Source: an optimization exercise on an open RTL-to-GDS flow (aim: a short achievable clock period and few clock cycles). Production flows keep margins and buffers that such runs may drop.
Function was checked by simulation only, so behaviour that the tests miss may differ from the original.
Not every run is shown, and edits may drop behaviour that the tests do not exercise.
Power and IR drop assume default switching activity.

**Run 1: clock wiring as the flow saved it**

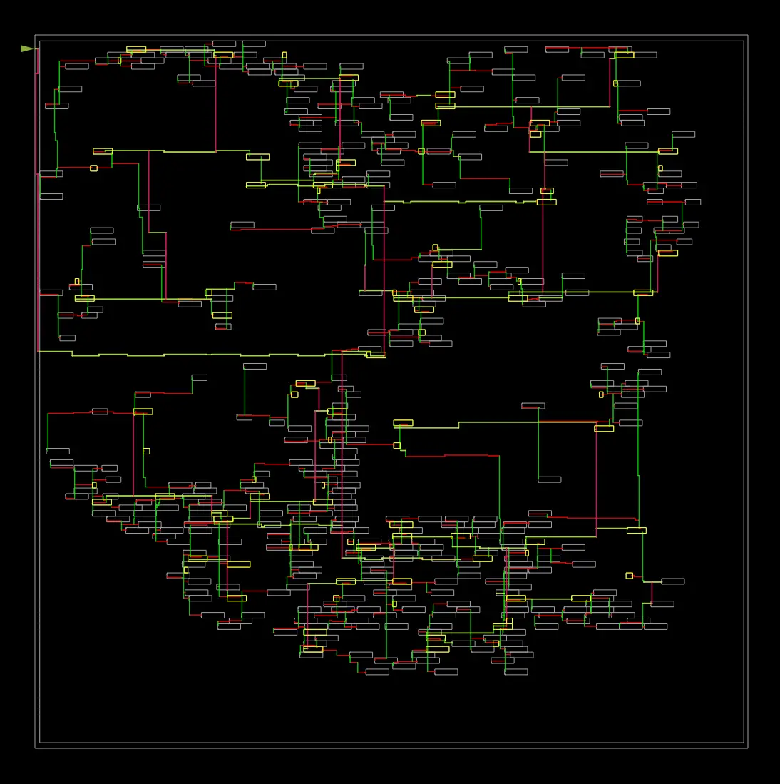
**Run 1: a small window of the routed layout**

Window x 61 to 111, y 61 to 111 um. Cells in gray, sequential cells in the stronger gray; small squares are vias.
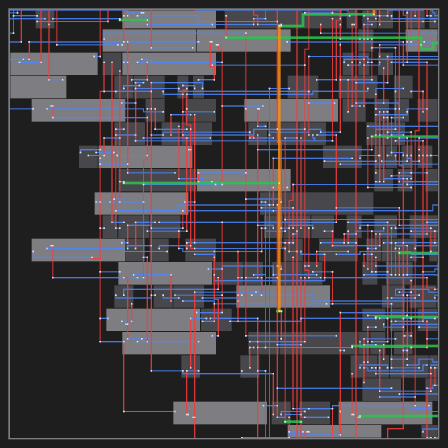
**Run 1: metal 1**

(1.5 px per um)
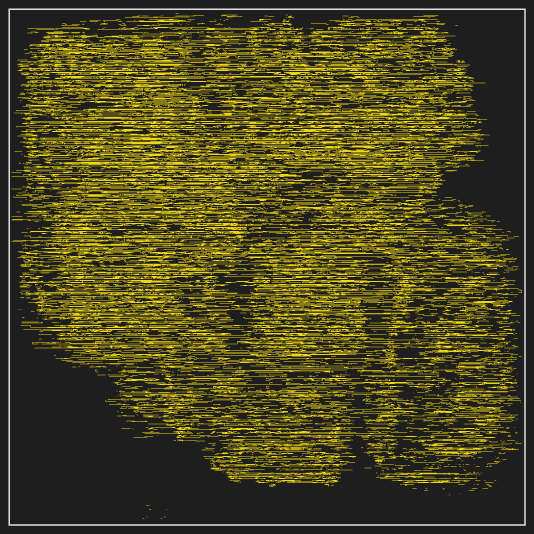
**Run 1: signal wires on met4**

(1 px per um)
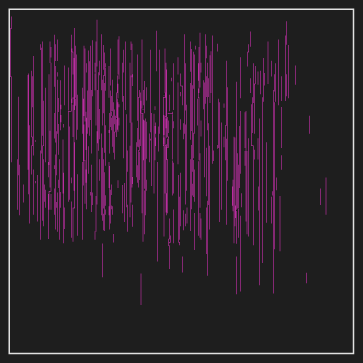
==> design.v <==
`timescale 1ns/1ps
`default_nettype none
module serial_divide
	#(parameter
		BIT_WIDTH=16
	)(
	input wire clk,
	input wire rst_n,
	input wire [BIT_WIDTH-1:0] num,
	input wire [BIT_WIDTH-1:0] denom,
	input wire valid,
	output reg ready,
	output reg [BIT_WIDTH-1:0] quotient,
	output reg [BIT_WIDTH-1:0] remainder);
	reg [BIT_WIDTH-1:0] num_l;
	reg [BIT_WIDTH-1:0] denom_l;
	reg [BIT_WIDTH-1:0] tmp;
	reg [1:0] fsm_state;
	localparam
		FSM_IDLE      = 0,				 
		FSM_DONE      = 1,				 
		FSM_NORMALIZE = 2,				 
		FSM_REDUCE    = 3;				 
	always @(posedge clk) begin
		if (!rst_n) begin
			ready     <= 0;
			fsm_state <= FSM_IDLE;
		end else begin
			case(fsm_state)
				FSM_IDLE:
					begin
						if (valid) begin
							quotient  <= 0;
							remainder <= 0;
							num_l     <= num;
							denom_l   <= denom;
							tmp	      <= 1;
							if (num < denom || denom == 0) begin
								remainder <= denom > 0 ? num : 0;
								ready     <= 1;
								fsm_state <= FSM_DONE;
							end else begin
								fsm_state <= FSM_NORMALIZE;
							end
						end	
					end
				FSM_NORMALIZE:
					begin
						if ({denom_l, 1'b0} <= {1'b0, num_l}) begin
							denom_l <= {denom_l[BIT_WIDTH-2:0], 1'b0};
							tmp     <= {tmp[BIT_WIDTH-2:0], 1'b0};
						end else begin
							fsm_state <= FSM_REDUCE;
						end
					end
				FSM_REDUCE:
					begin
						if (denom_l <= num_l) begin
							quotient <= quotient + tmp;
							num_l    <= num_l - denom_l;
						end else begin
							denom_l  <= {1'b0, denom_l[BIT_WIDTH-1:1]};
							tmp		 <= {1'b0, tmp[BIT_WIDTH-1:1]};
							if (tmp == 1) begin
								remainder <= num_l;
								ready     <= 1;
								fsm_state <= FSM_DONE;
							end
						end
					end
				FSM_DONE:
					begin
						if (!valid) begin
							ready     <= 0;
							fsm_state <= FSM_IDLE;
						end
					end
				default: fsm_state <= FSM_IDLE;
			endcase
		end
	end
endmodule
`default_nettype none
`timescale 1ns/1ps
module cf_cpu #(
	parameter TOP_VER     = 8'h00,
    parameter BOOT_VECTOR = 16'hF000,
    parameter USE_BARREL  = 1            
)(
	input wire clk,
	input wire rst_n,
	output reg [16:0] bus_address,		 
	output reg bus_wr_en,				 
	output reg bus_io_flag,				 
	output reg bus_burst,				 
	output reg [15:0] bus_data_in,		 
	output reg bus_enable,				 
	input wire bus_ready,				 
	input wire [15:0] bus_data_out		 
);
	reg [15:0] reg_ACC;
	reg [15:0] reg_INDEX;
    reg [15:0] reg_R[0:1];
	reg [15:0] reg_SP;
	reg [15:0] reg_PC;
	reg [7:0]  reg_flags;  				 
	reg [15:0] reg_alt;
	reg [7:0]  cur_opcode;				 
    reg [7:0]  cur_opcode2;
	reg [15:0] reg_operand;				 
	reg 	   reg_operand_16;			 
	reg [15:0] switch_table_addr;		 
	reg [15:0] switch_addr;				 
    reg [15:0] cycle_count;              
	localparam
		FLAG_SLT = 0,
		FLAG_SGT = 1,
		FLAG_ULT = 2,
		FLAG_UGT = 3,
		FLAG_EQ  = 4;
	reg [3:0]  fsm_state;
	localparam
		FSM_FETCH_OPCODE                  = 0,
		FSM_FETCH_ALU_OPERAND_00_97       = 1,		 
		FSM_FETCH_ALU_OPERAND2_00_97      = 2,
		FSM_EXECUTE_ALU_OPCODE_00_97      = 3,
		FSM_FETCH_ALU_OPERAND_98_B7       = 4,		 
		FSM_FETCH_ALU_OPERAND_98_B7_STORE = 5,  	 
		FSM_EXECUTE_OPCODE_C8_CF          = 6,		 
		FSM_EXECUTE_OPERAND_D0_D9         = 7,		 
		FSM_OPCODE_D8_1                   = 8,
		FSM_EXECUTE_OPERAND_DA_DF         = 9,		 
		FSM_EXECUTE_OPERAND_E0_FF         = 10,		 
		FSM_SWITCH_LOAD_ADDR              = 11,		 
		FSM_SWITCH_LOAD_VALUE		      = 12;
	reg cf_start_fetch;
	reg [15:0] sd_num;
	reg [15:0] sd_denom;
	reg sd_valid;
	wire sd_ready;
	wire [15:0] sd_quotient;
	wire [15:0] sd_remainder;
	serial_divide divider(
		.clk(clk),
		.rst_n(rst_n),
		.num(sd_num), .denom(sd_denom), .valid(sd_valid),
		.ready(sd_ready), .quotient(sd_quotient), .remainder(sd_remainder));
    reg [31:0] temp_mult;
	always @(posedge clk) begin
		if (!rst_n) begin
			bus_enable   <= 0;
			reg_PC       <= BOOT_VECTOR;
			fsm_state    <= FSM_FETCH_OPCODE;
			sd_valid	 <= 0;
			cf_start_fetch <= 0;
            cycle_count  <= 0;
		end else begin
			cf_start_fetch <= 1'b0;
            cycle_count <= cycle_count + 1'b1;
			case(fsm_state)
				FSM_FETCH_OPCODE:
					begin
						if (!bus_enable) begin
							cf_start_fetch <= 1'b1;
							bus_enable  <= 1'b1;
							bus_wr_en   <= 1'b0;
							bus_io_flag <= 1'b0;
							bus_burst   <= 1'b1;
							bus_address <= {1'b0, reg_PC};
						end else if (bus_enable && bus_ready) begin
							reg_PC      <= reg_PC + 1'b1;
							cur_opcode  <= bus_data_out[7:0];
                            cur_opcode2 <= bus_data_out[15:8];
							bus_enable  <= 1'b0;
                            bus_burst   <= 1'b0;
                            case (1'b1)
                                (bus_data_out[7:0] <= 8'h97): begin
                                    fsm_state      <= FSM_FETCH_ALU_OPERAND_00_97;
                                    reg_operand_16 <= ~bus_data_out[3];
                                end
                                (bus_data_out[7:0] >= 8'h98 && bus_data_out[7:0] <= 8'hB7): begin
                                    fsm_state 		<= FSM_FETCH_ALU_OPERAND_98_B7;
                                    reg_operand_16 	<= (bus_data_out[7:4] == 4'hB) ? 1'b1 : ~bus_data_out[3];  
                                end
                                (bus_data_out[7:0] >= 8'hB8 && bus_data_out[7:0] <= 8'hC7): begin
                                    fsm_state		<= FSM_FETCH_ALU_OPERAND_00_97;
                                    reg_operand_16  <= 0;
                                end
                                (bus_data_out[7:0] >= 8'hC8 && bus_data_out[7:0] <= 8'hCF): begin
                                    fsm_state <= FSM_EXECUTE_OPCODE_C8_CF;
                                end
                                (bus_data_out[7:0] >= 8'hD0 && bus_data_out[7:0] <= 8'hD9): begin
                                    fsm_state <= FSM_EXECUTE_OPERAND_D0_D9;
                                end
                                (bus_data_out[7:0] >= 8'hDA && bus_data_out[7:0] <= 8'hDF): begin
                                    fsm_state <= FSM_EXECUTE_OPERAND_DA_DF;
                                end
                                (bus_data_out[7:0] >= 8'hE0): begin
                                    fsm_state <= FSM_EXECUTE_OPERAND_E0_FF;
                                end 
							endcase
						end
					end
				FSM_FETCH_ALU_OPERAND_00_97:
					begin
						if (!bus_enable) begin
							bus_enable  <= 1'b1;
                            bus_burst   <= 1'b1;
							case(cur_opcode[2:0])
								0:  
									begin
                                        if (reg_operand_16) begin
                                            bus_address <= {1'b0, reg_PC};
                                            reg_PC 		<= reg_PC + 1'b1 + reg_operand_16;
                                            bus_burst   <= reg_operand_16;		 
                                        end else begin
                                            bus_enable  <= 1'b0;
                                            reg_operand <= {8'b0, cur_opcode2};
                                            reg_PC      <= reg_PC + 1'b1;
                                            fsm_state   <= FSM_EXECUTE_ALU_OPCODE_00_97;
                                        end
									end
								1:  
									begin
										bus_address <= {1'b0, reg_PC};		 
										reg_PC 		<= reg_PC + 16'd2;
									end
								2:  
									begin
										bus_address <= {1'b1, reg_INDEX};	 
										bus_burst   <= reg_operand_16;		 
									end
								3:  
									begin
										bus_address <= {1'b1, reg_INDEX + {8'b0, cur_opcode2}};
										bus_burst   <= reg_operand_16;
										fsm_state   <= FSM_FETCH_ALU_OPERAND2_00_97;
                                        reg_PC      <= reg_PC + 1'b1;
									end
								4:  
									begin
										bus_address <= {1'b1, reg_SP + {8'b0, cur_opcode2}};
										bus_burst   <= reg_operand_16;
										fsm_state   <= FSM_FETCH_ALU_OPERAND2_00_97;
                                        reg_PC      <= reg_PC + 1'b1;
									end
								5, 6:  
									begin
										bus_address <= {1'b1, reg_SP};		 
										reg_SP      <= reg_SP + 16'd2;		 
									end
								7:  
									begin
										bus_address <= {1'b1, reg_SP};		 
									end
							endcase
						end else if (bus_enable && bus_ready) begin					 
							bus_enable <= 1'b0;
							case(cur_opcode[2:0])
								0:  
									begin
										reg_operand <= bus_data_out;
										fsm_state   <= FSM_EXECUTE_ALU_OPCODE_00_97;
									end
								1:  
									begin
										bus_address <= {1'b1, bus_data_out};
										bus_burst   <= reg_operand_16;
										fsm_state   <= FSM_FETCH_ALU_OPERAND2_00_97;
									end
								2:  
									begin
										reg_operand <= bus_data_out;
										fsm_state   <= FSM_EXECUTE_ALU_OPCODE_00_97;
									end
								5:  
									begin
										reg_operand <= bus_data_out;
										fsm_state   <= FSM_EXECUTE_ALU_OPCODE_00_97;
									end
								6:  
									begin
										bus_address <= {1'b1, bus_data_out};
										bus_burst   <= reg_operand_16;
										fsm_state   <= FSM_FETCH_ALU_OPERAND2_00_97;
									end
								7:  
									begin
										bus_address <= {1'b1, bus_data_out};
										bus_burst   <= reg_operand_16;
										fsm_state   <= FSM_FETCH_ALU_OPERAND2_00_97;
									end
							endcase
						end
					end
				FSM_FETCH_ALU_OPERAND2_00_97:
					begin
						if (!bus_enable) begin
							bus_enable  <= 1'b1;
						end else if (bus_enable && bus_ready) begin
							bus_enable  <= 1'b0;
							reg_operand <= bus_data_out;					 
							fsm_state   <= FSM_EXECUTE_ALU_OPCODE_00_97;
						end
					end
				FSM_EXECUTE_ALU_OPCODE_00_97:
					begin
						fsm_state <= FSM_FETCH_OPCODE;
						bus_enable  <= 1'b1;
						bus_wr_en   <= 1'b0;
						bus_io_flag <= 1'b0;
						bus_burst   <= 1'b1;
						bus_address <= {1'b0, reg_PC};
						case(cur_opcode[7:4])
							4'h0:  
								begin
									reg_ACC <= reg_operand;
								end
							4'h1:  
								begin
									reg_ACC <= reg_ACC + reg_operand;
								end
							4'h2:  
								begin
									reg_ACC <= reg_ACC - reg_operand;
								end
							4'h3:  
								begin
                                    if (bus_enable == 1'b0) begin
                                        fsm_state <= fsm_state;
                                        temp_mult <= {reg_ACC, reg_operand};
                                    end else begin
                                        {reg_alt,reg_ACC} <= temp_mult[15:0] * temp_mult[31:16];
                                    end
								end
							4'h4:  
								begin
									fsm_state <= fsm_state;			 
                                    sd_valid  <= ~sd_ready;
                                    sd_num   <= reg_ACC;
                                    sd_denom <= reg_operand;
									if (sd_ready) begin
										fsm_state <= FSM_FETCH_OPCODE;
										reg_ACC   <= sd_quotient;						 
										reg_alt   <= sd_remainder;
									end
								end
							4'h5:  
								begin
									reg_ACC <= reg_ACC & reg_operand;
								end
							4'h6:  
								begin
									reg_ACC <= reg_ACC | reg_operand;
								end
							4'h7:  
								begin
									reg_ACC <= reg_ACC ^ reg_operand;
								end
							4'h8:  
								begin
									reg_flags[FLAG_EQ]  <= (reg_ACC == reg_operand) ? 1'b1 : 1'b0;
									reg_ACC             <= (reg_ACC == reg_operand) ? 16'd1 : 16'd0;
									if (reg_operand_16) begin
										reg_flags[FLAG_SLT] <= ($signed(reg_ACC) < $signed(reg_operand)) ? 1'b1 : 1'b0;
										reg_flags[FLAG_SGT] <= ($signed(reg_ACC) > $signed(reg_operand)) ? 1'b1 : 1'b0;
									end else begin
										reg_flags[FLAG_SLT] <= ($signed(reg_ACC[7:0]) < $signed(reg_operand[7:0])) ? 1'b1 : 1'b0;
										reg_flags[FLAG_SGT] <= ($signed(reg_ACC[7:0]) > $signed(reg_operand[7:0])) ? 1'b1 : 1'b0;
									end
									reg_flags[FLAG_ULT] <= (reg_ACC < reg_operand) ? 1'b1 : 1'b0;
									reg_flags[FLAG_UGT] <= (reg_ACC > reg_operand) ? 1'b1 : 1'b0;
								end
							4'h9:  
								begin
									reg_INDEX <= reg_operand;
								end
							default:
								begin
									case(cur_opcode[7:3])
										5'h17:  
											begin
                                                if (USE_BARREL == 1) begin
                                                    if (bus_enable == 1'b0) begin
                                                        fsm_state      <= fsm_state;
                                                        temp_mult[3:0] <= reg_operand[3:0];
                                                    end else begin
                                                        reg_ACC <= reg_ACC >> temp_mult[3:0];
                                                    end
                                                end else begin
                                                    if (reg_operand != 0) begin
                                                        reg_ACC 	<= {1'b0, reg_ACC[15:1]};
                                                        reg_operand <= reg_operand - 1'b1;
                                                        fsm_state 	<= fsm_state;
                                                    end
                                                end
                                            end
										5'h18:  
											begin
                                                if (USE_BARREL == 1) begin
                                                    if (bus_enable == 1'b0) begin
                                                        fsm_state      <= fsm_state;
                                                        temp_mult[3:0] <= reg_operand[3:0];
                                                    end else begin
                                                        reg_ACC <= reg_ACC << temp_mult[3:0];
                                                    end
                                                end else begin
                                                    if (reg_operand != 0) begin
                                                        reg_ACC		<= {reg_ACC[14:0], 1'b0};
                                                        reg_operand <= reg_operand - 1'b1;
                                                        fsm_state   <= fsm_state;
                                                    end
                                                end
											end
										default: begin end
									endcase
								end
						endcase
					end
				FSM_FETCH_ALU_OPERAND_98_B7:								 
					begin
						if (!bus_enable) begin				 
							bus_enable  <= 1'b1;
							bus_wr_en   <= 1'b0;
                            bus_burst   <= 1'b1;
							bus_data_in <= (cur_opcode[7:4] == 4'hA) ? reg_ACC : reg_INDEX;  
							case(cur_opcode[2:0])
								1:  
									begin
										bus_address <= {1'b0, reg_PC};		 
										reg_PC 		<= reg_PC + 16'd2;
									end
								2:  
									begin
										bus_enable  <= 1'b0;
										bus_address <= {1'b0, reg_INDEX};
										fsm_state   <= FSM_FETCH_ALU_OPERAND_98_B7_STORE;
										bus_burst   <= reg_operand_16;									 
									end
								3:  
									begin
										bus_enable  <= 1'b0;
                                        fsm_state   <= FSM_FETCH_ALU_OPERAND_98_B7_STORE;
										bus_address <= {1'b0, reg_INDEX + cur_opcode2};
										reg_PC 		<= reg_PC + 1'b1;
										bus_burst   <= reg_operand_16;									 
									end
								4:  
									begin
										bus_enable  <= 1'b0;
                                        fsm_state   <= FSM_FETCH_ALU_OPERAND_98_B7_STORE;
										bus_address <= {1'b0, reg_SP + cur_opcode2};
										reg_PC 		<= reg_PC + 1'b1;
										bus_burst   <= reg_operand_16;									 
									end
								6:  
									begin
										bus_address <= {1'b1, reg_SP};		 
										if (cur_opcode[7:4] != 4'h9) begin   
											reg_SP <= reg_SP + 16'd2;
										end
									end
								7:  
									begin
										bus_address <= {1'b1, reg_SP};		 
									end
								default:  
									begin end
							endcase
						end else if (bus_enable && bus_ready) begin					 
							bus_enable  <= 1'b0;
							fsm_state   <= FSM_FETCH_ALU_OPERAND_98_B7_STORE;
							bus_burst   <= reg_operand_16;									 
                            bus_address <= {1'b1, bus_data_out};
						end
					end
				FSM_FETCH_ALU_OPERAND_98_B7_STORE:
					begin
						if (!bus_enable) begin
							if (cur_opcode[7:4] == 4'h9) begin  
								reg_INDEX <= bus_address[15:0];
								fsm_state <= FSM_FETCH_OPCODE;
							end else begin						 
								bus_wr_en  <= 1'b1;
								bus_enable <= 1'b1;
							end
						end else if (bus_enable && bus_ready) begin
							bus_wr_en  <= 1'b0;
							bus_enable <= 1'b0;
							fsm_state  <= FSM_FETCH_OPCODE;
						end
					end
				FSM_EXECUTE_OPCODE_C8_CF:  
					begin
						fsm_state <= FSM_FETCH_OPCODE;
						bus_enable  <= 1'b1;
						bus_wr_en   <= 1'b0;
						bus_io_flag <= 1'b0;
						bus_burst   <= 1'b1;
						bus_address <= {1'b0, reg_PC };
						case(cur_opcode[3:0])
							4'h8:  
								reg_ACC <= { 15'b0, reg_flags[FLAG_SLT] };
							4'h9:  
								reg_ACC <= { 15'b0, reg_flags[FLAG_SLT] | reg_flags[FLAG_EQ] };
							4'hA:  
								reg_ACC <= { 15'b0, reg_flags[FLAG_SGT] };
							4'hB:  
								reg_ACC <= { 15'b0, reg_flags[FLAG_SGT] | reg_flags[FLAG_EQ] };
							4'hC:  
								reg_ACC <= { 15'b0, reg_flags[FLAG_ULT] };
							4'hD:  
								reg_ACC <= { 15'b0, reg_flags[FLAG_ULT] | reg_flags[FLAG_EQ] };
							4'hE:  
								reg_ACC <= { 15'b0, reg_flags[FLAG_UGT] };
							4'hF:  
								reg_ACC <= { 15'b0, reg_flags[FLAG_UGT] | reg_flags[FLAG_EQ] };
							default: begin end
						endcase
					end
				FSM_EXECUTE_OPERAND_D0_D9:  
					begin
						if (!bus_enable) begin
							bus_enable  <= 1'b1;
							bus_wr_en   <= 1'b0;
							bus_io_flag <= 1'b0;
                            bus_burst   <= 1'b1;
							case(cur_opcode[3:0])
								4'h0, 4'h1, 4'h2:  
									begin
										bus_address <= {1'b0, reg_PC};
										reg_PC      <= reg_PC + 16'd2;
									end
								4'h3:  
									begin
										reg_PC <= reg_PC + 1'b1 + { {8{cur_opcode2[7]}}, cur_opcode2[7:0] };
                                        bus_enable <= 1'b0;
                                        fsm_state <= FSM_FETCH_OPCODE;
									end
								4'h4:  
									begin
										if (reg_ACC == 0) begin
											reg_PC <= reg_PC + 1'b1 + { {8{cur_opcode2[7]}}, cur_opcode2[7:0] };
										end else begin
                                            reg_PC <= reg_PC + 1'b1;
                                        end
                                        bus_enable <= 1'b0;
                                        fsm_state <= FSM_FETCH_OPCODE;
									end
								4'h5:  
									begin
										if (reg_ACC != 0) begin
											reg_PC <= reg_PC + 1'b1 + { {8{cur_opcode2[7]}}, cur_opcode2[7:0] };
										end	else begin
                                            reg_PC <= reg_PC + 1'b1;
                                        end
                                        bus_enable <= 1'b0;
                                        fsm_state <= FSM_FETCH_OPCODE;
									end
								4'h6:  
									begin
										bus_enable  <= 1'b0;
										reg_PC	    <= reg_ACC;
										fsm_state   <= FSM_FETCH_OPCODE;
									end
								4'h7:  
									begin
										bus_enable        <= 1'b0;
										bus_address 	  <= {1'b0, reg_INDEX};
										switch_table_addr <= reg_INDEX;
										fsm_state   	  <= FSM_SWITCH_LOAD_ADDR;
									end
								4'h8:  
									begin
										bus_address <= {1'b0, reg_PC};
										reg_PC      <= reg_PC + 16'd2;
									end
								4'h9:  
									begin
										bus_address <= {1'b1, reg_SP};
										reg_SP      <= reg_SP + 16'd2;
									end
								default: begin end
							endcase
						end else if (bus_enable && bus_ready) begin							 
							bus_enable <= 1'b0;
							fsm_state  <= FSM_FETCH_OPCODE;
							case(cur_opcode[3:0])
								4'h0:  
									begin
										reg_PC <= bus_data_out;
									end
								4'h1:  
									begin
										if (reg_ACC == 0) begin
											reg_PC <= bus_data_out;
										end
									end
								4'h2:  
									begin
										if (reg_ACC != 0) begin
											reg_PC <= bus_data_out;
										end
									end
								4'h8:  
									begin
										fsm_state <= FSM_OPCODE_D8_1;			 
										bus_address <= {1'b1, reg_SP - 16'd2};
										bus_data_in <= reg_PC;
										bus_wr_en   <= 1'b1;
										reg_SP      <= reg_SP - 16'd2;
										reg_PC      <= bus_data_out;
									end
								4'h9:  
									begin
										reg_PC <= bus_data_out;
									end
								default: begin end  
							endcase
						end
					end
				FSM_OPCODE_D8_1:  
					begin
						if (!bus_enable) begin
							bus_enable <= 1'b1;
						end else if (bus_enable && bus_ready) begin
							bus_enable <= 1'b0;
							bus_wr_en  <= 1'b0;
							fsm_state  <= FSM_FETCH_OPCODE;
						end
					end
				FSM_EXECUTE_OPERAND_DA_DF:  
					begin
						if (!bus_enable) begin
							bus_enable  <= 1'b1;
							bus_wr_en   <= 1'b0;
							bus_io_flag <= 1'b0;
							bus_burst   <= 1'b1;
							case(cur_opcode[3:0])
								4'hA:  
									begin
                                        bus_address <= {1'b0, reg_PC + 1'b1 };
										reg_PC      <= reg_PC + 1'b1;
                                        reg_SP      <= reg_SP - cur_opcode2;
                                        fsm_state   <= FSM_FETCH_OPCODE;
									end
								4'hB:  
									begin
                                        bus_address <= {1'b0, reg_PC + 1'b1 };
										reg_PC      <= reg_PC + 1'b1;
                                        reg_SP      <= reg_SP + cur_opcode2;
                                        fsm_state   <= FSM_FETCH_OPCODE;
									end
								4'hC:  
									begin
										bus_wr_en    <= 1'b1;
										bus_address  <= {1'b1, reg_SP - 16'd2};
										bus_data_in  <= reg_ACC;
										reg_SP	     <= reg_SP - 16'd2;
									end
								4'hD:  
									begin
										bus_wr_en    <= 1'b1;
										bus_address  <= {1'b1, reg_SP - 16'd2};
										bus_data_in  <= reg_INDEX;
										reg_SP	     <= reg_SP - 16'd2;
									end
								4'hE:  
									begin
                                        bus_address  <= {1'b0, reg_PC};
										reg_SP    <= reg_ACC;
										fsm_state <= FSM_FETCH_OPCODE;
									end
								4'hF:  
									begin
                                        bus_address  <= {1'b0, reg_PC};
										reg_ACC   <= reg_SP;
										fsm_state <= FSM_FETCH_OPCODE;
									end
								default: begin end  
							endcase
						end else if (bus_enable && bus_ready) begin
							bus_enable <= 1'b0;
							fsm_state  <= FSM_FETCH_OPCODE;
						end
					end
				FSM_EXECUTE_OPERAND_E0_FF:  
					begin
						if (!bus_enable) begin
							fsm_state <= FSM_FETCH_OPCODE;
							bus_enable  <= 1'b1;
							bus_wr_en   <= 1'b0;
							bus_io_flag <= 1'b0;
							bus_burst   <= 1'b1;
							bus_address <= {1'b0, reg_PC};
							case(cur_opcode[4:0])
								5'h00:  
									reg_ACC <= 0;
								5'h01:  
									reg_ACC <= ~reg_ACC;
								5'h02:  
									reg_ACC <= -reg_ACC;
								5'h03:  
									reg_ACC <= reg_ACC == 0 ? 16'd1 : 16'd0;
								5'h04:  
									reg_ACC <= reg_ACC + 1'b1;
								5'h05:  
									reg_ACC <= reg_ACC - 1'b1;
								5'h06:  
									reg_INDEX <= reg_ACC;
								5'h07:  
									reg_ACC <= reg_INDEX;
								5'h08:  
									reg_INDEX <= reg_INDEX + reg_ACC;
								5'h09:  
									reg_ACC <= reg_alt;
								5'h0A, 5'h0B:  
									begin
                                        fsm_state   <= fsm_state;
                                        bus_io_flag <= 1'b1;
                                        bus_address <= {1'b0, 8'b0, cur_opcode2};
                                        bus_data_in <= reg_ACC;
                                        bus_wr_en   <= cur_opcode[3:0] == 4'hA ? 1'b1 : 1'b0;   
                                        reg_PC      <= reg_PC + 1'b1;
									end
                                5'h0D:  
                                    reg_ACC   <= {TOP_VER, 8'h06};
                                5'h0E:  
                                    begin
                                        reg_ACC     <= cycle_count;
                                        cycle_count <= 16'b0;
                                    end
                                5'h0F:  
                                    reg_R[0] <= reg_ACC;
                                5'h10:  
                                    reg_R[1] <= reg_ACC;
                                5'h11:  
                                    reg_ACC <= reg_R[0];
                                5'h12:  
                                    reg_ACC <= reg_R[1];
                                5'h13:  
                                    begin
                                        reg_ACC <= reg_R[0];
                                        reg_R[0] <= reg_ACC;
                                    end
                                5'h14:  
                                    begin
                                        reg_ACC <= reg_R[1];
                                        reg_R[1] <= reg_ACC;
                                    end
                                5'h15:  
                                    begin
                                        reg_ACC  <= reg_R[0] - 1'b1;
                                        reg_R[0] <= reg_R[0] - 1'b1;
                                    end
                                5'h16:  
                                    begin
                                        reg_ACC  <= reg_R[1] - 1'b1;
                                        reg_R[1] <= reg_R[1] - 1'b1;
                                    end
                                5'h17:  
                                    reg_R[0] <= reg_R[0] + reg_ACC;
                                5'h18:  
                                    reg_R[1] <= reg_R[1] + reg_ACC;
                                5'h19:  
                                    begin
                                        reg_INDEX <= reg_R[0] + 1'b1;
                                        reg_R[0]  <= reg_R[0] + 1'b1;
                                    end
                                5'h1A:  
                                    begin
                                        reg_INDEX <= reg_R[1] + 1'b1;
                                        reg_R[1]  <= reg_R[1] + 1'b1;
                                    end
                                default: begin end
							endcase
						end else if (bus_enable && bus_ready) begin
							if (cur_opcode == 8'hEB || (bus_address[7:2] == 6'b111100)) begin	 
								reg_ACC <= bus_data_out;
							end
							bus_enable  <= 1'b0;
							bus_io_flag <= 1'b0;
                            bus_wr_en   <= 1'b0;
							fsm_state   <= FSM_FETCH_OPCODE;
						end
                    end
				FSM_SWITCH_LOAD_ADDR:  
					begin
						if (!bus_enable) begin
							bus_enable 		  <= 1'b1;
							switch_table_addr <= switch_table_addr + 16'd2;
						end else if (bus_enable && bus_ready) begin
							switch_addr <= bus_data_out;
							bus_enable  <= 1'b0;
							bus_address <= {1'b0, switch_table_addr};
							fsm_state   <= FSM_SWITCH_LOAD_VALUE;
						end
					end
				FSM_SWITCH_LOAD_VALUE:  
					begin
						if (!bus_enable) begin
							bus_enable 		  <= 1'b1;
							switch_table_addr <= switch_table_addr + 16'd2;
						end else if (bus_enable && bus_ready) begin
							bus_enable <= 1'b0;
                            fsm_state  <= FSM_FETCH_OPCODE;
							if (switch_addr == 0) begin				 
								reg_PC    <= bus_data_out;
							end else if (bus_data_out == reg_ACC) begin					 
								reg_PC    <= switch_addr;
							end else begin										 
								bus_address <= {1'b0, switch_table_addr};
								fsm_state   <= FSM_SWITCH_LOAD_ADDR;
							end
						end
					end					
				default:
					fsm_state <= FSM_FETCH_OPCODE;
			endcase
		end
	end
endmodule
==> run.sh <==
#!/bin/bash
# synth_recipe.tcl (not shown) runs the flow's synth.tcl, then flattens the netlist and writes it again
# the make line also repeats each setting of config.mk as NAME=value (left out here)
make -C /OpenROAD-flow-scripts/flow DESIGN_CONFIG=/design/flow/config.mk WORK_HOME=/design/flow/orfs CLKGATE_MAP_FILE= SYNTH_SCRIPT=/design/flow/synth_recipe.tcl finish
==> config.mk <==
export PLATFORM = sky130hd
export DESIGN_NAME = cf_cpu
export DESIGN_NICKNAME = cf_cpu
export VERILOG_FILES = /design/flow/design.v
export SDC_FILE = /design/flow/constraint.sdc
export NUM_CORES = 4
export LEC_CHECK = 0
export CAP_MARGIN = 20
export CORE_MARGIN = 2
export CORE_UTILIZATION = 40
export SLEW_MARGIN = 20
==> constraint.sdc <==
create_clock -name core_clock -period 7.5 [get_ports {clk}]
set_input_delay 1.5000 -clock core_clock [delete_from_list [all_inputs] [get_ports {clk}]]
set_output_delay 1.5000 -clock core_clock [all_outputs]
set_load 0.01 [all_outputs]
==> impl_results.md, run 1 <==
- Largest power group: combinational logic
- Number of core rows: 124
- Power of the combinational group: around 4.5 mW
- DP Worst Slack: between 600 and 700 ps
- Part of the power in combinational logic: between 40% and 50%
- Type of the worst setup path: reg2reg
- Dominant combinational cell family by area after synthesis: compound AO/OA/AOI/OAI gates
- Power density over the cells: about 200 mW/mm^2
- Proportion of cell area occupied by multi-input gates: a little under two thirds
- Hold-fix buffer count after cts: 0
- Critical path endpoint category: flip-flop
- Average cell area after synthesis: 8.29 sq um
- Most common cell after layout, fill and taps aside: sky130_fd_sc_hd__nand2_1
- Most heavily used metal layer in global routing: met2
- Leak: around 19 nW
- End of the worst register-to-register path: reg_alt[13]$_DFFE_PP_
- Post-synthesis xor/xnor area fraction: under 10%
- Wire length of the first global-routing pass: 305 mm
- Type of the tightest min-delay check: reg2reg
- Count of endpoints failing setup in the final report: 0
- Sequential Power: between 3 and 4 mW
- Power spent charging and discharging nets: approximately 4.7 mW
- Die boundary height: 343 um
- Multiplexer fraction of the synthesized cell area: between 2 and 2.5%
- Origin of the worst setup path: temp_mult[10]$_DFFE_PP_
- R2R setup slack: ~480 ps
- Layout buffer count excluding clock buffers: ~230
- Max Slew Vio Count: 0
- Top library cells by usage in the layout, fill and taps aside: 539 x sky130_fd_sc_hd__nand2_1, 421 x sky130_fd_sc_hd__inv_1, 404 x sky130_fd_sc_hd__nor2_1
- Global-route met2 utilization: 50.1%
- I/O pin count: 56
- Highest routing layer actually used: met5
- Setup repair after global routing missed its margin: no
- Max VDD drop: 0.000202 V
- Adder and majority gate portion of the synthesized area: 17.8%
- Post-route setup TNS: 0 ps
- CTS Buffer Depth: 3
- Average wire per standard cell: around 30 um
- Placement-stage cell area: ~0.048 sq mm
- Leading cell types by count after synthesis: 540 x sky130_fd_sc_hd__nand2_1, 421 x sky130_fd_sc_hd__inv_1, 413 x sky130_fd_sc_hd__nor2_1
- Met2 Wirelength: between 80 and 90 mm
- Max stage delay cell, worst path: sky130_fd_sc_hd__a2111oi_0
- Result of the run: finished clean
- Met3 Routed Length: roughly 27 mm
- Number of H-tree branching levels: 2
- Bufs and invs on worst path: 4
- Maximum fanout along the worst path: 16
- Post-detailed-placement half-perimeter wirelength: 155 mm
- Clock tree from TritonCTS: done
- Post-CTS Setup Bufs: 0
- Via count of the first global-routing pass: about 43,000
- Dominant register cell in the synthesized netlist: sky130_fd_sc_hd__edfxtp_1
- Root buffer cell: sky130_fd_sc_hd__clkbuf_16
- Max-cap check violation count: 0
- Top cell category: multi-input gates
- DIE AREA: 0.118 sq mm
- Met1 Routed Length: around 82 mm
- Detailed router's first-iteration violation count: roughly 7,500
- CP endpoint: reg_alt[13]$_DFFE_PP_
- Portion of total power attributed to the clock network: approximately a quarter
- Internal power: between 5 and 6 mW
- Tap cell count: between 1,500 and 2,000
- Reg power frac: a little under a third
- Portion of the clock cycle consumed by the worst path in the final layout: 93.6%
- Post-synthesis cell type count: about 100
- Met3 Usage GRT: 10.1%
- Clock Power: 2.52 mW
- Proportion of synthesized chip area in sequential cells: 24.4%
- Gates resized, CTS repair: 0
- Final core occ: between 40% and 50%
- Slew of the pin with the lowest slew margin: roughly 1200 ps
- Crit path arrival time: roughly 7500 ps
- Initial antenna violation count: 17
- Async set-or-reset flop fraction in the synthesized netlist: 0%
- Area of the multi-input gates: between 0.03 and 0.04 sq mm
- Syn. warnings: 3
- Layout clock area frac: 3.28%
- Share of synthesized cell area in and, or, nand and nor gates: roughly a fifth
- Die outline width: approximately 340 um
- Final-report hold violation count: 0
- Total non-filler cell area in the finished layout: 0.0500 sq mm
- Proportion of cell area occupied by registers: 22.4%
- Top achievable clock speed: about 140 MHz
- Layout-stage area growth over the synthesis result: 8.95%
- Critical Path Most Common Cell: sky130_fd_sc_hd__fa_1
- Filler-free cell count of the finished design: 6,991
- Cell family contributing the most delay on the critical path: adder cells
- Number of nets with antenna violations after routing: 0
- Post-Route Skew: roughly 44 ps
- Share of cells above drive strength 1: around 6.8%
- Synth Area in Compound Gates: 24.1%
- Hold Path End: cycle_count[0]$_SDFF_PN0_
- Most repeated cell in the gate-level netlist after synthesis: sky130_fd_sc_hd__nand2_1
- Launching element type of the critical path: flip-flop
- Core Area: roughly 0.11 sq mm
- Multi-Input Combinational: around 4,300
- Largest net degree at the start of global routing: 68
- Clock transition at the registers of the reported paths: about 60 ps
- Critical Path Max Stage Delay: between 900 and 1000 ps
- Count of flip-flops with a built-in enable after synthesis: ~350
- Number of signal-net inverters in the final layout: around 430
- Effective utilization at floorplan: between 40% and 50%
- Switching Share: a little under half
- Source of the worst hold timing path: cycle_count[0]$_SDFF_PN0_
- Total number of nets in the final design: about 6,000
- Weighted congestion reported at the end of routability-driven placement: between 1 and 1.5
- GRT Resource Usage Total: 35.2%
- Final-layout worst hold slack: between 500 and 600 ps
- Clock network latency to the later pin of the worst-skew pair: roughly 680 ps
- Number of cells on the worst hold path: 1
- Area leader, netlist: sky130_fd_sc_hd__edfxtp_1
- R2R depth: 19
- Summed instance area of the synthesized netlist: roughly 0.046 sq mm
- Min Tclk post-route: about 7000 ps
- Critical path depth in cells: 19
- Number of detailed-route iterations in the first pass: 11
- Via density per instance: 6.68
- Remaining design rule violation count: 0
- # port buffers: 55
- Placed insts: between 6,000 and 7,000
- Remaining max-slew budget at the tightest pin: between 20 and 25%
- Layout non-clock buf frac: approximately 3.6%
- Sequence of cells on the critical path: and2_1 > fa_1 > inv_1 > fa_1 > inv_1 > fa_1 > fa_1 > fa_1 > inv_1 > fa_1 > inv_1 > ha_1 > nand3_1 > a2111oi_0 > a22o_1 > o21a_1 > o41ai_1 > and3_1 > o31ai_1
- Overall Power: between 10 and 15 mW
- Fill count: 11,544
- Startpoint of the worst register-to-register path: temp_mult[10]$_DFFE_PP_
- PnR worst setup slack: 484 ps
- Portion of synthesized cell area occupied by the leading cell type: 22.6%
- Required time worst endpoint: 7990 ps
- Syn_nets: between 6,000 and 7,000
- Number of synthesized register bits: between 300 and 400
- FF/Latch Area: ~0.011 sq mm
- Antenna diode instance count: 8
- Cells taking the most area after synthesis: sky130_fd_sc_hd__edfxtp_1 23%, sky130_fd_sc_hd__fa_1 9.0%, sky130_fd_sc_hd__ha_1 8.8%
- Overall overflow remaining after global route: 0
- Synthesized netlist cell count: 5,543
Testbench counts for the RTL of run 1, summed over its fixed seeds: cycles 315,103.
Notes on 'clock wiring as the flow saved it' above:
total number of sequential cells: 387
number of clock buffers in the layout: 56
number of clock sinks: 387
Inserted Clock Buffers: 49

Notes on 'a small window of the routed layout' above:
layer	color
metal 1	blue
metal 3	green
metal 4	orange
metal 2	red
most frequent	edfxtp_1 (19), nor2b_1 (16), mux2i_1 (14)
sequential cells in the window	19
netlist names of flops here include	`divider.tmp` (14), `switch_addr` (4)
cells with their middle in the window	111

Notes on 'metal 1' above:
main direction	horizontal
nets with wire on the layer	5,646
wire length on this layer	82.2 mm
routed vias: 46,709
global-route track usage on met1: 46.8%
Final Routed Wirelength: 213 mm

Notes on 'signal wires on met4' above:
longest straight run	203 um
nets with wire on the layer	246

--- run 2 (changed files replaced; the others as in run 1) ---
==> design.v <==
`timescale 1ns/1ps
`default_nettype none
module serial_divide(
	input wire clk,
	input wire rst_n,
	input wire start,
	input wire [15:0] num,
	input wire [15:0] denom,
	output wire done,
	output wire [15:0] quotient,
	output wire [15:0] remainder);
	reg [1:0]  st;
	reg [2:0]  cnt;
	reg [15:0] d;
	reg [17:0] d3;
	reg [15:0] r;
	reg [15:0] nq;			 
	localparam
		ST_IDLE = 0,
		ST_RUN  = 1,
		ST_DONE = 2;
	wire [17:0] r4 = {r, nq[15:14]};
	wire [18:0] t1 = {1'b0, r4} - {3'b0, d};
	wire [18:0] t2 = {1'b0, r4} - {2'b0, d, 1'b0};
	wire [18:0] t3 = {1'b0, r4} - {1'b0, d3};
	always @(posedge clk) begin
		if (!rst_n) begin
			st <= ST_IDLE;
		end else begin
			case (st)
				ST_IDLE: if (start) begin
					d  <= denom;
					d3 <= {2'b0, denom} + {1'b0, denom, 1'b0};
					if (denom == 16'd0) begin
						r  <= 16'd0;
						nq <= 16'd0;
						st <= ST_DONE;
					end else if (num < denom) begin
						r  <= num;
						nq <= 16'd0;
						st <= ST_DONE;
					end else if (denom[15:8] != 8'h00 || num[15:8] == 8'h00) begin
						r   <= {8'h00, num[15:8]};
						nq  <= {num[7:0], 8'h00};
						cnt <= 3'd3;
						st  <= ST_RUN;
					end else begin
						r   <= 16'd0;
						nq  <= num;
						cnt <= 3'd7;
						st  <= ST_RUN;
					end
				end
				ST_RUN: begin
					if (!t3[18]) begin
						r  <= t3[15:0];
						nq <= {nq[13:0], 2'd3};
					end else if (!t2[18]) begin
						r  <= t2[15:0];
						nq <= {nq[13:0], 2'd2};
					end else if (!t1[18]) begin
						r  <= t1[15:0];
						nq <= {nq[13:0], 2'd1};
					end else begin
						r  <= r4[15:0];
						nq <= {nq[13:0], 2'd0};
					end
					cnt <= cnt - 3'd1;
					if (cnt == 3'd0) st <= ST_DONE;
				end
				default: st <= ST_IDLE;
			endcase
		end
	end
	assign done      = (st == ST_DONE);
	assign quotient  = nq;
	assign remainder = r;
endmodule
`default_nettype none
`timescale 1ns/1ps
module cf_cpu #(
	parameter TOP_VER     = 8'h00,
    parameter BOOT_VECTOR = 16'hF000,
    parameter USE_BARREL  = 1
)(
	input wire clk,
	input wire rst_n,
	output reg [16:0] bus_address,
	output reg bus_wr_en,
	output reg bus_io_flag,
	output reg bus_burst,
	output reg [15:0] bus_data_in,
	output reg bus_enable,
	input wire bus_ready,
	input wire [15:0] bus_data_out
);
	reg [15:0] reg_ACC;
	reg [15:0] reg_INDEX;
	reg [15:0] reg_R0;
	reg [15:0] reg_R1;
	reg [15:0] reg_SP;
	reg [15:0] reg_PC;					 
	reg [4:0]  reg_flags;				 
	reg [15:0] reg_alt;
	reg [15:0] cycle_count;
	localparam
		FLAG_SLT = 0,
		FLAG_SGT = 1,
		FLAG_ULT = 2,
		FLAG_UGT = 3,
		FLAG_EQ  = 4;
	reg [7:0]  qb0, qb1, qb2, qb3, qb4, qb5, qb6, qb7;
	reg [7:0]  qv;						 
	reg [15:0] fpc;						 
	reg [7:0]  ic_d [0:31];
	reg [2:0]  ic_p [0:31];				 
	reg [10:0] ic_t [0:31];
	reg [31:0] ic_v;
	reg [7:0]  dc_d [0:15];
	reg [11:0] dc_t [0:15];
	reg [15:0] dc_v;
	reg [1:0]  btype;
	localparam
		BT_EXEC  = 0,					 
		BT_FETCH = 1,					 
		BT_DISC  = 2;					 
	reg [3:0]  xs;
	localparam
		X_DEC   = 0,					 
		X_WAITD = 1,					 
		X_WAITP = 2,					 
		X_ALU   = 3,					 
		X_MUL   = 4,
		X_DIV   = 5,
		X_RET   = 6,
		X_SWA   = 7,
		X_SWV   = 8,
		X_IO    = 9;
	reg [7:0]  xop;
	reg [15:0] opnd;
	reg [15:0] sw_tab;
	reg [15:0] sw_addr;
	reg [31:0] macc;
	reg [19:0] mpp;
	reg [15:0] mul_b;
	reg [2:0]  mul_cnt;
	reg        div_start;
	wire       div_done;
	wire [15:0] div_q;
	wire [15:0] div_r;
	serial_divide divider(
		.clk(clk), .rst_n(rst_n),
		.start(div_start), .num(reg_ACC), .denom(opnd),
		.done(div_done), .quotient(div_q), .remainder(div_r));
	wire [7:0] op = qb0;
	wire [7:0] b1 = qb1;
	wire [7:0] b2 = qb2;
	wire [2:0] mode = op[2:0];
	wire       is_alu   = (op <= 8'h97) || (op >= 8'hB8 && op <= 8'hC7);
	wire       is_store = (op >= 8'h98 && op <= 8'hB7);
	wire       wide_imm = (op <= 8'h97) && !op[3];
	function [2:0] predec(input [7:0] o);
		reg [1:0] l;
		reg nb;
		begin
			if (o <= 8'hC7) begin
				case (o[2:0])
					3'd0: l = ((o <= 8'h97) && !o[3]) ? 2'd3 : 2'd2;
					3'd1: l = 2'd3;
					3'd3, 3'd4: l = 2'd2;
					default: l = 2'd1;
				endcase
				if (o >= 8'h98 && o <= 8'hB7)
					nb = (o[7:3] == 5'b10011) ? (o[2:0] == 3'd6 || o[2:0] == 3'd7) : 1'b1;
				else
					nb = (o[2:0] != 3'd0);
			end else begin
				case (o)
					8'hD0, 8'hD1, 8'hD2, 8'hD8: l = 2'd3;
					8'hD3, 8'hD4, 8'hD5, 8'hDA, 8'hDB, 8'hEA, 8'hEB: l = 2'd2;
					default: l = 2'd1;
				endcase
				case (o)
					8'hD7, 8'hD8, 8'hD9, 8'hDC, 8'hDD, 8'hEA, 8'hEB: nb = 1'b1;
					default: nb = 1'b0;
				endcase
			end
			predec = {nb, l};
		end
	endfunction
	reg [2:0] pq0, pq1, pq2, pq3, pq4, pq5, pq6, pq7;
	wire [1:0] ilen = pq0[1:0];
	reg have;
	always @* begin
		case (ilen)
			2'd2: have = qv[1];
			2'd3: have = qv[2];
			default: have = qv[0];
		endcase
	end
	wire [15:0] imm  = wide_imm ? {b2, b1} : {8'h00, b1};
	wire [15:0] sjmp_target = reg_PC + 16'd2 + {{8{b1[7]}}, b1};
	reg [15:0] ea;
	always @* begin
		case (mode)
			3'd1: ea = {b2, b1};
			3'd2: ea = reg_INDEX;
			3'd3: ea = reg_INDEX + {8'h00, b1};
			3'd4: ea = reg_SP + {8'h00, b1};
			default: ea = reg_SP;
		endcase
	end
	wire ea_hi = !(mode == 3'd2 || mode == 3'd3 || mode == 3'd4);
	wire [15:0] dla   = (op == 8'hD9) ? reg_SP : ea;
	wire [15:0] dla1  = dla + 16'd1;
	wire [3:0]  dc_i0 = dla[3:0];
	wire [3:0]  dc_i1 = dla1[3:0];
	wire        dc_h0 = dc_v[dc_i0] && (dc_t[dc_i0] == dla[15:4]);
	wire        dc_h1 = dc_v[dc_i1] && (dc_t[dc_i1] == dla1[15:4]);
	wire [15:0] dc_w  = {dc_d[dc_i1], dc_d[dc_i0]};
	wire        op_byte = !((op <= 8'h97) && !op[3]) && mode != 3'd5;
	wire        dc_hop  = dc_h0 && (op_byte || dc_h1);		 
	wire        dc_hw   = dc_h0 && dc_h1;					 
	wire        in_alu = (xs == X_ALU);
	wire        in_wd  = (xs == X_WAITD);
	wire [7:0]  aop    = (in_alu || in_wd) ? xop : op;
	wire        rd_byte = !((xop <= 8'h97) && !xop[3]) && xop[2:0] != 3'd5;
	wire [15:0] rd_opnd = rd_byte ? {8'h00, bus_data_out[7:0]} : bus_data_out;
	wire [15:0] B      = in_alu ? opnd : in_wd ? rd_opnd : imm;
	wire [15:0] A      = reg_ACC;
	wire        a16    = (aop <= 8'h97) && !aop[3];
	reg [15:0] alu_res;
	always @* begin
		case (aop[7:4])
			4'h0: alu_res = B;
			4'h1: alu_res = A + B;
			4'h2: alu_res = A - B;
			4'h5: alu_res = A & B;
			4'h6: alu_res = A | B;
			4'h7: alu_res = A ^ B;
			4'h8: alu_res = {15'b0, A == B};
			4'hB: alu_res = A >> B[3:0];
			4'hC: alu_res = A << B[3:0];
			default: alu_res = A;
		endcase
	end
	wire [4:0] cmp_flags;
	assign cmp_flags[FLAG_EQ]  = (A == B);
	assign cmp_flags[FLAG_ULT] = (A < B);
	assign cmp_flags[FLAG_UGT] = (A > B);
	assign cmp_flags[FLAG_SLT] = a16 ? ($signed(A) < $signed(B)) : ($signed(A[7:0]) < $signed(B[7:0]));
	assign cmp_flags[FLAG_SGT] = a16 ? ($signed(A) > $signed(B)) : ($signed(A[7:0]) > $signed(B[7:0]));
	reg ftest;
	always @* begin
		case (op[2:0])
			3'd0: ftest = reg_flags[FLAG_SLT];
			3'd1: ftest = reg_flags[FLAG_SLT] | reg_flags[FLAG_EQ];
			3'd2: ftest = reg_flags[FLAG_SGT];
			3'd3: ftest = reg_flags[FLAG_SGT] | reg_flags[FLAG_EQ];
			3'd4: ftest = reg_flags[FLAG_ULT];
			3'd5: ftest = reg_flags[FLAG_ULT] | reg_flags[FLAG_EQ];
			3'd6: ftest = reg_flags[FLAG_UGT];
			default: ftest = reg_flags[FLAG_UGT] | reg_flags[FLAG_EQ];
		endcase
	end
	function [15:0] st_data(input [7:0] o, input [15:0] acc, input [15:0] idx);
		st_data = (o[7:4] == 4'hA) ? acc : idx;
	endfunction
	function st_burst(input [7:0] o);
		st_burst = (o[7:4] == 4'hB) | ~o[3];
	endfunction
	wire [31:0] mul_next = {macc[27:0], 4'b0} + {12'b0, mpp};
	wire [19:0] mul_pp   = reg_ACC * mul_b[15:12];
	wire [4:0]  ic_i0 = fpc[4:0];
	wire [4:0]  ic_i1 = fpc[4:0] + 5'd1;
	wire [15:0] fpc1  = fpc + 16'd1;
	wire        ic_h0 = ic_v[ic_i0] && (ic_t[ic_i0] == fpc[15:5]);
	wire        ic_h1 = ic_v[ic_i1] && (ic_t[ic_i1] == fpc1[15:5]);
	wire        finfl = bus_enable && (btype == BT_FETCH);
	wire bfree  = !bus_enable || bus_ready;
	wire bdone  = bus_enable && bus_ready;
	wire exec_now = have && (!pq0[2] || bfree);
	wire [2:0] pd_lo = predec(bus_data_out[7:0]);
	wire [2:0] pd_hi = predec(bus_data_out[15:8]);
	wire       fapp  = bus_enable && bus_ready && (btype == BT_FETCH);
	wire       capp2 = !finfl && ic_h0 && ic_h1 && !qv[6];
	wire       capp1 = !finfl && ic_h0 && !(ic_h1 && !qv[6]) && !qv[7];
	wire       app2  = fapp || capp2;
	wire       app1  = capp1;
	wire       app   = app2 || app1;
	wire [7:0] a_lo  = finfl ? bus_data_out[7:0]  : ic_d[ic_i0];
	wire [7:0] a_hi  = finfl ? bus_data_out[15:8] : ic_d[ic_i1];
	wire [2:0] a_plo = finfl ? pd_lo : ic_p[ic_i0];
	wire [2:0] a_phi = finfl ? pd_hi : ic_p[ic_i1];
	wire [7:0] lo_pos = ~qv & {qv[6:0], 1'b1};
	wire [7:0] hi_pos = {lo_pos[6:0], 1'b0};
	reg [1:0]  cons;
	reg        flush;
	reg        redir;
	reg [15:0] rtarget;
	reg        xreq;
	reg [16:0] r_addr;
	reg        r_wr, r_io, r_burst;
	reg [15:0] r_din;
	reg        r_wait;
	reg        fetch_ok;
	reg [7:0]  t0, t1, t2, t3, t4, t5, t6, t7, t8, t9;
	reg [2:0]  u0, u1, u2, u3, u4, u5, u6, u7, u8, u9;
	reg [7:0]  qva, qvs;
	reg [15:0] mask_d;
	always @(posedge clk) begin
		if (!rst_n) begin
			bus_enable  <= 1'b0;
			bus_wr_en   <= 1'b0;
			bus_io_flag <= 1'b0;
			reg_PC      <= BOOT_VECTOR;
			fpc         <= BOOT_VECTOR;
			qv          <= 8'h00;
			xs          <= X_DEC;
			btype       <= BT_FETCH;
			div_start   <= 1'b0;
			cycle_count <= 16'd0;
		end else begin
			cycle_count <= cycle_count + 1'b1;
			div_start   <= 1'b0;
			cons    = 2'd0;
			flush   = 1'b0;
			redir   = 1'b0;
			rtarget = 16'h0000;
			xreq    = 1'b0;
			r_addr  = 17'h0;
			r_wr    = 1'b0;
			r_io    = 1'b0;
			r_burst = 1'b1;
			r_din   = reg_ACC;
			r_wait  = 1'b1;
			case (xs)
				X_DEC: if (exec_now) begin
					if (is_alu) begin
						if (mode == 3'd0) begin
							cons = ilen;
							if (op[7:4] == 4'h3 || op[7:4] == 4'h4) begin
								opnd <= imm;
								xop  <= op;
								xs   <= X_ALU;
							end else begin
								if (op[7:4] == 4'h8) reg_flags <= cmp_flags;
								if (op[7:4] == 4'h9) reg_INDEX <= B;
								else reg_ACC <= alu_res;
							end
						end else begin
							cons   = ilen;
							xop    <= op;
							if (mode == 3'd5 || mode == 3'd6) reg_SP <= reg_SP + 16'd2;
							if (mode == 3'd6 || mode == 3'd7) begin
								xreq = 1'b1;
								if (dc_hw) begin
									r_addr = {1'b1, dc_w};
									xs <= X_WAITD;
								end else begin
									r_addr = {1'b1, reg_SP};
									xs <= X_WAITP;
								end
							end else if (dc_hop) begin
								opnd <= op_byte ? {8'h00, dc_w[7:0]} : dc_w;
								xs <= X_ALU;
							end else begin
								xreq   = 1'b1;
								r_addr = {ea_hi, ea};
								xs <= X_WAITD;
							end
						end
					end else if (is_store) begin
						if (op[7:3] == 5'b10011) begin	 
							if (mode == 3'd6 || mode == 3'd7) begin
								cons = 2'd1;
								xop  <= op;
								if (dc_hw) begin
									reg_INDEX <= dc_w;
								end else begin
									xreq   = 1'b1;
									r_addr = {1'b1, reg_SP};
									xs     <= X_WAITP;
								end
							end else begin
								cons = ilen;
								reg_INDEX <= ea;
							end
						end else begin
							cons   = ilen;
							xop    <= op;
							xreq   = 1'b1;
							if ((mode == 3'd6 || mode == 3'd7) && dc_hw) begin
								r_addr  = {1'b1, dc_w};
								r_wr    = 1'b1;
								r_din   = st_data(op, reg_ACC, reg_INDEX);
								r_burst = st_burst(op);
								r_wait  = 1'b0;
								if (mode == 3'd6) reg_SP <= reg_SP + 16'd2;
							end else if (mode == 3'd6 || mode == 3'd7) begin
								r_addr = {1'b1, reg_SP};
								if (mode == 3'd6) reg_SP <= reg_SP + 16'd2;
								xs <= X_WAITP;
							end else begin
								r_addr  = {ea_hi, ea};
								r_wr    = 1'b1;
								r_din   = st_data(op, reg_ACC, reg_INDEX);
								r_burst = st_burst(op);
								r_wait  = 1'b0;
							end
						end
					end else if (op <= 8'hCF) begin
						cons = 2'd1;
						reg_ACC <= {15'b0, ftest};
					end else begin
						case (op)
							8'hD0, 8'hD1, 8'hD2: begin
								cons = 2'd3;
								if (op == 8'hD0 || (op == 8'hD1 && reg_ACC == 16'd0) || (op == 8'hD2 && reg_ACC != 16'd0)) begin
									redir = 1'b1; rtarget = {b2, b1};
								end
							end
							8'hD3, 8'hD4, 8'hD5: begin
								cons = 2'd2;
								if (op == 8'hD3 || (op == 8'hD4 && reg_ACC == 16'd0) || (op == 8'hD5 && reg_ACC != 16'd0)) begin
									redir = 1'b1; rtarget = sjmp_target;
								end
							end
							8'hD6: begin
								cons = 2'd1;
								redir = 1'b1; rtarget = reg_ACC;
							end
							8'hD7: begin	 
								cons   = 2'd1;
								flush  = 1'b1;
								xreq   = 1'b1;
								r_addr = {1'b0, reg_INDEX};
								sw_tab <= reg_INDEX + 16'd2;
								xs     <= X_SWA;
							end
							8'hD8: begin	 
								cons    = 2'd3;
								xreq    = 1'b1;
								r_addr  = {1'b1, reg_SP - 16'd2};
								r_wr    = 1'b1;
								r_din   = reg_PC + 16'd3;
								r_wait  = 1'b0;
								reg_SP  <= reg_SP - 16'd2;
								redir   = 1'b1;
								rtarget = {b2, b1};
							end
							8'hD9: begin	 
								cons   = 2'd1;
								reg_SP <= reg_SP + 16'd2;
								if (dc_hw) begin
									redir   = 1'b1;
									rtarget = dc_w;
								end else begin
									flush  = 1'b1;
									xreq   = 1'b1;
									r_addr = {1'b1, reg_SP};
									xs     <= X_RET;
								end
							end
							8'hDA: begin cons = 2'd2; reg_SP <= reg_SP - {8'h00, b1}; end
							8'hDB: begin cons = 2'd2; reg_SP <= reg_SP + {8'h00, b1}; end
							8'hDC, 8'hDD: begin	 
								cons   = 2'd1;
								xreq   = 1'b1;
								r_addr = {1'b1, reg_SP - 16'd2};
								r_wr   = 1'b1;
								r_din  = op[0] ? reg_INDEX : reg_ACC;
								r_wait = 1'b0;
								reg_SP <= reg_SP - 16'd2;
							end
							8'hDE: begin cons = 2'd1; reg_SP <= reg_ACC; end
							8'hDF: begin cons = 2'd1; reg_ACC <= reg_SP; end
							8'hE0: begin cons = 2'd1; reg_ACC <= 16'd0; end
							8'hE1: begin cons = 2'd1; reg_ACC <= ~reg_ACC; end
							8'hE2: begin cons = 2'd1; reg_ACC <= -reg_ACC; end
							8'hE3: begin cons = 2'd1; reg_ACC <= (reg_ACC == 16'd0) ? 16'd1 : 16'd0; end
							8'hE4: begin cons = 2'd1; reg_ACC <= reg_ACC + 16'd1; end
							8'hE5: begin cons = 2'd1; reg_ACC <= reg_ACC - 16'd1; end
							8'hE6: begin cons = 2'd1; reg_INDEX <= reg_ACC; end
							8'hE7: begin cons = 2'd1; reg_ACC <= reg_INDEX; end
							8'hE8: begin cons = 2'd1; reg_INDEX <= reg_INDEX + reg_ACC; end
							8'hE9: begin cons = 2'd1; reg_ACC <= reg_alt; end
							8'hEA, 8'hEB: begin	 
								cons   = 2'd2;
								xreq   = 1'b1;
								r_addr = {9'b0, b1};
								r_io   = 1'b1;
								r_wr   = (op == 8'hEA);
								r_din  = reg_ACC;
								if (op == 8'hEB || b1[7:2] == 6'b111100) begin
									xs <= X_IO;
								end else begin
									r_wait = 1'b0;
								end
							end
							8'hED: begin cons = 2'd1; reg_ACC <= {TOP_VER, 8'h06}; end
							8'hEE: begin cons = 2'd1; reg_ACC <= cycle_count; cycle_count <= 16'd0; end
							8'hEF: begin cons = 2'd1; reg_R0 <= reg_ACC; end
							8'hF0: begin cons = 2'd1; reg_R1 <= reg_ACC; end
							8'hF1: begin cons = 2'd1; reg_ACC <= reg_R0; end
							8'hF2: begin cons = 2'd1; reg_ACC <= reg_R1; end
							8'hF3: begin cons = 2'd1; reg_ACC <= reg_R0; reg_R0 <= reg_ACC; end
							8'hF4: begin cons = 2'd1; reg_ACC <= reg_R1; reg_R1 <= reg_ACC; end
							8'hF5: begin cons = 2'd1; reg_ACC <= reg_R0 - 16'd1; reg_R0 <= reg_R0 - 16'd1; end
							8'hF6: begin cons = 2'd1; reg_ACC <= reg_R1 - 16'd1; reg_R1 <= reg_R1 - 16'd1; end
							8'hF7: begin cons = 2'd1; reg_R0 <= reg_R0 + reg_ACC; end
							8'hF8: begin cons = 2'd1; reg_R1 <= reg_R1 + reg_ACC; end
							8'hF9: begin cons = 2'd1; reg_INDEX <= reg_R0 + 16'd1; reg_R0 <= reg_R0 + 16'd1; end
							8'hFA: begin cons = 2'd1; reg_INDEX <= reg_R1 + 16'd1; reg_R1 <= reg_R1 + 16'd1; end
							default: cons = 2'd1;		 
						endcase
					end
				end
				X_WAITD: if (bdone) begin
					if (xop[7:4] == 4'h3 || xop[7:4] == 4'h4) begin
						opnd <= rd_opnd;
						xs <= X_ALU;
					end else begin
						if (xop[7:4] == 4'h8) reg_flags <= cmp_flags;
						if (xop[7:4] == 4'h9) reg_INDEX <= B;
						else reg_ACC <= alu_res;
						xs <= X_DEC;
					end
				end
				X_WAITP: if (bdone) begin
					if (xop <= 8'h97 || xop >= 8'hB8) begin		 
						xreq   = 1'b1;
						r_addr = {1'b1, bus_data_out};
						xs     <= X_WAITD;
					end else if (xop[7:3] == 5'b10011) begin	 
						reg_INDEX <= bus_data_out;
						xs <= X_DEC;
					end else begin								 
						xreq    = 1'b1;
						r_addr  = {1'b1, bus_data_out};
						r_wr    = 1'b1;
						r_din   = st_data(xop, reg_ACC, reg_INDEX);
						r_burst = st_burst(xop);
						r_wait  = 1'b0;
						xs <= X_DEC;
					end
				end
				X_ALU: begin
					if (xop[7:4] == 4'h3) begin
						macc    <= 32'd0;
						mpp     <= 20'd0;
						mul_b   <= (opnd[15:8] == 8'h00) ? {opnd[7:0], 8'h00} : opnd;
						mul_cnt <= (opnd[15:8] == 8'h00) ? 3'd2 : 3'd4;
						xs <= X_MUL;
					end else if (xop[7:4] == 4'h4) begin
						div_start <= 1'b1;
						xs <= X_DIV;
					end else begin
						if (xop[7:4] == 4'h8) reg_flags <= cmp_flags;
						if (xop[7:4] == 4'h9) reg_INDEX <= B;
						else reg_ACC <= alu_res;
						xs <= X_DEC;
					end
				end
				X_MUL: begin
					mpp     <= mul_pp;
					macc    <= mul_next;
					mul_b   <= {mul_b[11:0], 4'b0};
					mul_cnt <= mul_cnt - 3'd1;
					if (mul_cnt == 3'd0) begin
						{reg_alt, reg_ACC} <= mul_next;
						xs <= X_DEC;
					end
				end
				X_DIV: if (div_done) begin
					reg_ACC <= div_q;
					reg_alt <= div_r;
					xs <= X_DEC;
				end
				X_RET: if (bdone) begin
					redir   = 1'b1;
					rtarget = bus_data_out;
					xs <= X_DEC;
				end
				X_SWA: if (bdone) begin
					sw_addr <= bus_data_out;
					xreq    = 1'b1;
					r_addr  = {1'b0, sw_tab};
					sw_tab  <= sw_tab + 16'd2;
					xs <= X_SWV;
				end
				X_SWV: if (bdone) begin
					if (sw_addr == 16'd0) begin
						redir = 1'b1; rtarget = bus_data_out;
						xs <= X_DEC;
					end else if (bus_data_out == reg_ACC) begin
						redir = 1'b1; rtarget = sw_addr;
						xs <= X_DEC;
					end else begin
						xreq   = 1'b1;
						r_addr = {1'b0, sw_tab};
						sw_tab <= sw_tab + 16'd2;
						xs <= X_SWA;
					end
				end
				X_IO: if (bdone) begin
					reg_ACC <= bus_data_out;
					xs <= X_DEC;
				end
				default: xs <= X_DEC;
			endcase
			if (redir) flush = 1'b1;
			cons = (xs == X_DEC && exec_now) ? ilen : 2'd0;
			if (xs == X_DEC && exec_now && (op == 8'hD7 || op == 8'hD9)) flush = 1'b1;
			t0 = (app && lo_pos[0]) ? a_lo : qb0;
			t1 = (app && lo_pos[1]) ? a_lo : (app && hi_pos[1]) ? a_hi : qb1;
			t2 = (app && lo_pos[2]) ? a_lo : (app && hi_pos[2]) ? a_hi : qb2;
			t3 = (app && lo_pos[3]) ? a_lo : (app && hi_pos[3]) ? a_hi : qb3;
			t4 = (app && lo_pos[4]) ? a_lo : (app && hi_pos[4]) ? a_hi : qb4;
			t5 = (app && lo_pos[5]) ? a_lo : (app && hi_pos[5]) ? a_hi : qb5;
			t6 = (app && lo_pos[6]) ? a_lo : (app && hi_pos[6]) ? a_hi : qb6;
			t7 = (app && lo_pos[7]) ? a_lo : (app && hi_pos[7]) ? a_hi : qb7;
			t8 = 8'h00; t9 = 8'h00;
			u0 = (app && lo_pos[0]) ? a_plo : pq0;
			u1 = (app && lo_pos[1]) ? a_plo : (app && hi_pos[1]) ? a_phi : pq1;
			u2 = (app && lo_pos[2]) ? a_plo : (app && hi_pos[2]) ? a_phi : pq2;
			u3 = (app && lo_pos[3]) ? a_plo : (app && hi_pos[3]) ? a_phi : pq3;
			u4 = (app && lo_pos[4]) ? a_plo : (app && hi_pos[4]) ? a_phi : pq4;
			u5 = (app && lo_pos[5]) ? a_plo : (app && hi_pos[5]) ? a_phi : pq5;
			u6 = (app && lo_pos[6]) ? a_plo : (app && hi_pos[6]) ? a_phi : pq6;
			u7 = (app && lo_pos[7]) ? a_plo : (app && hi_pos[7]) ? a_phi : pq7;
			u8 = 3'd1; u9 = 3'd1;
			qva = app2 ? {qv[5:0], 2'b11} : app1 ? {qv[6:0], 1'b1} : qv;
			case (cons)
				2'd1: begin
					qb0 <= t1; qb1 <= t2; qb2 <= t3; qb3 <= t4; qb4 <= t5; qb5 <= t6; qb6 <= t7; qb7 <= t8;
					pq0 <= u1; pq1 <= u2; pq2 <= u3; pq3 <= u4; pq4 <= u5; pq5 <= u6; pq6 <= u7; pq7 <= u8;
					qvs = {1'b0, qva[7:1]};
				end
				2'd2: begin
					qb0 <= t2; qb1 <= t3; qb2 <= t4; qb3 <= t5; qb4 <= t6; qb5 <= t7; qb6 <= t8; qb7 <= t9;
					pq0 <= u2; pq1 <= u3; pq2 <= u4; pq3 <= u5; pq4 <= u6; pq5 <= u7; pq6 <= u8; pq7 <= u9;
					qvs = {2'b0, qva[7:2]};
				end
				2'd3: begin
					qb0 <= t3; qb1 <= t4; qb2 <= t5; qb3 <= t6; qb4 <= t7; qb5 <= t8; qb6 <= t9; qb7 <= t9;
					pq0 <= u3; pq1 <= u4; pq2 <= u5; pq3 <= u6; pq4 <= u7; pq5 <= u8; pq6 <= u9; pq7 <= u9;
					qvs = {3'b0, qva[7:3]};
				end
				default: begin
					qb0 <= t0; qb1 <= t1; qb2 <= t2; qb3 <= t3; qb4 <= t4; qb5 <= t5; qb6 <= t6; qb7 <= t7;
					pq0 <= u0; pq1 <= u1; pq2 <= u2; pq3 <= u3; pq4 <= u4; pq5 <= u5; pq6 <= u6; pq7 <= u7;
					qvs = qva;
				end
			endcase
			qv <= flush ? 8'h00 : qvs;
			reg_PC <= redir ? rtarget : reg_PC + {14'b0, cons};
			fetch_ok = (fapp ? !qv[4] : !qv[6]) && !ic_h0 && xs != X_RET && xs != X_SWA && xs != X_SWV;
			if (redir) fpc <= rtarget;
			else if (app && !finfl) fpc <= fpc + (app2 ? 16'd2 : 16'd1);
			if (xreq) begin
				bus_enable  <= 1'b1;
				bus_address <= r_addr;
				bus_wr_en   <= r_wr;
				bus_io_flag <= r_io;
				bus_burst   <= r_burst;
				bus_data_in <= r_din;
				btype       <= BT_EXEC;
			end else if (bfree && !redir && fetch_ok) begin
				bus_enable  <= 1'b1;
				bus_address <= {1'b0, fpc};
				bus_wr_en   <= 1'b0;
				bus_io_flag <= 1'b0;
				bus_burst   <= 1'b1;
				btype       <= BT_FETCH;
				fpc         <= fpc + 16'd2;
			end else begin
				if (bfree) begin
					bus_enable  <= 1'b0;
					bus_wr_en   <= 1'b0;
					bus_io_flag <= 1'b0;
				end else if (redir && btype == BT_FETCH) begin
					btype <= BT_DISC;
				end
			end
		end
	end
	always @(posedge clk) begin
		if (!rst_n) begin
			ic_v <= 32'd0;
		end else if (bus_enable && bus_ready && btype != BT_EXEC) begin
			ic_d[bus_address[4:0]]        <= bus_data_out[7:0];
			ic_p[bus_address[4:0]]        <= pd_lo;
			ic_t[bus_address[4:0]]        <= bus_address[15:5];
			ic_v[bus_address[4:0]]        <= 1'b1;
			ic_d[bus_address[4:0] + 5'd1] <= bus_data_out[15:8];
			ic_p[bus_address[4:0] + 5'd1] <= pd_hi;
			ic_t[bus_address[4:0] + 5'd1] <= bus_addr1[15:5];
			ic_v[bus_address[4:0] + 5'd1] <= 1'b1;
		end
	end
	wire [15:0] bus_addr1 = bus_address[15:0] + 16'd1;
	wire dc_fill = bus_enable && bus_ready && (btype == BT_EXEC) && !bus_wr_en && !bus_io_flag;
	wire dc_wr   = bus_enable && bus_wr_en && !bus_io_flag;
	always @(posedge clk) begin
		if (!rst_n) begin
			dc_v <= 16'd0;
		end else if (dc_fill) begin
			dc_d[bus_address[3:0]] <= bus_data_out[7:0];
			dc_t[bus_address[3:0]] <= bus_address[15:4];
			dc_v[bus_address[3:0]] <= 1'b1;
			if (bus_burst) begin
				dc_d[bus_addr1[3:0]] <= bus_data_out[15:8];
				dc_t[bus_addr1[3:0]] <= bus_addr1[15:4];
				dc_v[bus_addr1[3:0]] <= 1'b1;
			end
		end else if (dc_wr) begin
			if (bus_address[15:0] < 16'hF000) begin
				dc_d[bus_address[3:0]] <= bus_data_in[7:0];
				dc_t[bus_address[3:0]] <= bus_address[15:4];
				dc_v[bus_address[3:0]] <= 1'b1;
			end
			if (bus_burst && bus_addr1 < 16'hF000) begin
				dc_d[bus_addr1[3:0]] <= bus_data_in[15:8];
				dc_t[bus_addr1[3:0]] <= bus_addr1[15:4];
				dc_v[bus_addr1[3:0]] <= 1'b1;
			end
		end
	end
endmodule
==> config.mk <==
export PLATFORM = sky130hd
export DESIGN_NAME = cf_cpu
export DESIGN_NICKNAME = cf_cpu
export VERILOG_FILES = /design/flow/design.v
export SDC_FILE = /design/flow/constraint.sdc
export NUM_CORES = 4
export LEC_CHECK = 0
export ABC_CLOCK_PERIOD_IN_PS = 4000
export CAP_MARGIN = 20
export CELL_PAD_IN_SITES_DETAIL_PLACEMENT = 1
export CELL_PAD_IN_SITES_GLOBAL_PLACEMENT = 2
export CORE_MARGIN = 2
export CORE_UTILIZATION = 35
export PLACE_DENSITY = 0.55
export SETUP_SLACK_MARGIN = 3.0
export SLEW_MARGIN = 20
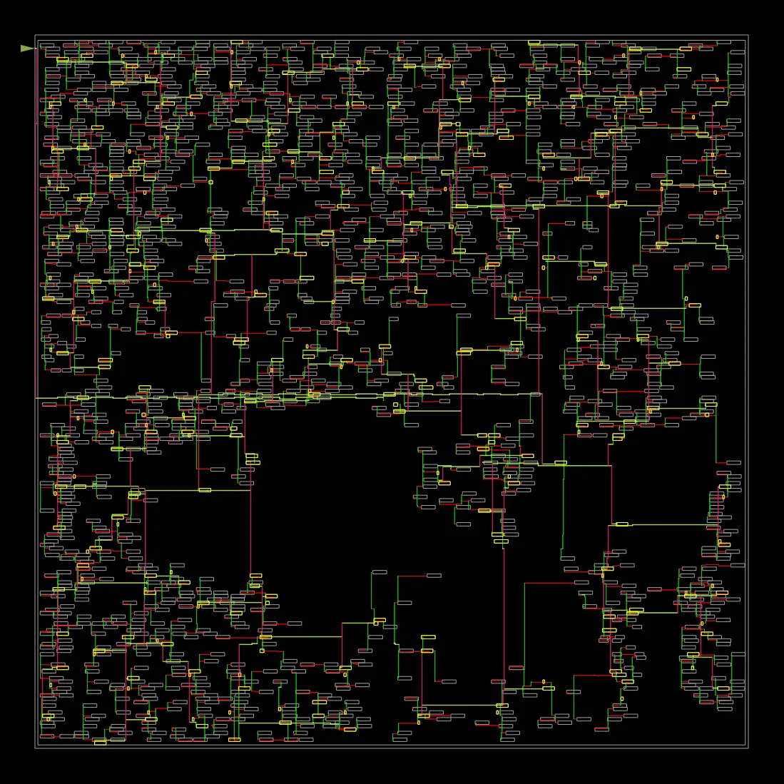
**Above:** run 2 (clock wiring as the flow saved it).
Post-Route Skew: 104 ps
number of clock buffers in the layout: 243
number of clock sinks: 1,554
Inserted Clock Buffers: 198

==> impl_results.md, run 2 <==
- Result of the run: finished clean
- I/O pin count: between 50 and 60
- Largest net degree at the start of global routing: approximately 110
- DIE AREA: about 0.32 sq mm
- Via count of the first global-routing pass: ~97,000
- Adder and majority gate portion of the synthesized area: 4.46%
- Proportion of synthesized chip area in sequential cells: between 40% and 50%
- Cell family contributing the most delay on the critical path: compound AO/OA/AOI/OAI gates
- R2R depth: 24
- Post-synthesis cell type count: 123
- Critical Path Most Common Cell: sky130_fd_sc_hd__buf_12
- Most repeated cell in the gate-level netlist after synthesis: sky130_fd_sc_hd__edfxtp_1
- Detailed router's first-iteration violation count: about 11,000
- Die outline width: ~570 um
- Layout-stage area growth over the synthesis result: 21.4%
- Highest routing layer actually used: met5
- Multiplexer fraction of the synthesized cell area: around 17%
- Syn. warnings: 2
- End of the worst register-to-register path: bus_address[5]$_DFFE_PP_
- Average cell area after synthesis: between 10 and 15 sq um
- Slew of the pin with the lowest slew margin: 1320 ps
- Syn_nets: ~11,000
- Required time worst endpoint: around 8100 ps
- Proportion of cell area occupied by registers: about a third
- Fill count: around 34,000
- Async set-or-reset flop fraction in the synthesized netlist: 0%
- Share of synthesized cell area in and, or, nand and nor gates: 12.2%
- Max-cap check violation count: 0
- Overall overflow remaining after global route: 0
- Layout non-clock buf frac: under 10%
- Remaining design rule violation count: 0
- Final-report hold violation count: 0
- Total number of sequential cells: ~1,600
- Global-route track usage on met1: 47.1%
- Number of signal-net inverters in the final layout: between 300 and 400
- Internal power: approximately 32 mW
- Summed instance area of the synthesized netlist: 0.111 sq mm
- Type of the tightest min-delay check: reg2reg
- Top cell category: multi-input gates
- Total number of nets in the final design: 11,387
- Dominant combinational cell family by area after synthesis: multiplexers
- Switching Share: between 40 and 50%
- Final Routed Wirelength: about 600 mm
- Critical Path Max Stage Delay: 530 ps
- Number of H-tree branching levels: 4
- Setup repair after global routing missed its margin: yes
- Dominant register cell in the synthesized netlist: sky130_fd_sc_hd__edfxtp_1
- Clock Power: between 9 and 10 mW
- Root buffer cell: sky130_fd_sc_hd__clkbuf_16
- Final core occ: between 40% and 50%
- Maximum fanout along the worst path: 6
- Post-CTS Setup Bufs: just over 300
- Post-synthesis xor/xnor area fraction: ~4.4%
- Proportion of cell area occupied by multi-input gates: 47.5%
- FF/Latch Area: between 0.04 and 0.05 sq mm
- Gates resized, CTS repair: 855
- Post-detailed-placement half-perimeter wirelength: 411 mm
- Number of core rows: around 200
- Sequential Power: about 12 mW
- Multi-Input Combinational: around 7,700
- Max Slew Vio Count: 0
- CTS Buffer Depth: 4
- Die boundary height: 567 um
- Type of the worst setup path: reg2reg
- Initial antenna violation count: 35
- Origin of the worst setup path: qb1[0]$_DFFE_PP_
- Leak: between 40 and 50 nW
- Sequence of cells on the critical path: ha_2 > inv_2 > fa_1 > o22a_1 > o21ai_4 > o21ai_4 > inv_2 > ha_4 > buf_12 > buf_6 > mux4_2 > mux2i_4 > mux2i_1 > xnor2_1 > o21ai_1 > a2111oi_4 > o211ai_1 > nand4b_4 > buf_12 > buf_12 > nand2_8 > mux2i_2 > a221o_1 > a31oi_2
- Number of detailed-route iterations in the first pass: 7
- Core Area: ~0.32 sq mm
- Top achievable clock speed: ~170 MHz
- Launching element type of the critical path: flip-flop
- Largest power group: combinational logic
- Met1 Routed Length: around 250 mm
- Most common cell after layout, fill and taps aside: sky130_fd_sc_hd__edfxtp_1
- Critical path depth in cells: 24
- Number of nets with antenna violations after routing: 0
- Filler-free cell count of the finished design: around 15,000
- Source of the worst hold timing path: ic_v[19]$_SDFFE_PN0P_
- Startpoint of the worst register-to-register path: qb1[0]$_DFFE_PP_
- Placed insts: approximately 14,000
- Power density over the cells: around 470 mW/mm^2
- Portion of synthesized cell area occupied by the leading cell type: roughly 39%
- Antenna diode instance count: 19
- Global-route met2 utilization: 56.0%
- Max VDD drop: a little under 0.0005 V
- Met3 Usage GRT: ~4.4%
- Top library cells by usage in the layout, fill and taps aside: 1,438 x sky130_fd_sc_hd__edfxtp_1, 1,146 x sky130_fd_sc_hd__nand2_1, 825 x sky130_fd_sc_hd__nor2_1
- Crit path arrival time: between 6000 and 7000 ps
- Layout buffer count excluding clock buffers: ~1,200
- Post-route setup TNS: 0 ps
- Hold Path End: ic_v[19]$_SDFFE_PN0P_
- Portion of total power attributed to the clock network: 15.2%
- Remaining max-slew budget at the tightest pin: approximately 11%
- Via density per instance: ~6.3
- Number of synthesized register bits: around 1,600
- # port buffers: 55
- Routed vias: 97,175
- Power spent charging and discharging nets: approximately 31 mW
- Synthesized netlist cell count: between 10,000 and 15,000
- Number of cells on the worst hold path: 2
- Min Tclk post-route: 5930 ps
- Wire length of the first global-routing pass: ~800 mm
- Area of the multi-input gates: 0.0641 sq mm
- Clock transition at the registers of the reported paths: 60 ps
- Weighted congestion reported at the end of routability-driven placement: roughly 0.97
- Tap cell count: 4,160
- Met3 Routed Length: ~37 mm
- Power of the combinational group: between 40 and 50 mW
- Hold-fix buffer count after cts: 0
- Max stage delay cell, worst path: sky130_fd_sc_hd__edfxtp_1
- Most heavily used metal layer in global routing: met2
- DP Worst Slack: between 200 and 300 ps
- Count of flip-flops with a built-in enable after synthesis: approximately 1,400
- PnR worst setup slack: 1570 ps
- Final-layout worst hold slack: 481 ps
- Overall Power: ~63 mW
Testbench counts for the RTL of run 2, summed over its fixed seeds: cycles 158,327.
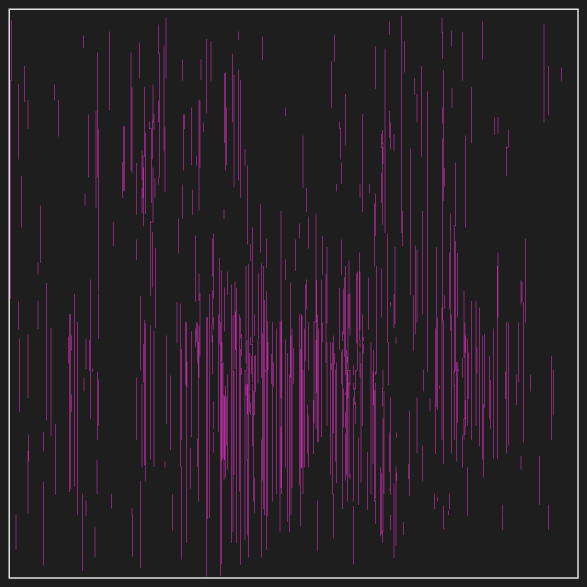
**Above:** run 2 (signal wires on met4).
(1 px per um)
share of all routed wire	5.5%
longest straight run	280 um
nets with wire on the layer	310
wire length on this layer	31.9 mm

**Run 2: sequential cells grouped by signal name**

(1 px per um) Other sequential cells in the stronger gray, the rest of the logic in the fainter gray.
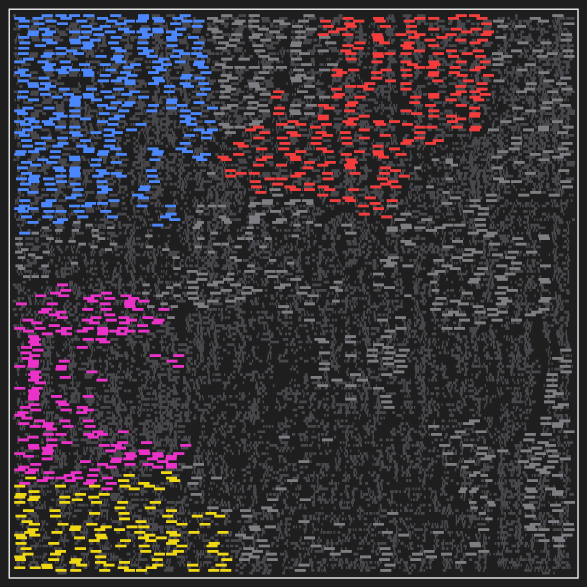

--- run 3 (diff from run 2) ---
--- a/design.v
+++ b/design.v
@@ -112,10 +112,10 @@
 	reg [7:0]  qb0, qb1, qb2, qb3, qb4, qb5, qb6, qb7;
 	reg [7:0]  qv;						 
 	reg [15:0] fpc;						 
-	reg [7:0]  ic_d [0:31];
-	reg [2:0]  ic_p [0:31];				 
-	reg [10:0] ic_t [0:31];
-	reg [31:0] ic_v;
+	reg [7:0]  ic_d [0:15];
+	reg [2:0]  ic_p [0:15];				 
+	reg [11:0] ic_tag0, ic_tag1;
+	reg [15:0] ic_v;
 	reg [7:0]  dc_d [0:15];
 	reg [11:0] dc_t [0:15];
 	reg [15:0] dc_v;
@@ -124,18 +124,31 @@
 		BT_EXEC  = 0,					 
 		BT_FETCH = 1,					 
 		BT_DISC  = 2;					 
-	reg [3:0]  xs;
+	reg [10:0] xs;
 	localparam
-		X_DEC   = 0,					 
-		X_WAITD = 1,					 
-		X_WAITP = 2,					 
-		X_ALU   = 3,					 
-		X_MUL   = 4,
-		X_DIV   = 5,
-		X_RET   = 6,
-		X_SWA   = 7,
-		X_SWV   = 8,
-		X_IO    = 9;
+		S_DEC = 0,
+		S_WAITD = 1,
+		S_WAITP = 2,
+		S_ALU = 3,
+		S_MUL = 4,
+		S_DIV = 5,
+		S_RET = 6,
+		S_SWA = 7,
+		S_SWV = 8,
+		S_IO = 9,
+		S_RETH = 10;
+	localparam [10:0]
+		X_DEC = 11'd1 << S_DEC,
+		X_WAITD = 11'd1 << S_WAITD,
+		X_WAITP = 11'd1 << S_WAITP,
+		X_ALU = 11'd1 << S_ALU,
+		X_MUL = 11'd1 << S_MUL,
+		X_DIV = 11'd1 << S_DIV,
+		X_RET = 11'd1 << S_RET,
+		X_SWA = 11'd1 << S_SWA,
+		X_SWV = 11'd1 << S_SWV,
+		X_IO = 11'd1 << S_IO,
+		X_RETH = 11'd1 << S_RETH;
 	reg [7:0]  xop;
 	reg [15:0] opnd;
 	reg [15:0] sw_tab;
@@ -199,7 +212,13 @@
 		endcase
 	end
 	wire [15:0] imm  = wide_imm ? {b2, b1} : {8'h00, b1};
-	wire [15:0] sjmp_target = reg_PC + 16'd2 + {{8{b1[7]}}, b1};
+	wire [15:0] pc_p1 = reg_PC + 16'd1;
+	wire [15:0] pc_p2 = reg_PC + 16'd2;
+	wire [15:0] pc_p3 = reg_PC + 16'd3;
+	wire [15:0] fpc_p1 = fpc + 16'd1;
+	wire [15:0] fpc_p2 = fpc + 16'd2;
+	reg  [15:0] pc_next;
+	wire [15:0] sjmp_target = pc_p2 + {{8{b1[7]}}, b1};
 	reg [15:0] ea;
 	always @* begin
 		case (mode)
@@ -211,18 +230,32 @@
 		endcase
 	end
 	wire ea_hi = !(mode == 3'd2 || mode == 3'd3 || mode == 3'd4);
-	wire [15:0] dla   = (op == 8'hD9) ? reg_SP : ea;
-	wire [15:0] dla1  = dla + 16'd1;
-	wire [3:0]  dc_i0 = dla[3:0];
-	wire [3:0]  dc_i1 = dla1[3:0];
-	wire        dc_h0 = dc_v[dc_i0] && (dc_t[dc_i0] == dla[15:4]);
-	wire        dc_h1 = dc_v[dc_i1] && (dc_t[dc_i1] == dla1[15:4]);
-	wire [15:0] dc_w  = {dc_d[dc_i1], dc_d[dc_i0]};
+	wire [15:0] dl_sp = reg_SP;
+	wire [15:0] dl_ix = reg_INDEX;
+	wire [15:0] dl_ab = {b2, b1};
+	wire [15:0] dl_sp1 = dl_sp + 16'd1;
+	wire [15:0] dl_ix1 = dl_ix + 16'd1;
+	wire [15:0] dl_ab1 = dl_ab + 16'd1;
+	wire dh0_sp = dc_v[dl_sp[3:0]]  && (dc_t[dl_sp[3:0]]  == dl_sp[15:4]);
+	wire dh1_sp = dc_v[dl_sp1[3:0]] && (dc_t[dl_sp1[3:0]] == dl_sp1[15:4]);
+	wire dh0_ix = dc_v[dl_ix[3:0]]  && (dc_t[dl_ix[3:0]]  == dl_ix[15:4]);
+	wire dh1_ix = dc_v[dl_ix1[3:0]] && (dc_t[dl_ix1[3:0]] == dl_ix1[15:4]);
+	wire dh0_ab = dc_v[dl_ab[3:0]]  && (dc_t[dl_ab[3:0]]  == dl_ab[15:4]);
+	wire dh1_ab = dc_v[dl_ab1[3:0]] && (dc_t[dl_ab1[3:0]] == dl_ab1[15:4]);
+	wire [15:0] dw_sp = {dc_d[dl_sp1[3:0]], dc_d[dl_sp[3:0]]};
+	wire [15:0] dw_ix = {dc_d[dl_ix1[3:0]], dc_d[dl_ix[3:0]]};
+	wire [15:0] dw_ab = {dc_d[dl_ab1[3:0]], dc_d[dl_ab[3:0]]};
+	wire dl_use_ab = (op != 8'hD9) && (mode == 3'd1);
+	wire dl_use_ix = (op != 8'hD9) && (mode == 3'd2);
+	wire dl_ok = 1'b0;
+	wire        dc_h0 = dl_ok && (dl_use_ab ? dh0_ab : dl_use_ix ? dh0_ix : dh0_sp);
+	wire        dc_h1 = dl_use_ab ? dh1_ab : dl_use_ix ? dh1_ix : dh1_sp;
+	wire [15:0] dc_w  = dl_use_ab ? dw_ab : dl_use_ix ? dw_ix : dw_sp;
 	wire        op_byte = !((op <= 8'h97) && !op[3]) && mode != 3'd5;
 	wire        dc_hop  = dc_h0 && (op_byte || dc_h1);		 
 	wire        dc_hw   = dc_h0 && dc_h1;					 
-	wire        in_alu = (xs == X_ALU);
-	wire        in_wd  = (xs == X_WAITD);
+	wire        in_alu = (xs[S_ALU]);
+	wire        in_wd  = (xs[S_WAITD]);
 	wire [7:0]  aop    = (in_alu || in_wd) ? xop : op;
 	wire        rd_byte = !((xop <= 8'h97) && !xop[3]) && xop[2:0] != 3'd5;
 	wire [15:0] rd_opnd = rd_byte ? {8'h00, bus_data_out[7:0]} : bus_data_out;
@@ -271,12 +304,13 @@
 	endfunction
 	wire [31:0] mul_next = {macc[27:0], 4'b0} + {12'b0, mpp};
 	wire [19:0] mul_pp   = reg_ACC * mul_b[15:12];
-	wire [4:0]  ic_i0 = fpc[4:0];
-	wire [4:0]  ic_i1 = fpc[4:0] + 5'd1;
-	wire [15:0] fpc1  = fpc + 16'd1;
-	wire        ic_h0 = ic_v[ic_i0] && (ic_t[ic_i0] == fpc[15:5]);
-	wire        ic_h1 = ic_v[ic_i1] && (ic_t[ic_i1] == fpc1[15:5]);
-	wire        finfl = bus_enable && (btype == BT_FETCH);
+	wire [3:0]  ic_i0 = fpc[3:0];
+	wire [3:0]  ic_i1 = fpc[3:0] + 4'd1;
+	wire        ic_tm0 = (ic_tag0 == fpc[15:4]);
+	wire        ic_tm1 = (ic_tag1 == fpc[15:4]);
+	wire        ic_h0 = ic_v[ic_i0] && (fpc[3] ? ic_tm1 : ic_tm0);
+	wire        ic_h1 = (fpc[3:0] != 4'd15) && ic_v[ic_i1] && (ic_i1[3] ? ic_tm1 : ic_tm0);
+	wire        finfl = bus_enable && (btype != BT_EXEC);	 
 	wire bfree  = !bus_enable || bus_ready;
 	wire bdone  = bus_enable && bus_ready;
 	wire exec_now = have && (!pq0[2] || bfree);
@@ -334,8 +368,8 @@
 			r_burst = 1'b1;
 			r_din   = reg_ACC;
 			r_wait  = 1'b1;
-			case (xs)
-				X_DEC: if (exec_now) begin
+			case (1'b1)
+				xs[S_DEC]: if (exec_now) begin
 					if (is_alu) begin
 						if (mode == 3'd0) begin
 							cons = ilen;
@@ -443,7 +477,7 @@
 								xreq    = 1'b1;
 								r_addr  = {1'b1, reg_SP - 16'd2};
 								r_wr    = 1'b1;
-								r_din   = reg_PC + 16'd3;
+								r_din   = pc_p3;
 								r_wait  = 1'b0;
 								reg_SP  <= reg_SP - 16'd2;
 								redir   = 1'b1;
@@ -452,9 +486,10 @@
 							8'hD9: begin	 
 								cons   = 2'd1;
 								reg_SP <= reg_SP + 16'd2;
+								flush  = 1'b1;
 								if (dc_hw) begin
-									redir   = 1'b1;
-									rtarget = dc_w;
+									opnd <= dc_w;		 
+									xs   <= X_RETH;
 								end else begin
 									flush  = 1'b1;
 									xreq   = 1'b1;
@@ -516,7 +551,7 @@
 						endcase
 					end
 				end
-				X_WAITD: if (bdone) begin
+				xs[S_WAITD]: if (bdone) begin
 					if (xop[7:4] == 4'h3 || xop[7:4] == 4'h4) begin
 						opnd <= rd_opnd;
 						xs <= X_ALU;
@@ -527,7 +562,7 @@
 						xs <= X_DEC;
 					end
 				end
-				X_WAITP: if (bdone) begin
+				xs[S_WAITP]: if (bdone) begin
 					if (xop <= 8'h97 || xop >= 8'hB8) begin		 
 						xreq   = 1'b1;
 						r_addr = {1'b1, bus_data_out};
@@ -545,7 +580,7 @@
 						xs <= X_DEC;
 					end
 				end
-				X_ALU: begin
+				xs[S_ALU]: begin
 					if (xop[7:4] == 4'h3) begin
 						macc    <= 32'd0;
 						mpp     <= 20'd0;
@@ -562,7 +597,7 @@
 						xs <= X_DEC;
 					end
 				end
-				X_MUL: begin
+				xs[S_MUL]: begin
 					mpp     <= mul_pp;
 					macc    <= mul_next;
 					mul_b   <= {mul_b[11:0], 4'b0};
@@ -572,24 +607,29 @@
 						xs <= X_DEC;
 					end
 				end
-				X_DIV: if (div_done) begin
+				xs[S_DIV]: if (div_done) begin
 					reg_ACC <= div_q;
 					reg_alt <= div_r;
 					xs <= X_DEC;
 				end
-				X_RET: if (bdone) begin
+				xs[S_RET]: if (bdone) begin
 					redir   = 1'b1;
 					rtarget = bus_data_out;
 					xs <= X_DEC;
 				end
-				X_SWA: if (bdone) begin
+				xs[S_RETH]: begin
+					redir   = 1'b1;
+					rtarget = opnd;
+					xs <= X_DEC;
+				end
+				xs[S_SWA]: if (bdone) begin
 					sw_addr <= bus_data_out;
 					xreq    = 1'b1;
 					r_addr  = {1'b0, sw_tab};
 					sw_tab  <= sw_tab + 16'd2;
 					xs <= X_SWV;
 				end
-				X_SWV: if (bdone) begin
+				xs[S_SWV]: if (bdone) begin
 					if (sw_addr == 16'd0) begin
 						redir = 1'b1; rtarget = bus_data_out;
 						xs <= X_DEC;
@@ -603,15 +643,15 @@
 						xs <= X_SWA;
 					end
 				end
-				X_IO: if (bdone) begin
+				xs[S_IO]: if (bdone) begin
 					reg_ACC <= bus_data_out;
 					xs <= X_DEC;
 				end
 				default: xs <= X_DEC;
 			endcase
 			if (redir) flush = 1'b1;
-			cons = (xs == X_DEC && exec_now) ? ilen : 2'd0;
-			if (xs == X_DEC && exec_now && (op == 8'hD7 || op == 8'hD9)) flush = 1'b1;
+			cons = (xs[S_DEC] && exec_now) ? ilen : 2'd0;
+			if (xs[S_DEC] && exec_now && (op == 8'hD7 || op == 8'hD9)) flush = 1'b1;
 			t0 = (app && lo_pos[0]) ? a_lo : qb0;
 			t1 = (app && lo_pos[1]) ? a_lo : (app && hi_pos[1]) ? a_hi : qb1;
 			t2 = (app && lo_pos[2]) ? a_lo : (app && hi_pos[2]) ? a_hi : qb2;
@@ -654,10 +694,16 @@
 				end
 			endcase
 			qv <= flush ? 8'h00 : qvs;
-			reg_PC <= redir ? rtarget : reg_PC + {14'b0, cons};
-			fetch_ok = (fapp ? !qv[4] : !qv[6]) && !ic_h0 && xs != X_RET && xs != X_SWA && xs != X_SWV;
+			case (cons)
+				2'd1: pc_next = pc_p1;
+				2'd2: pc_next = pc_p2;
+				2'd3: pc_next = pc_p3;
+				default: pc_next = reg_PC;
+			endcase
+			reg_PC <= redir ? rtarget : pc_next;
+			fetch_ok = (fapp ? !qv[4] : !qv[6]) && !ic_h0 && !xs[S_RET] && !xs[S_RETH] && !xs[S_SWA] && !xs[S_SWV];
 			if (redir) fpc <= rtarget;
-			else if (app && !finfl) fpc <= fpc + (app2 ? 16'd2 : 16'd1);
+			else if (app && !finfl) fpc <= app2 ? fpc_p2 : fpc_p1;
 			if (xreq) begin
 				bus_enable  <= 1'b1;
 				bus_address <= r_addr;
@@ -673,7 +719,7 @@
 				bus_io_flag <= 1'b0;
 				bus_burst   <= 1'b1;
 				btype       <= BT_FETCH;
-				fpc         <= fpc + 16'd2;
+				fpc         <= fpc_p2;
 			end else begin
 				if (bfree) begin
 					bus_enable  <= 1'b0;
@@ -685,22 +731,36 @@
 			end
 		end
 	end
+	wire [15:0] fa0 = bus_address[15:0];
+	wire [15:0] bus_addr1 = bus_address[15:0] + 16'd1;
+	reg  [15:0] icv_n;
 	always @(posedge clk) begin
 		if (!rst_n) begin
-			ic_v <= 32'd0;
-		end else if (bus_enable && bus_ready && btype != BT_EXEC) begin
-			ic_d[bus_address[4:0]]        <= bus_data_out[7:0];
-			ic_p[bus_address[4:0]]        <= pd_lo;
-			ic_t[bus_address[4:0]]        <= bus_address[15:5];
-			ic_v[bus_address[4:0]]        <= 1'b1;
-			ic_d[bus_address[4:0] + 5'd1] <= bus_data_out[15:8];
-			ic_p[bus_address[4:0] + 5'd1] <= pd_hi;
-			ic_t[bus_address[4:0] + 5'd1] <= bus_addr1[15:5];
-			ic_v[bus_address[4:0] + 5'd1] <= 1'b1;
+			ic_v <= 16'd0;
+		end else if (finfl) begin
+			ic_d[fa0[3:0]]       <= bus_data_out[7:0];
+			ic_p[fa0[3:0]]       <= pd_lo;
+			ic_d[bus_addr1[3:0]] <= bus_data_out[15:8];
+			ic_p[bus_addr1[3:0]] <= pd_hi;
+			icv_n = ic_v;
+			if (!fa0[3] || !bus_addr1[3]) begin
+				if (ic_tag0 != (!fa0[3] ? fa0[15:4] : bus_addr1[15:4])) begin
+					ic_tag0 <= !fa0[3] ? fa0[15:4] : bus_addr1[15:4];
+					icv_n[7:0] = 8'd0;
+				end
+			end
+			if (fa0[3] || bus_addr1[3]) begin
+				if (ic_tag1 != (fa0[3] ? fa0[15:4] : bus_addr1[15:4])) begin
+					ic_tag1 <= fa0[3] ? fa0[15:4] : bus_addr1[15:4];
+					icv_n[15:8] = 8'd0;
+				end
+			end
+			icv_n[fa0[3:0]]       = 1'b1;
+			icv_n[bus_addr1[3:0]] = 1'b1;
+			ic_v <= icv_n;
 		end
 	end
-	wire [15:0] bus_addr1 = bus_address[15:0] + 16'd1;
-	wire dc_fill = bus_enable && bus_ready && (btype == BT_EXEC) && !bus_wr_en && !bus_io_flag;
+	wire dc_fill = bus_enable && (btype == BT_EXEC) && !bus_wr_en && !bus_io_flag;
 	wire dc_wr   = bus_enable && bus_wr_en && !bus_io_flag;
 	always @(posedge clk) begin
 		if (!rst_n) begin
@@ -708,11 +768,11 @@
 		end else if (dc_fill) begin
 			dc_d[bus_address[3:0]] <= bus_data_out[7:0];
 			dc_t[bus_address[3:0]] <= bus_address[15:4];
-			dc_v[bus_address[3:0]] <= 1'b1;
+			dc_v[bus_address[3:0]] <= bus_ready;
 			if (bus_burst) begin
 				dc_d[bus_addr1[3:0]] <= bus_data_out[15:8];
 				dc_t[bus_addr1[3:0]] <= bus_addr1[15:4];
-				dc_v[bus_addr1[3:0]] <= 1'b1;
+				dc_v[bus_addr1[3:0]] <= bus_ready;
 			end
 		end else if (dc_wr) begin
 			if (bus_address[15:0] < 16'hF000) begin
--- a/config.mk
+++ b/config.mk
@@ -5,7 +5,7 @@
 export SDC_FILE = /design/flow/constraint.sdc
 export NUM_CORES = 4
 export LEC_CHECK = 0
-export ABC_CLOCK_PERIOD_IN_PS = 4000
+export ABC_CLOCK_PERIOD_IN_PS = 3000
 export CAP_MARGIN = 20
 export CELL_PAD_IN_SITES_DETAIL_PLACEMENT = 1
 export CELL_PAD_IN_SITES_GLOBAL_PLACEMENT = 2
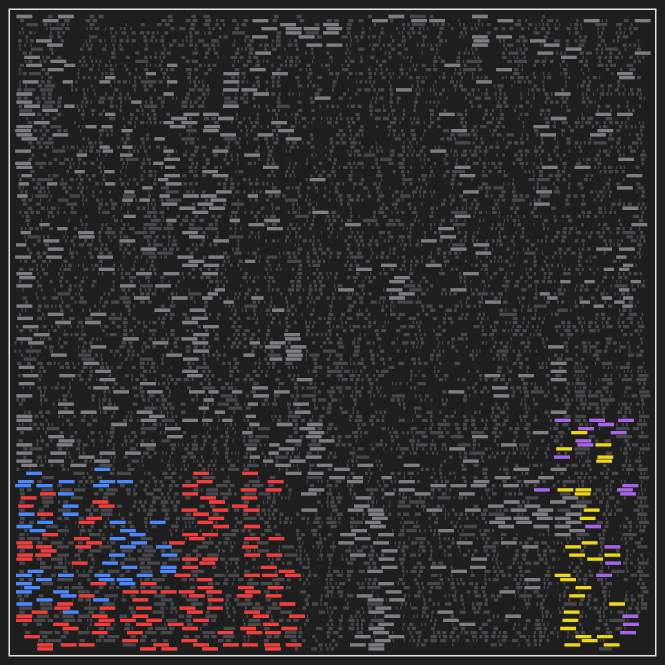
**Above:** run 3 (sequential cells grouped by signal name).
(1.5 px per um) Other sequential cells in the stronger gray, the rest of the logic in the fainter gray.
signal	color	flops
`ic_d`	red	128
`mpp`	purple	20
`ic_p`	blue	48
`macc`	yellow	28
not colored	480
FF/Latch Area: 0.0203 sq mm
final core occ: 39.9%
proportion of cell area occupied by registers: 28.1%
Sequential Power: 6.10 mW

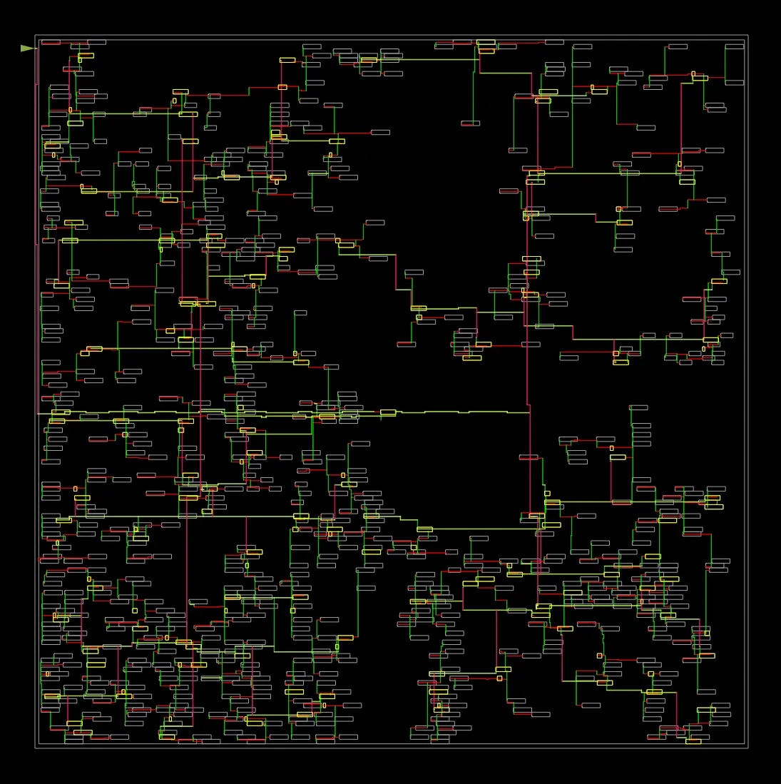
**Above:** run 3 (clock wiring as the flow saved it).
total number of sequential cells: 704
number of clock sinks: 704
Clock Power: 5.22 mW

==> impl_results.md, run 3 <==
- CP endpoint: fpc[12]$_SDFF_PN1_
- Layout clock area frac: under 10%
- Average cell area after synthesis: 8.85 sq um
- Syn_nets: 7,553
- Clock network latency to the later pin of the worst-skew pair: approximately 800 ps
- Internal power: 14.3 mW
- Most common cell after layout, fill and taps aside: sky130_fd_sc_hd__nor2_1
- Hold-fix buffer count after cts: 0
- Share of synthesized cell area in and, or, nand and nor gates: between 10% and 20%
- Sequence of cells on the critical path: or4_1 > nor2_1 > buf_4 > nand2_1 > a311o_1 > a22oi_1 > o22ai_1 > a21oi_1 > nand2_1 > a221o_1
- Max stage delay cell, worst path: sky130_fd_sc_hd__or4_1
- Remaining design rule violation count: 0
- Cells taking the most area after synthesis: sky130_fd_sc_hd__edfxtp_1 29%, sky130_fd_sc_hd__ha_1 6.1%, sky130_fd_sc_hd__a21oi_1 4.2%
- Min Tclk post-route: between 4000 and 5000 ps
- Adder and majority gate portion of the synthesized area: about 7.5%
- Syn. warnings: 2
- Area of the multi-input gates: approximately 0.041 sq mm
- Setup repair after global routing missed its margin: yes
- Synthesized netlist cell count: around 7,200
- Result of the run: finished clean
- PnR worst setup slack: between 2000 and 3000 ps
- Most repeated cell in the gate-level netlist after synthesis: sky130_fd_sc_hd__nor2_1
- Root buffer cell: sky130_fd_sc_hd__clkbuf_16
- Required time worst endpoint: 8160 ps
- Critical path endpoint category: flip-flop
- Largest net degree at the start of global routing: 75
- Number of signal-net inverters in the final layout: 242
- Part of the power in combinational logic: between 60% and 70%
- Power of the combinational group: approximately 18 mW
- Post-synthesis xor/xnor area fraction: 5.59%
- Remaining max-slew budget at the tightest pin: between 10% and 20%
- Critical path depth in cells: 10
- Highest routing layer actually used: met5
- CTS Buffer Depth: 3
- Power density over the cells: ~410 mW/mm^2
- Bufs and invs on worst path: 1
- Launching element type of the critical path: flip-flop
- Final-report hold violation count: 0
- Number of cells on the worst hold path: 1
- Post-detailed-placement half-perimeter wirelength: around 250 mm
- Routed vias: 62,571
- Post-synthesis cell type count: ~120
- Origin of the worst setup path: reg_ACC[8]$_DFFE_PP_
- GRT Resource Usage Total: a little over a third
- Largest power group: combinational logic
- Post-Route Skew: approximately 70 ps
- DIE AREA: roughly 0.18 sq mm
- Layout-stage area growth over the synthesis result: 13.5%
- Post-route setup TNS: 0 ps
- Portion of total power attributed to the clock network: between 10% and 20%
- Number of H-tree branching levels: 3
- Detailed router's first-iteration violation count: around 6,700
- Global-route track usage on met1: a little under half
- Overall Power: around 30 mW
- End of the worst register-to-register path: fpc[12]$_SDFF_PN1_
- Max Slew Vio Count: 0
- Crit path arrival time: around 5200 ps
- Top achievable clock speed: about 220 MHz
- Inserted Clock Buffers: 96
- Dominant combinational cell family by area after synthesis: compound AO/OA/AOI/OAI gates
- Die outline width: between 400 and 500 um
- Power spent charging and discharging nets: approximately 15 mW
- Share of cells above drive strength 1: ~14%
- Startpoint of the worst register-to-register path: reg_ACC[8]$_DFFE_PP_
- Switching Share: 51.7%
- Source of the worst hold timing path: cycle_count[0]$_SDFF_PN0_
- Number of detailed-route iterations in the first pass: 8
- Wire length of the first global-routing pass: between 400 and 500 mm
- Final-layout worst hold slack: just over 500 ps
- DP Worst Slack: approximately 1600 ps
- Weighted congestion reported at the end of routability-driven placement: roughly 0.95
- Via density per instance: 6.54
- Count of endpoints failing setup in the final report: 0
- Number of clock buffers in the layout: approximately 110
- Maximum fanout along the worst path: 16
- Number of synthesized register bits: slightly above 700
- Multi-Input Combinational: 5,651
- Layout buffer count excluding clock buffers: approximately 420
- Initial antenna violation count: 14
Testbench counts for the RTL of run 3, summed over its fixed seeds: cycles 171,253.
**Run 3: a small window of the routed layout**

Window x 83 to 133, y 83 to 133 um. Cells in gray, sequential cells in the stronger gray; small squares are vias.
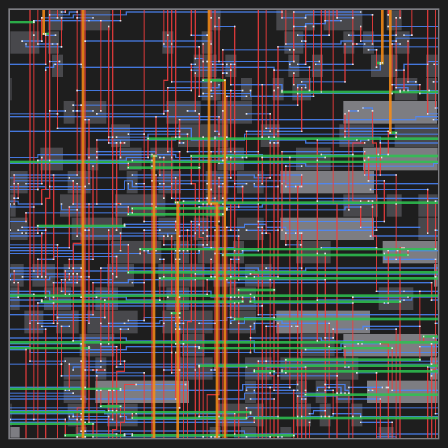

==> run 4: too many edits to list; what changed since run 3 <==
design.v: 790 -> 812 lines; modules unchanged: 0
  serial_divide: edited, 76 -> 115 lines
  cf_cpu: edited, 710 -> 693 lines
==> module serial_divide as of run 4 <==
module serial_divide(
	input wire clk,
	input wire rst_n,
	input wire start,
	input wire [15:0] num,
	input wire [15:0] denom,
	output wire done,
	output wire [15:0] quotient,
	output wire [15:0] remainder);
	reg [1:0]  st;
	reg [2:0]  cnt;
	reg [15:0] d;
	reg [17:0] d3;
	reg [15:0] r;
	reg [15:0] nq;			 
	localparam
		ST_IDLE = 0,
		ST_RUN  = 1,
		ST_DONE = 2;
	function [16:0] ksa(input [15:0] a, input [15:0] b, input cin);
		reg [15:0] g, p, gk, pk, c;
		integer i, d;
		begin
			g  = a & b;
			p  = a ^ b;
			gk = g;
			pk = p;
			for (d = 1; d < 16; d = d * 2)
				for (i = 15; i >= d; i = i - 1) begin
					gk[i] = gk[i] | (pk[i] & gk[i - d]);
					pk[i] = pk[i] & pk[i - d];
				end
			c[0] = cin;
			for (i = 1; i < 16; i = i + 1) c[i] = gk[i - 1] | (pk[i - 1] & cin);
			ksa = {gk[15] | (pk[15] & cin), p ^ c};
		end
	endfunction
	function [32:0] ksa32(input [31:0] a, input [31:0] b, input cin);
		reg [31:0] g, p, gk, pk, c;
		integer i, d;
		begin
			g  = a & b;
			p  = a ^ b;
			gk = g;
			pk = p;
			for (d = 1; d < 32; d = d * 2)
				for (i = 31; i >= d; i = i - 1) begin
					gk[i] = gk[i] | (pk[i] & gk[i - d]);
					pk[i] = pk[i] & pk[i - d];
				end
			c[0] = cin;
			for (i = 1; i < 32; i = i + 1) c[i] = gk[i - 1] | (pk[i - 1] & cin);
			ksa32 = {gk[31] | (pk[31] & cin), p ^ c};
		end
	endfunction
	wire [17:0] r4 = {r, nq[15:14]};
	wire [32:0] s1 = ksa32({14'b0, r4}, ~{16'b0, d}, 1'b1);
	wire [32:0] s2 = ksa32({14'b0, r4}, ~{15'b0, d, 1'b0}, 1'b1);
	wire [32:0] s3 = ksa32({14'b0, r4}, ~{14'b0, d3}, 1'b1);
	wire [18:0] t1 = {!s1[32], s1[17:0]};
	wire [18:0] t2 = {!s2[32], s2[17:0]};
	wire [18:0] t3 = {!s3[32], s3[17:0]};
	always @(posedge clk) begin
		if (!rst_n) begin
			st <= ST_IDLE;
		end else begin
			case (st)
				ST_IDLE: if (start) begin
					d  <= denom;
					d3 <= {2'b0, denom} + {1'b0, denom, 1'b0};
					if (denom == 16'd0) begin
						r  <= 16'd0;
						nq <= 16'd0;
						st <= ST_DONE;
					end else if (num < denom) begin
						r  <= num;
						nq <= 16'd0;
						st <= ST_DONE;
					end else if (denom[15:8] != 8'h00 || num[15:8] == 8'h00) begin
						r   <= {8'h00, num[15:8]};
						nq  <= {num[7:0], 8'h00};
						cnt <= 3'd3;
						st  <= ST_RUN;
					end else begin
						r   <= 16'd0;
						nq  <= num;
						cnt <= 3'd7;
						st  <= ST_RUN;
					end
				end
				ST_RUN: begin
					if (!t3[18]) begin
						r  <= t3[15:0];
						nq <= {nq[13:0], 2'd3};
					end else if (!t2[18]) begin
						r  <= t2[15:0];
						nq <= {nq[13:0], 2'd2};
					end else if (!t1[18]) begin
						r  <= t1[15:0];
						nq <= {nq[13:0], 2'd1};
					end else begin
						r  <= r4[15:0];
						nq <= {nq[13:0], 2'd0};
					end
					cnt <= cnt - 3'd1;
					if (cnt == 3'd0) st <= ST_DONE;
				end
				default: st <= ST_IDLE;
			endcase
		end
	end
	assign done      = (st == ST_DONE);
	assign quotient  = nq;
	assign remainder = r;
endmodule
--- a/config.mk
+++ b/config.mk
@@ -13,4 +13,4 @@
 export CORE_UTILIZATION = 35
 export PLACE_DENSITY = 0.55
-export SETUP_SLACK_MARGIN = 3.0
+export SETUP_SLACK_MARGIN = 4.0
 export SLEW_MARGIN = 20
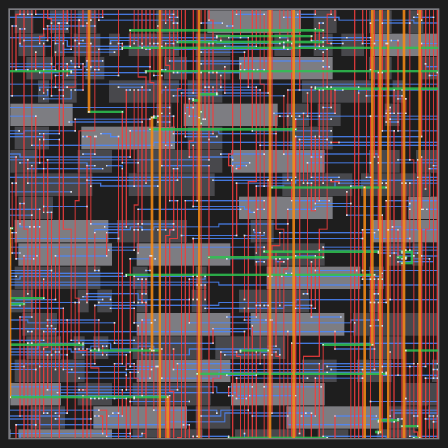
**Above:** run 4 (a small window of the routed layout).
Window x 86 to 136, y 86 to 136 um. Cells in gray, sequential cells in the stronger gray; small squares are vias.
layer	color
metal 2	red
metal 1	blue
metal 4	orange
metal 3	green
sequential cells in the window	20
netlist names of flops here include	`ic_d` (20)
most frequent	edfxtp_1 (20), mux2_2 (16), nand2_1 (10)
cells with their middle in the window	98

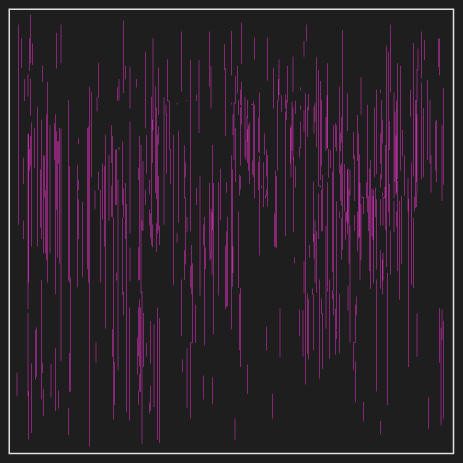
**Above:** run 4 (signal wires on met4).
(1 px per um)
main direction	vertical
longest straight run	360 um
share of all routed wire	6.2%
nets with wire on the layer	287
wire length on this layer	24.5 mm

==> impl_results.md, run 4 <==
- Origin of the worst setup path: qb0[5]$_DFFE_PP_
- Crit path arrival time: between 4000 and 5000 ps
- Number of cells on the worst hold path: 2
- Portion of total power attributed to the clock network: approximately 15%
- Dominant register cell in the synthesized netlist: sky130_fd_sc_hd__edfxtp_1
- Met3 Usage GRT: 6.26%
- Layout non-clock buf frac: about 11%
- Routed vias: 70,704
- Root buffer cell: sky130_fd_sc_hd__clkbuf_16
- Via density per instance: around 6.5
- Number of H-tree branching levels: 3
- Part of the power in combinational logic: roughly two thirds
- Top library cells by usage in the layout, fill and taps aside: 654 x sky130_fd_sc_hd__buf_4, 645 x sky130_fd_sc_hd__nand2_1, 645 x sky130_fd_sc_hd__nor2_1
- Die boundary height: approximately 440 um
- Final-report hold violation count: 0
- FF/Latch Area: between 0.02 and 0.025 sq mm
- Count of flip-flops with a built-in enable after synthesis: about 630
- Final core occ: between 40% and 50%
- Sequence of cells on the critical path: buf_6 > buf_6 > buf_6 > nor2b_4 > nand3_2 > buf_6 > nor3_4 > buf_12 > buf_6 > buf_6 > buf_8 > ha_4 > and2_4 > a22o_1 > a311oi_2 > a21oi_2 > a31oi_4 > xnor2_2 > a221o_1 > a211o_1
- Remaining design rule violation count: 0
- Overall overflow remaining after global route: 0
- Total number of sequential cells: approximately 720
- R2R setup slack: 3300 ps
- Share of cells above drive strength 1: 27.9%
- Adder and majority gate portion of the synthesized area: 8.68%
- Post-CTS Setup Bufs: between 300 and 400
- Portion of synthesized cell area occupied by the leading cell type: between 20 and 30%
- Final-layout worst hold slack: around 520 ps
- Startpoint of the worst register-to-register path: qb0[5]$_DFFE_PP_
- Number of signal-net inverters in the final layout: approximately 270
- Bufs and invs on worst path: 8
- Hold Path End: ic_v[4]$_SDFFE_PN0P_
- Most heavily used metal layer in global routing: met2
- Min Tclk post-route: 4200 ps
- Via count of the first global-routing pass: between 60,000 and 70,000
- Top achievable clock speed: about 240 MHz
- Clock Power: between 5 and 6 mW
- Number of detailed-route iterations in the first pass: 9
- Area of the multi-input gates: slightly below 0.05 sq mm
- Critical path endpoint category: flip-flop
- CP endpoint: reg_ACC[13]$_DFFE_PP_
- Inserted Clock Buffers: roughly 100
- Number of nets with antenna violations after routing: 0
- Total number of nets in the final design: between 8,000 and 9,000
- Proportion of cell area occupied by multi-input gates: between 50% and 60%
- Detailed router's first-iteration violation count: about 8,000
- Gates resized, CTS repair: 885
- Global-route met2 utilization: roughly 61%
- Launching element type of the critical path: flip-flop
- Die outline width: roughly 440 um
- Overall Power: 33.0 mW
- Multiplexer fraction of the synthesized cell area: around 8.8%
- Critical Path Most Common Cell: sky130_fd_sc_hd__buf_6
- GRT Resource Usage Total: roughly two fifths
- Top cell category: multi-input gates
- Post-Route Skew: around 90 ps
- Maximum fanout along the worst path: 5
- Antenna diode instance count: 13
- Largest power group: combinational logic
- PnR worst setup slack: ~3300 ps
- Number of synthesized register bits: ~700
- Max-cap check violation count: 0
- Placed insts: about 10,000
- Filler-free cell count of the finished design: ~11,000
- Area leader, netlist: sky130_fd_sc_hd__edfxtp_1
- Async set-or-reset flop fraction in the synthesized netlist: 0%
- DP Worst Slack: about 1400 ps
- Type of the worst setup path: reg2reg
- Power spent charging and discharging nets: ~17 mW
- Power of the combinational group: 21.8 mW
- Tap cell count: 2,526
- Reg power frac: a little under a fifth
- Slew of the pin with the lowest slew margin: between 1000 and 1500 ps
- Post-synthesis cell type count: between 100 and 150
- Proportion of cell area occupied by registers: a little under a quarter
- # port buffers: 55
- Number of clock buffers in the layout: between 100 and 150
- Number of clock sinks: 719
- Effective utilization at floorplan: a little over a third
- Syn. warnings: 2
- Cells taking the most area after synthesis: sky130_fd_sc_hd__edfxtp_1 28%, sky130_fd_sc_hd__ha_1 7.8%, sky130_fd_sc_hd__a21oi_1 4.7%
- Final Routed Wirelength: 395 mm
- Source of the worst hold timing path: ic_v[4]$_SDFFE_PN0P_
- Post-detailed-placement half-perimeter wirelength: 272 mm
- Switching Share: roughly half
- Proportion of synthesized chip area in sequential cells: a little under a third
- Type of the tightest min-delay check: reg2reg
- Result of the run: finished clean
- Syn_nets: about 8,000
- Layout clock area frac: between 3 and 4%
Testbench counts for the RTL of run 4, summed over its fixed seeds: cycles 171,253.
**Run 4: sequential cells grouped by signal name**

(1 px per um) Other sequential cells in the stronger gray, the rest of the logic in the fainter gray.
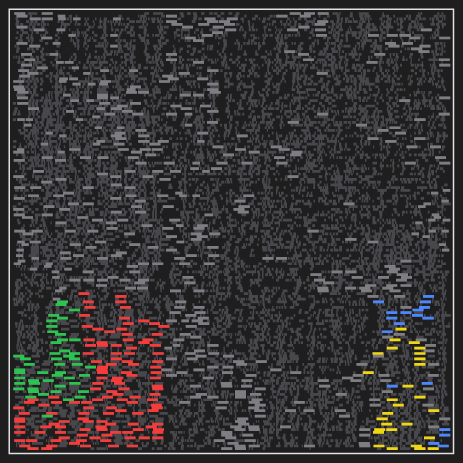

--- run 5: outline of the changes from run 4 ---
design.v: 812 -> 826 lines; modules unchanged: 1
  cf_cpu: edited, 693 -> 707 lines
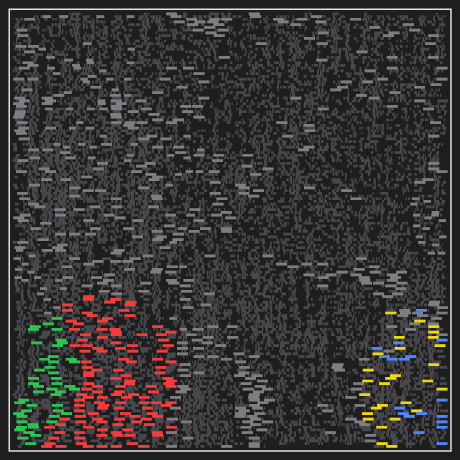
**Above:** run 5 (sequential cells grouped by signal name).
(1 px per um) Other sequential cells in the stronger gray, the rest of the logic in the fainter gray.
signal	color	flops	where
`mpb`	blue	18	bottom right
`ic_p`	green	48	bottom left
`macc`	yellow	28	bottom right
`ic_d`	red	128	bottom left
not colored	492

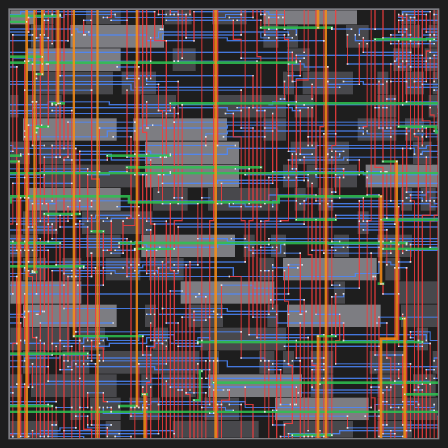
**Above:** run 5 (a small window of the routed layout).
Window x 85 to 135, y 85 to 135 um. Cells in gray, sequential cells in the stronger gray; small squares are vias.
layer	color
metal 2	red
metal 3	green
metal 1	blue
metal 4	orange
netlist names of flops here include	`ic_d` (17)
cells with their middle in the window	111
most frequent	mux2_2 (18), edfxtp_1 (17), nand2_1 (15)
sequential cells in the window	17

==> impl_results.md, run 5 <==
- Result of the run: finished clean
- Die boundary height: about 440 um
- Met1 Routed Length: 161 mm
- Total number of nets in the final design: just under 9,000
- Tap cell count: roughly 2,500
- Post-route setup TNS: 0 ps
- Type of the tightest min-delay check: reg2reg
- Via count of the first global-routing pass: 69,181
- Dominant combinational cell family by area after synthesis: compound AO/OA/AOI/OAI gates
- R2R setup slack: ~3300 ps
- Count of endpoints failing setup in the final report: 0
- CP endpoint: divider.nq[0]$_DFFE_PP_
- Reg power frac: between 10% and 20%
- Antenna diode instance count: 24
- Cells taking the most area after synthesis: sky130_fd_sc_hd__edfxtp_1 28%, sky130_fd_sc_hd__ha_1 7.6%, sky130_fd_sc_hd__a21oi_1 4.9%
- Remaining max-slew budget at the tightest pin: about a fifth
- Met3 Routed Length: between 30 and 40 mm
- Origin of the worst setup path: opnd[10]$_DFFE_PP_
- Most common cell after layout, fill and taps aside: sky130_fd_sc_hd__buf_4
- Layout-stage area growth over the synthesis result: 33.9%
- Maximum fanout along the worst path: 8
- Area leader, netlist: sky130_fd_sc_hd__edfxtp_1
- Portion of the clock cycle consumed by the worst path in the final layout: between 50% and 60%
- Average wire per standard cell: approximately 36 um
- Filler-free cell count of the finished design: 10,870
- Effective utilization at floorplan: roughly a third
- Top cell category: multi-input gates
- Weighted congestion reported at the end of routability-driven placement: 0.956
- Share of cells above drive strength 1: between 30% and 40%
- R2R depth: 28
- Required time worst endpoint: 8050 ps
- Count of flip-flops with a built-in enable after synthesis: ~630
- Dominant register cell in the synthesized netlist: sky130_fd_sc_hd__edfxtp_1
- End of the worst register-to-register path: divider.nq[0]$_DFFE_PP_
- Fill count: 20,879
- Top achievable clock speed: 238 MHz
- Placement-stage cell area: between 0.07 and 0.08 sq mm
- Detailed router's first-iteration violation count: 7,827
- I/O pin count: between 50 and 60
- Critical Path Max Stage Delay: around 510 ps
- Met2 Wirelength: ~170 mm
- Critical path depth in cells: 28
- Launching element type of the critical path: flip-flop
- Proportion of cell area occupied by multi-input gates: a little under three fifths
- Bufs and invs on worst path: 20
- Part of the power in combinational logic: about two thirds
- FF/Latch Area: 0.0206 sq mm
- Number of signal-net inverters in the final layout: about 280
- Max-cap check violation count: 0
- Synth Area in Compound Gates: between 20% and 30%
- Cell family contributing the most delay on the critical path: buffers and inverters
- Placed insts: a little under 10,000
- Portion of synthesized cell area occupied by the leading cell type: ~28%
- Final-layout worst hold slack: 476 ps
- Average cell area after synthesis: 8.71 sq um
- Post-Route Skew: 80.5 ps
- Min Tclk post-route: around 4200 ps
- Leak: around 33 nW
- Root buffer cell: sky130_fd_sc_hd__clkbuf_16
- Syn_nets: 8,100
- Area of the multi-input gates: about 0.05 sq mm
Testbench counts for the RTL of run 5, summed over its fixed seeds: cycles 168,808.

separate check: timing with driven ports:
How much do the figures lean on ideal ports? The routed layouts below were timed once more, with nothing changed but the port constraints. Step 1 sets driving cells, clkbuf_16 on the clock port and buf_2 on the other inputs (assumed; they add their load-dependent delay and slew). Step 2 times the ports against the registers' clock, not the clock port: input delays grow and output delays shrink by t, the midpoint of the rising clock arrivals with the driver on. Three values: ideal, step 1, step 2; two values: the first two.
| run | t (ns) | slack for setup (ns) | latest minus earliest clock arrival (ns) | worst register clock-pin slew, ns | worst slew at a driven data input, ns |
|---|---|---|---|---|---|
| run 1 | 0.732 | 0.484 / 0.484 / 0.484 | 0.045 / 0.046 | 0.08 / 0.08 | 0.08 |
| run 2 | 0.995 | 1.567 / 1.567 / 1.038 | 0.104 / 0.104 | 0.07 / 0.07 | 0.18 |
| run 3 | 0.855 | 2.920 / 2.920 / 2.177 | 0.075 / 0.076 | 0.07 / 0.07 | 0.12 |
| run 4 | 0.864 | 3.296 / 3.296 / 2.645 | 0.103 / 0.103 | 0.08 / 0.08 | 0.07 |
| run 5 | 0.877 | 3.290 / 3.290 / 2.775 | 0.081 / 0.081 | 0.08 / 0.08 | 0.27 |
After both steps setup and hold are still met in every run listed. The setup slack of run 3, which loses most, moves by 0.000 ns with the drivers and by -0.743 ns with both steps.
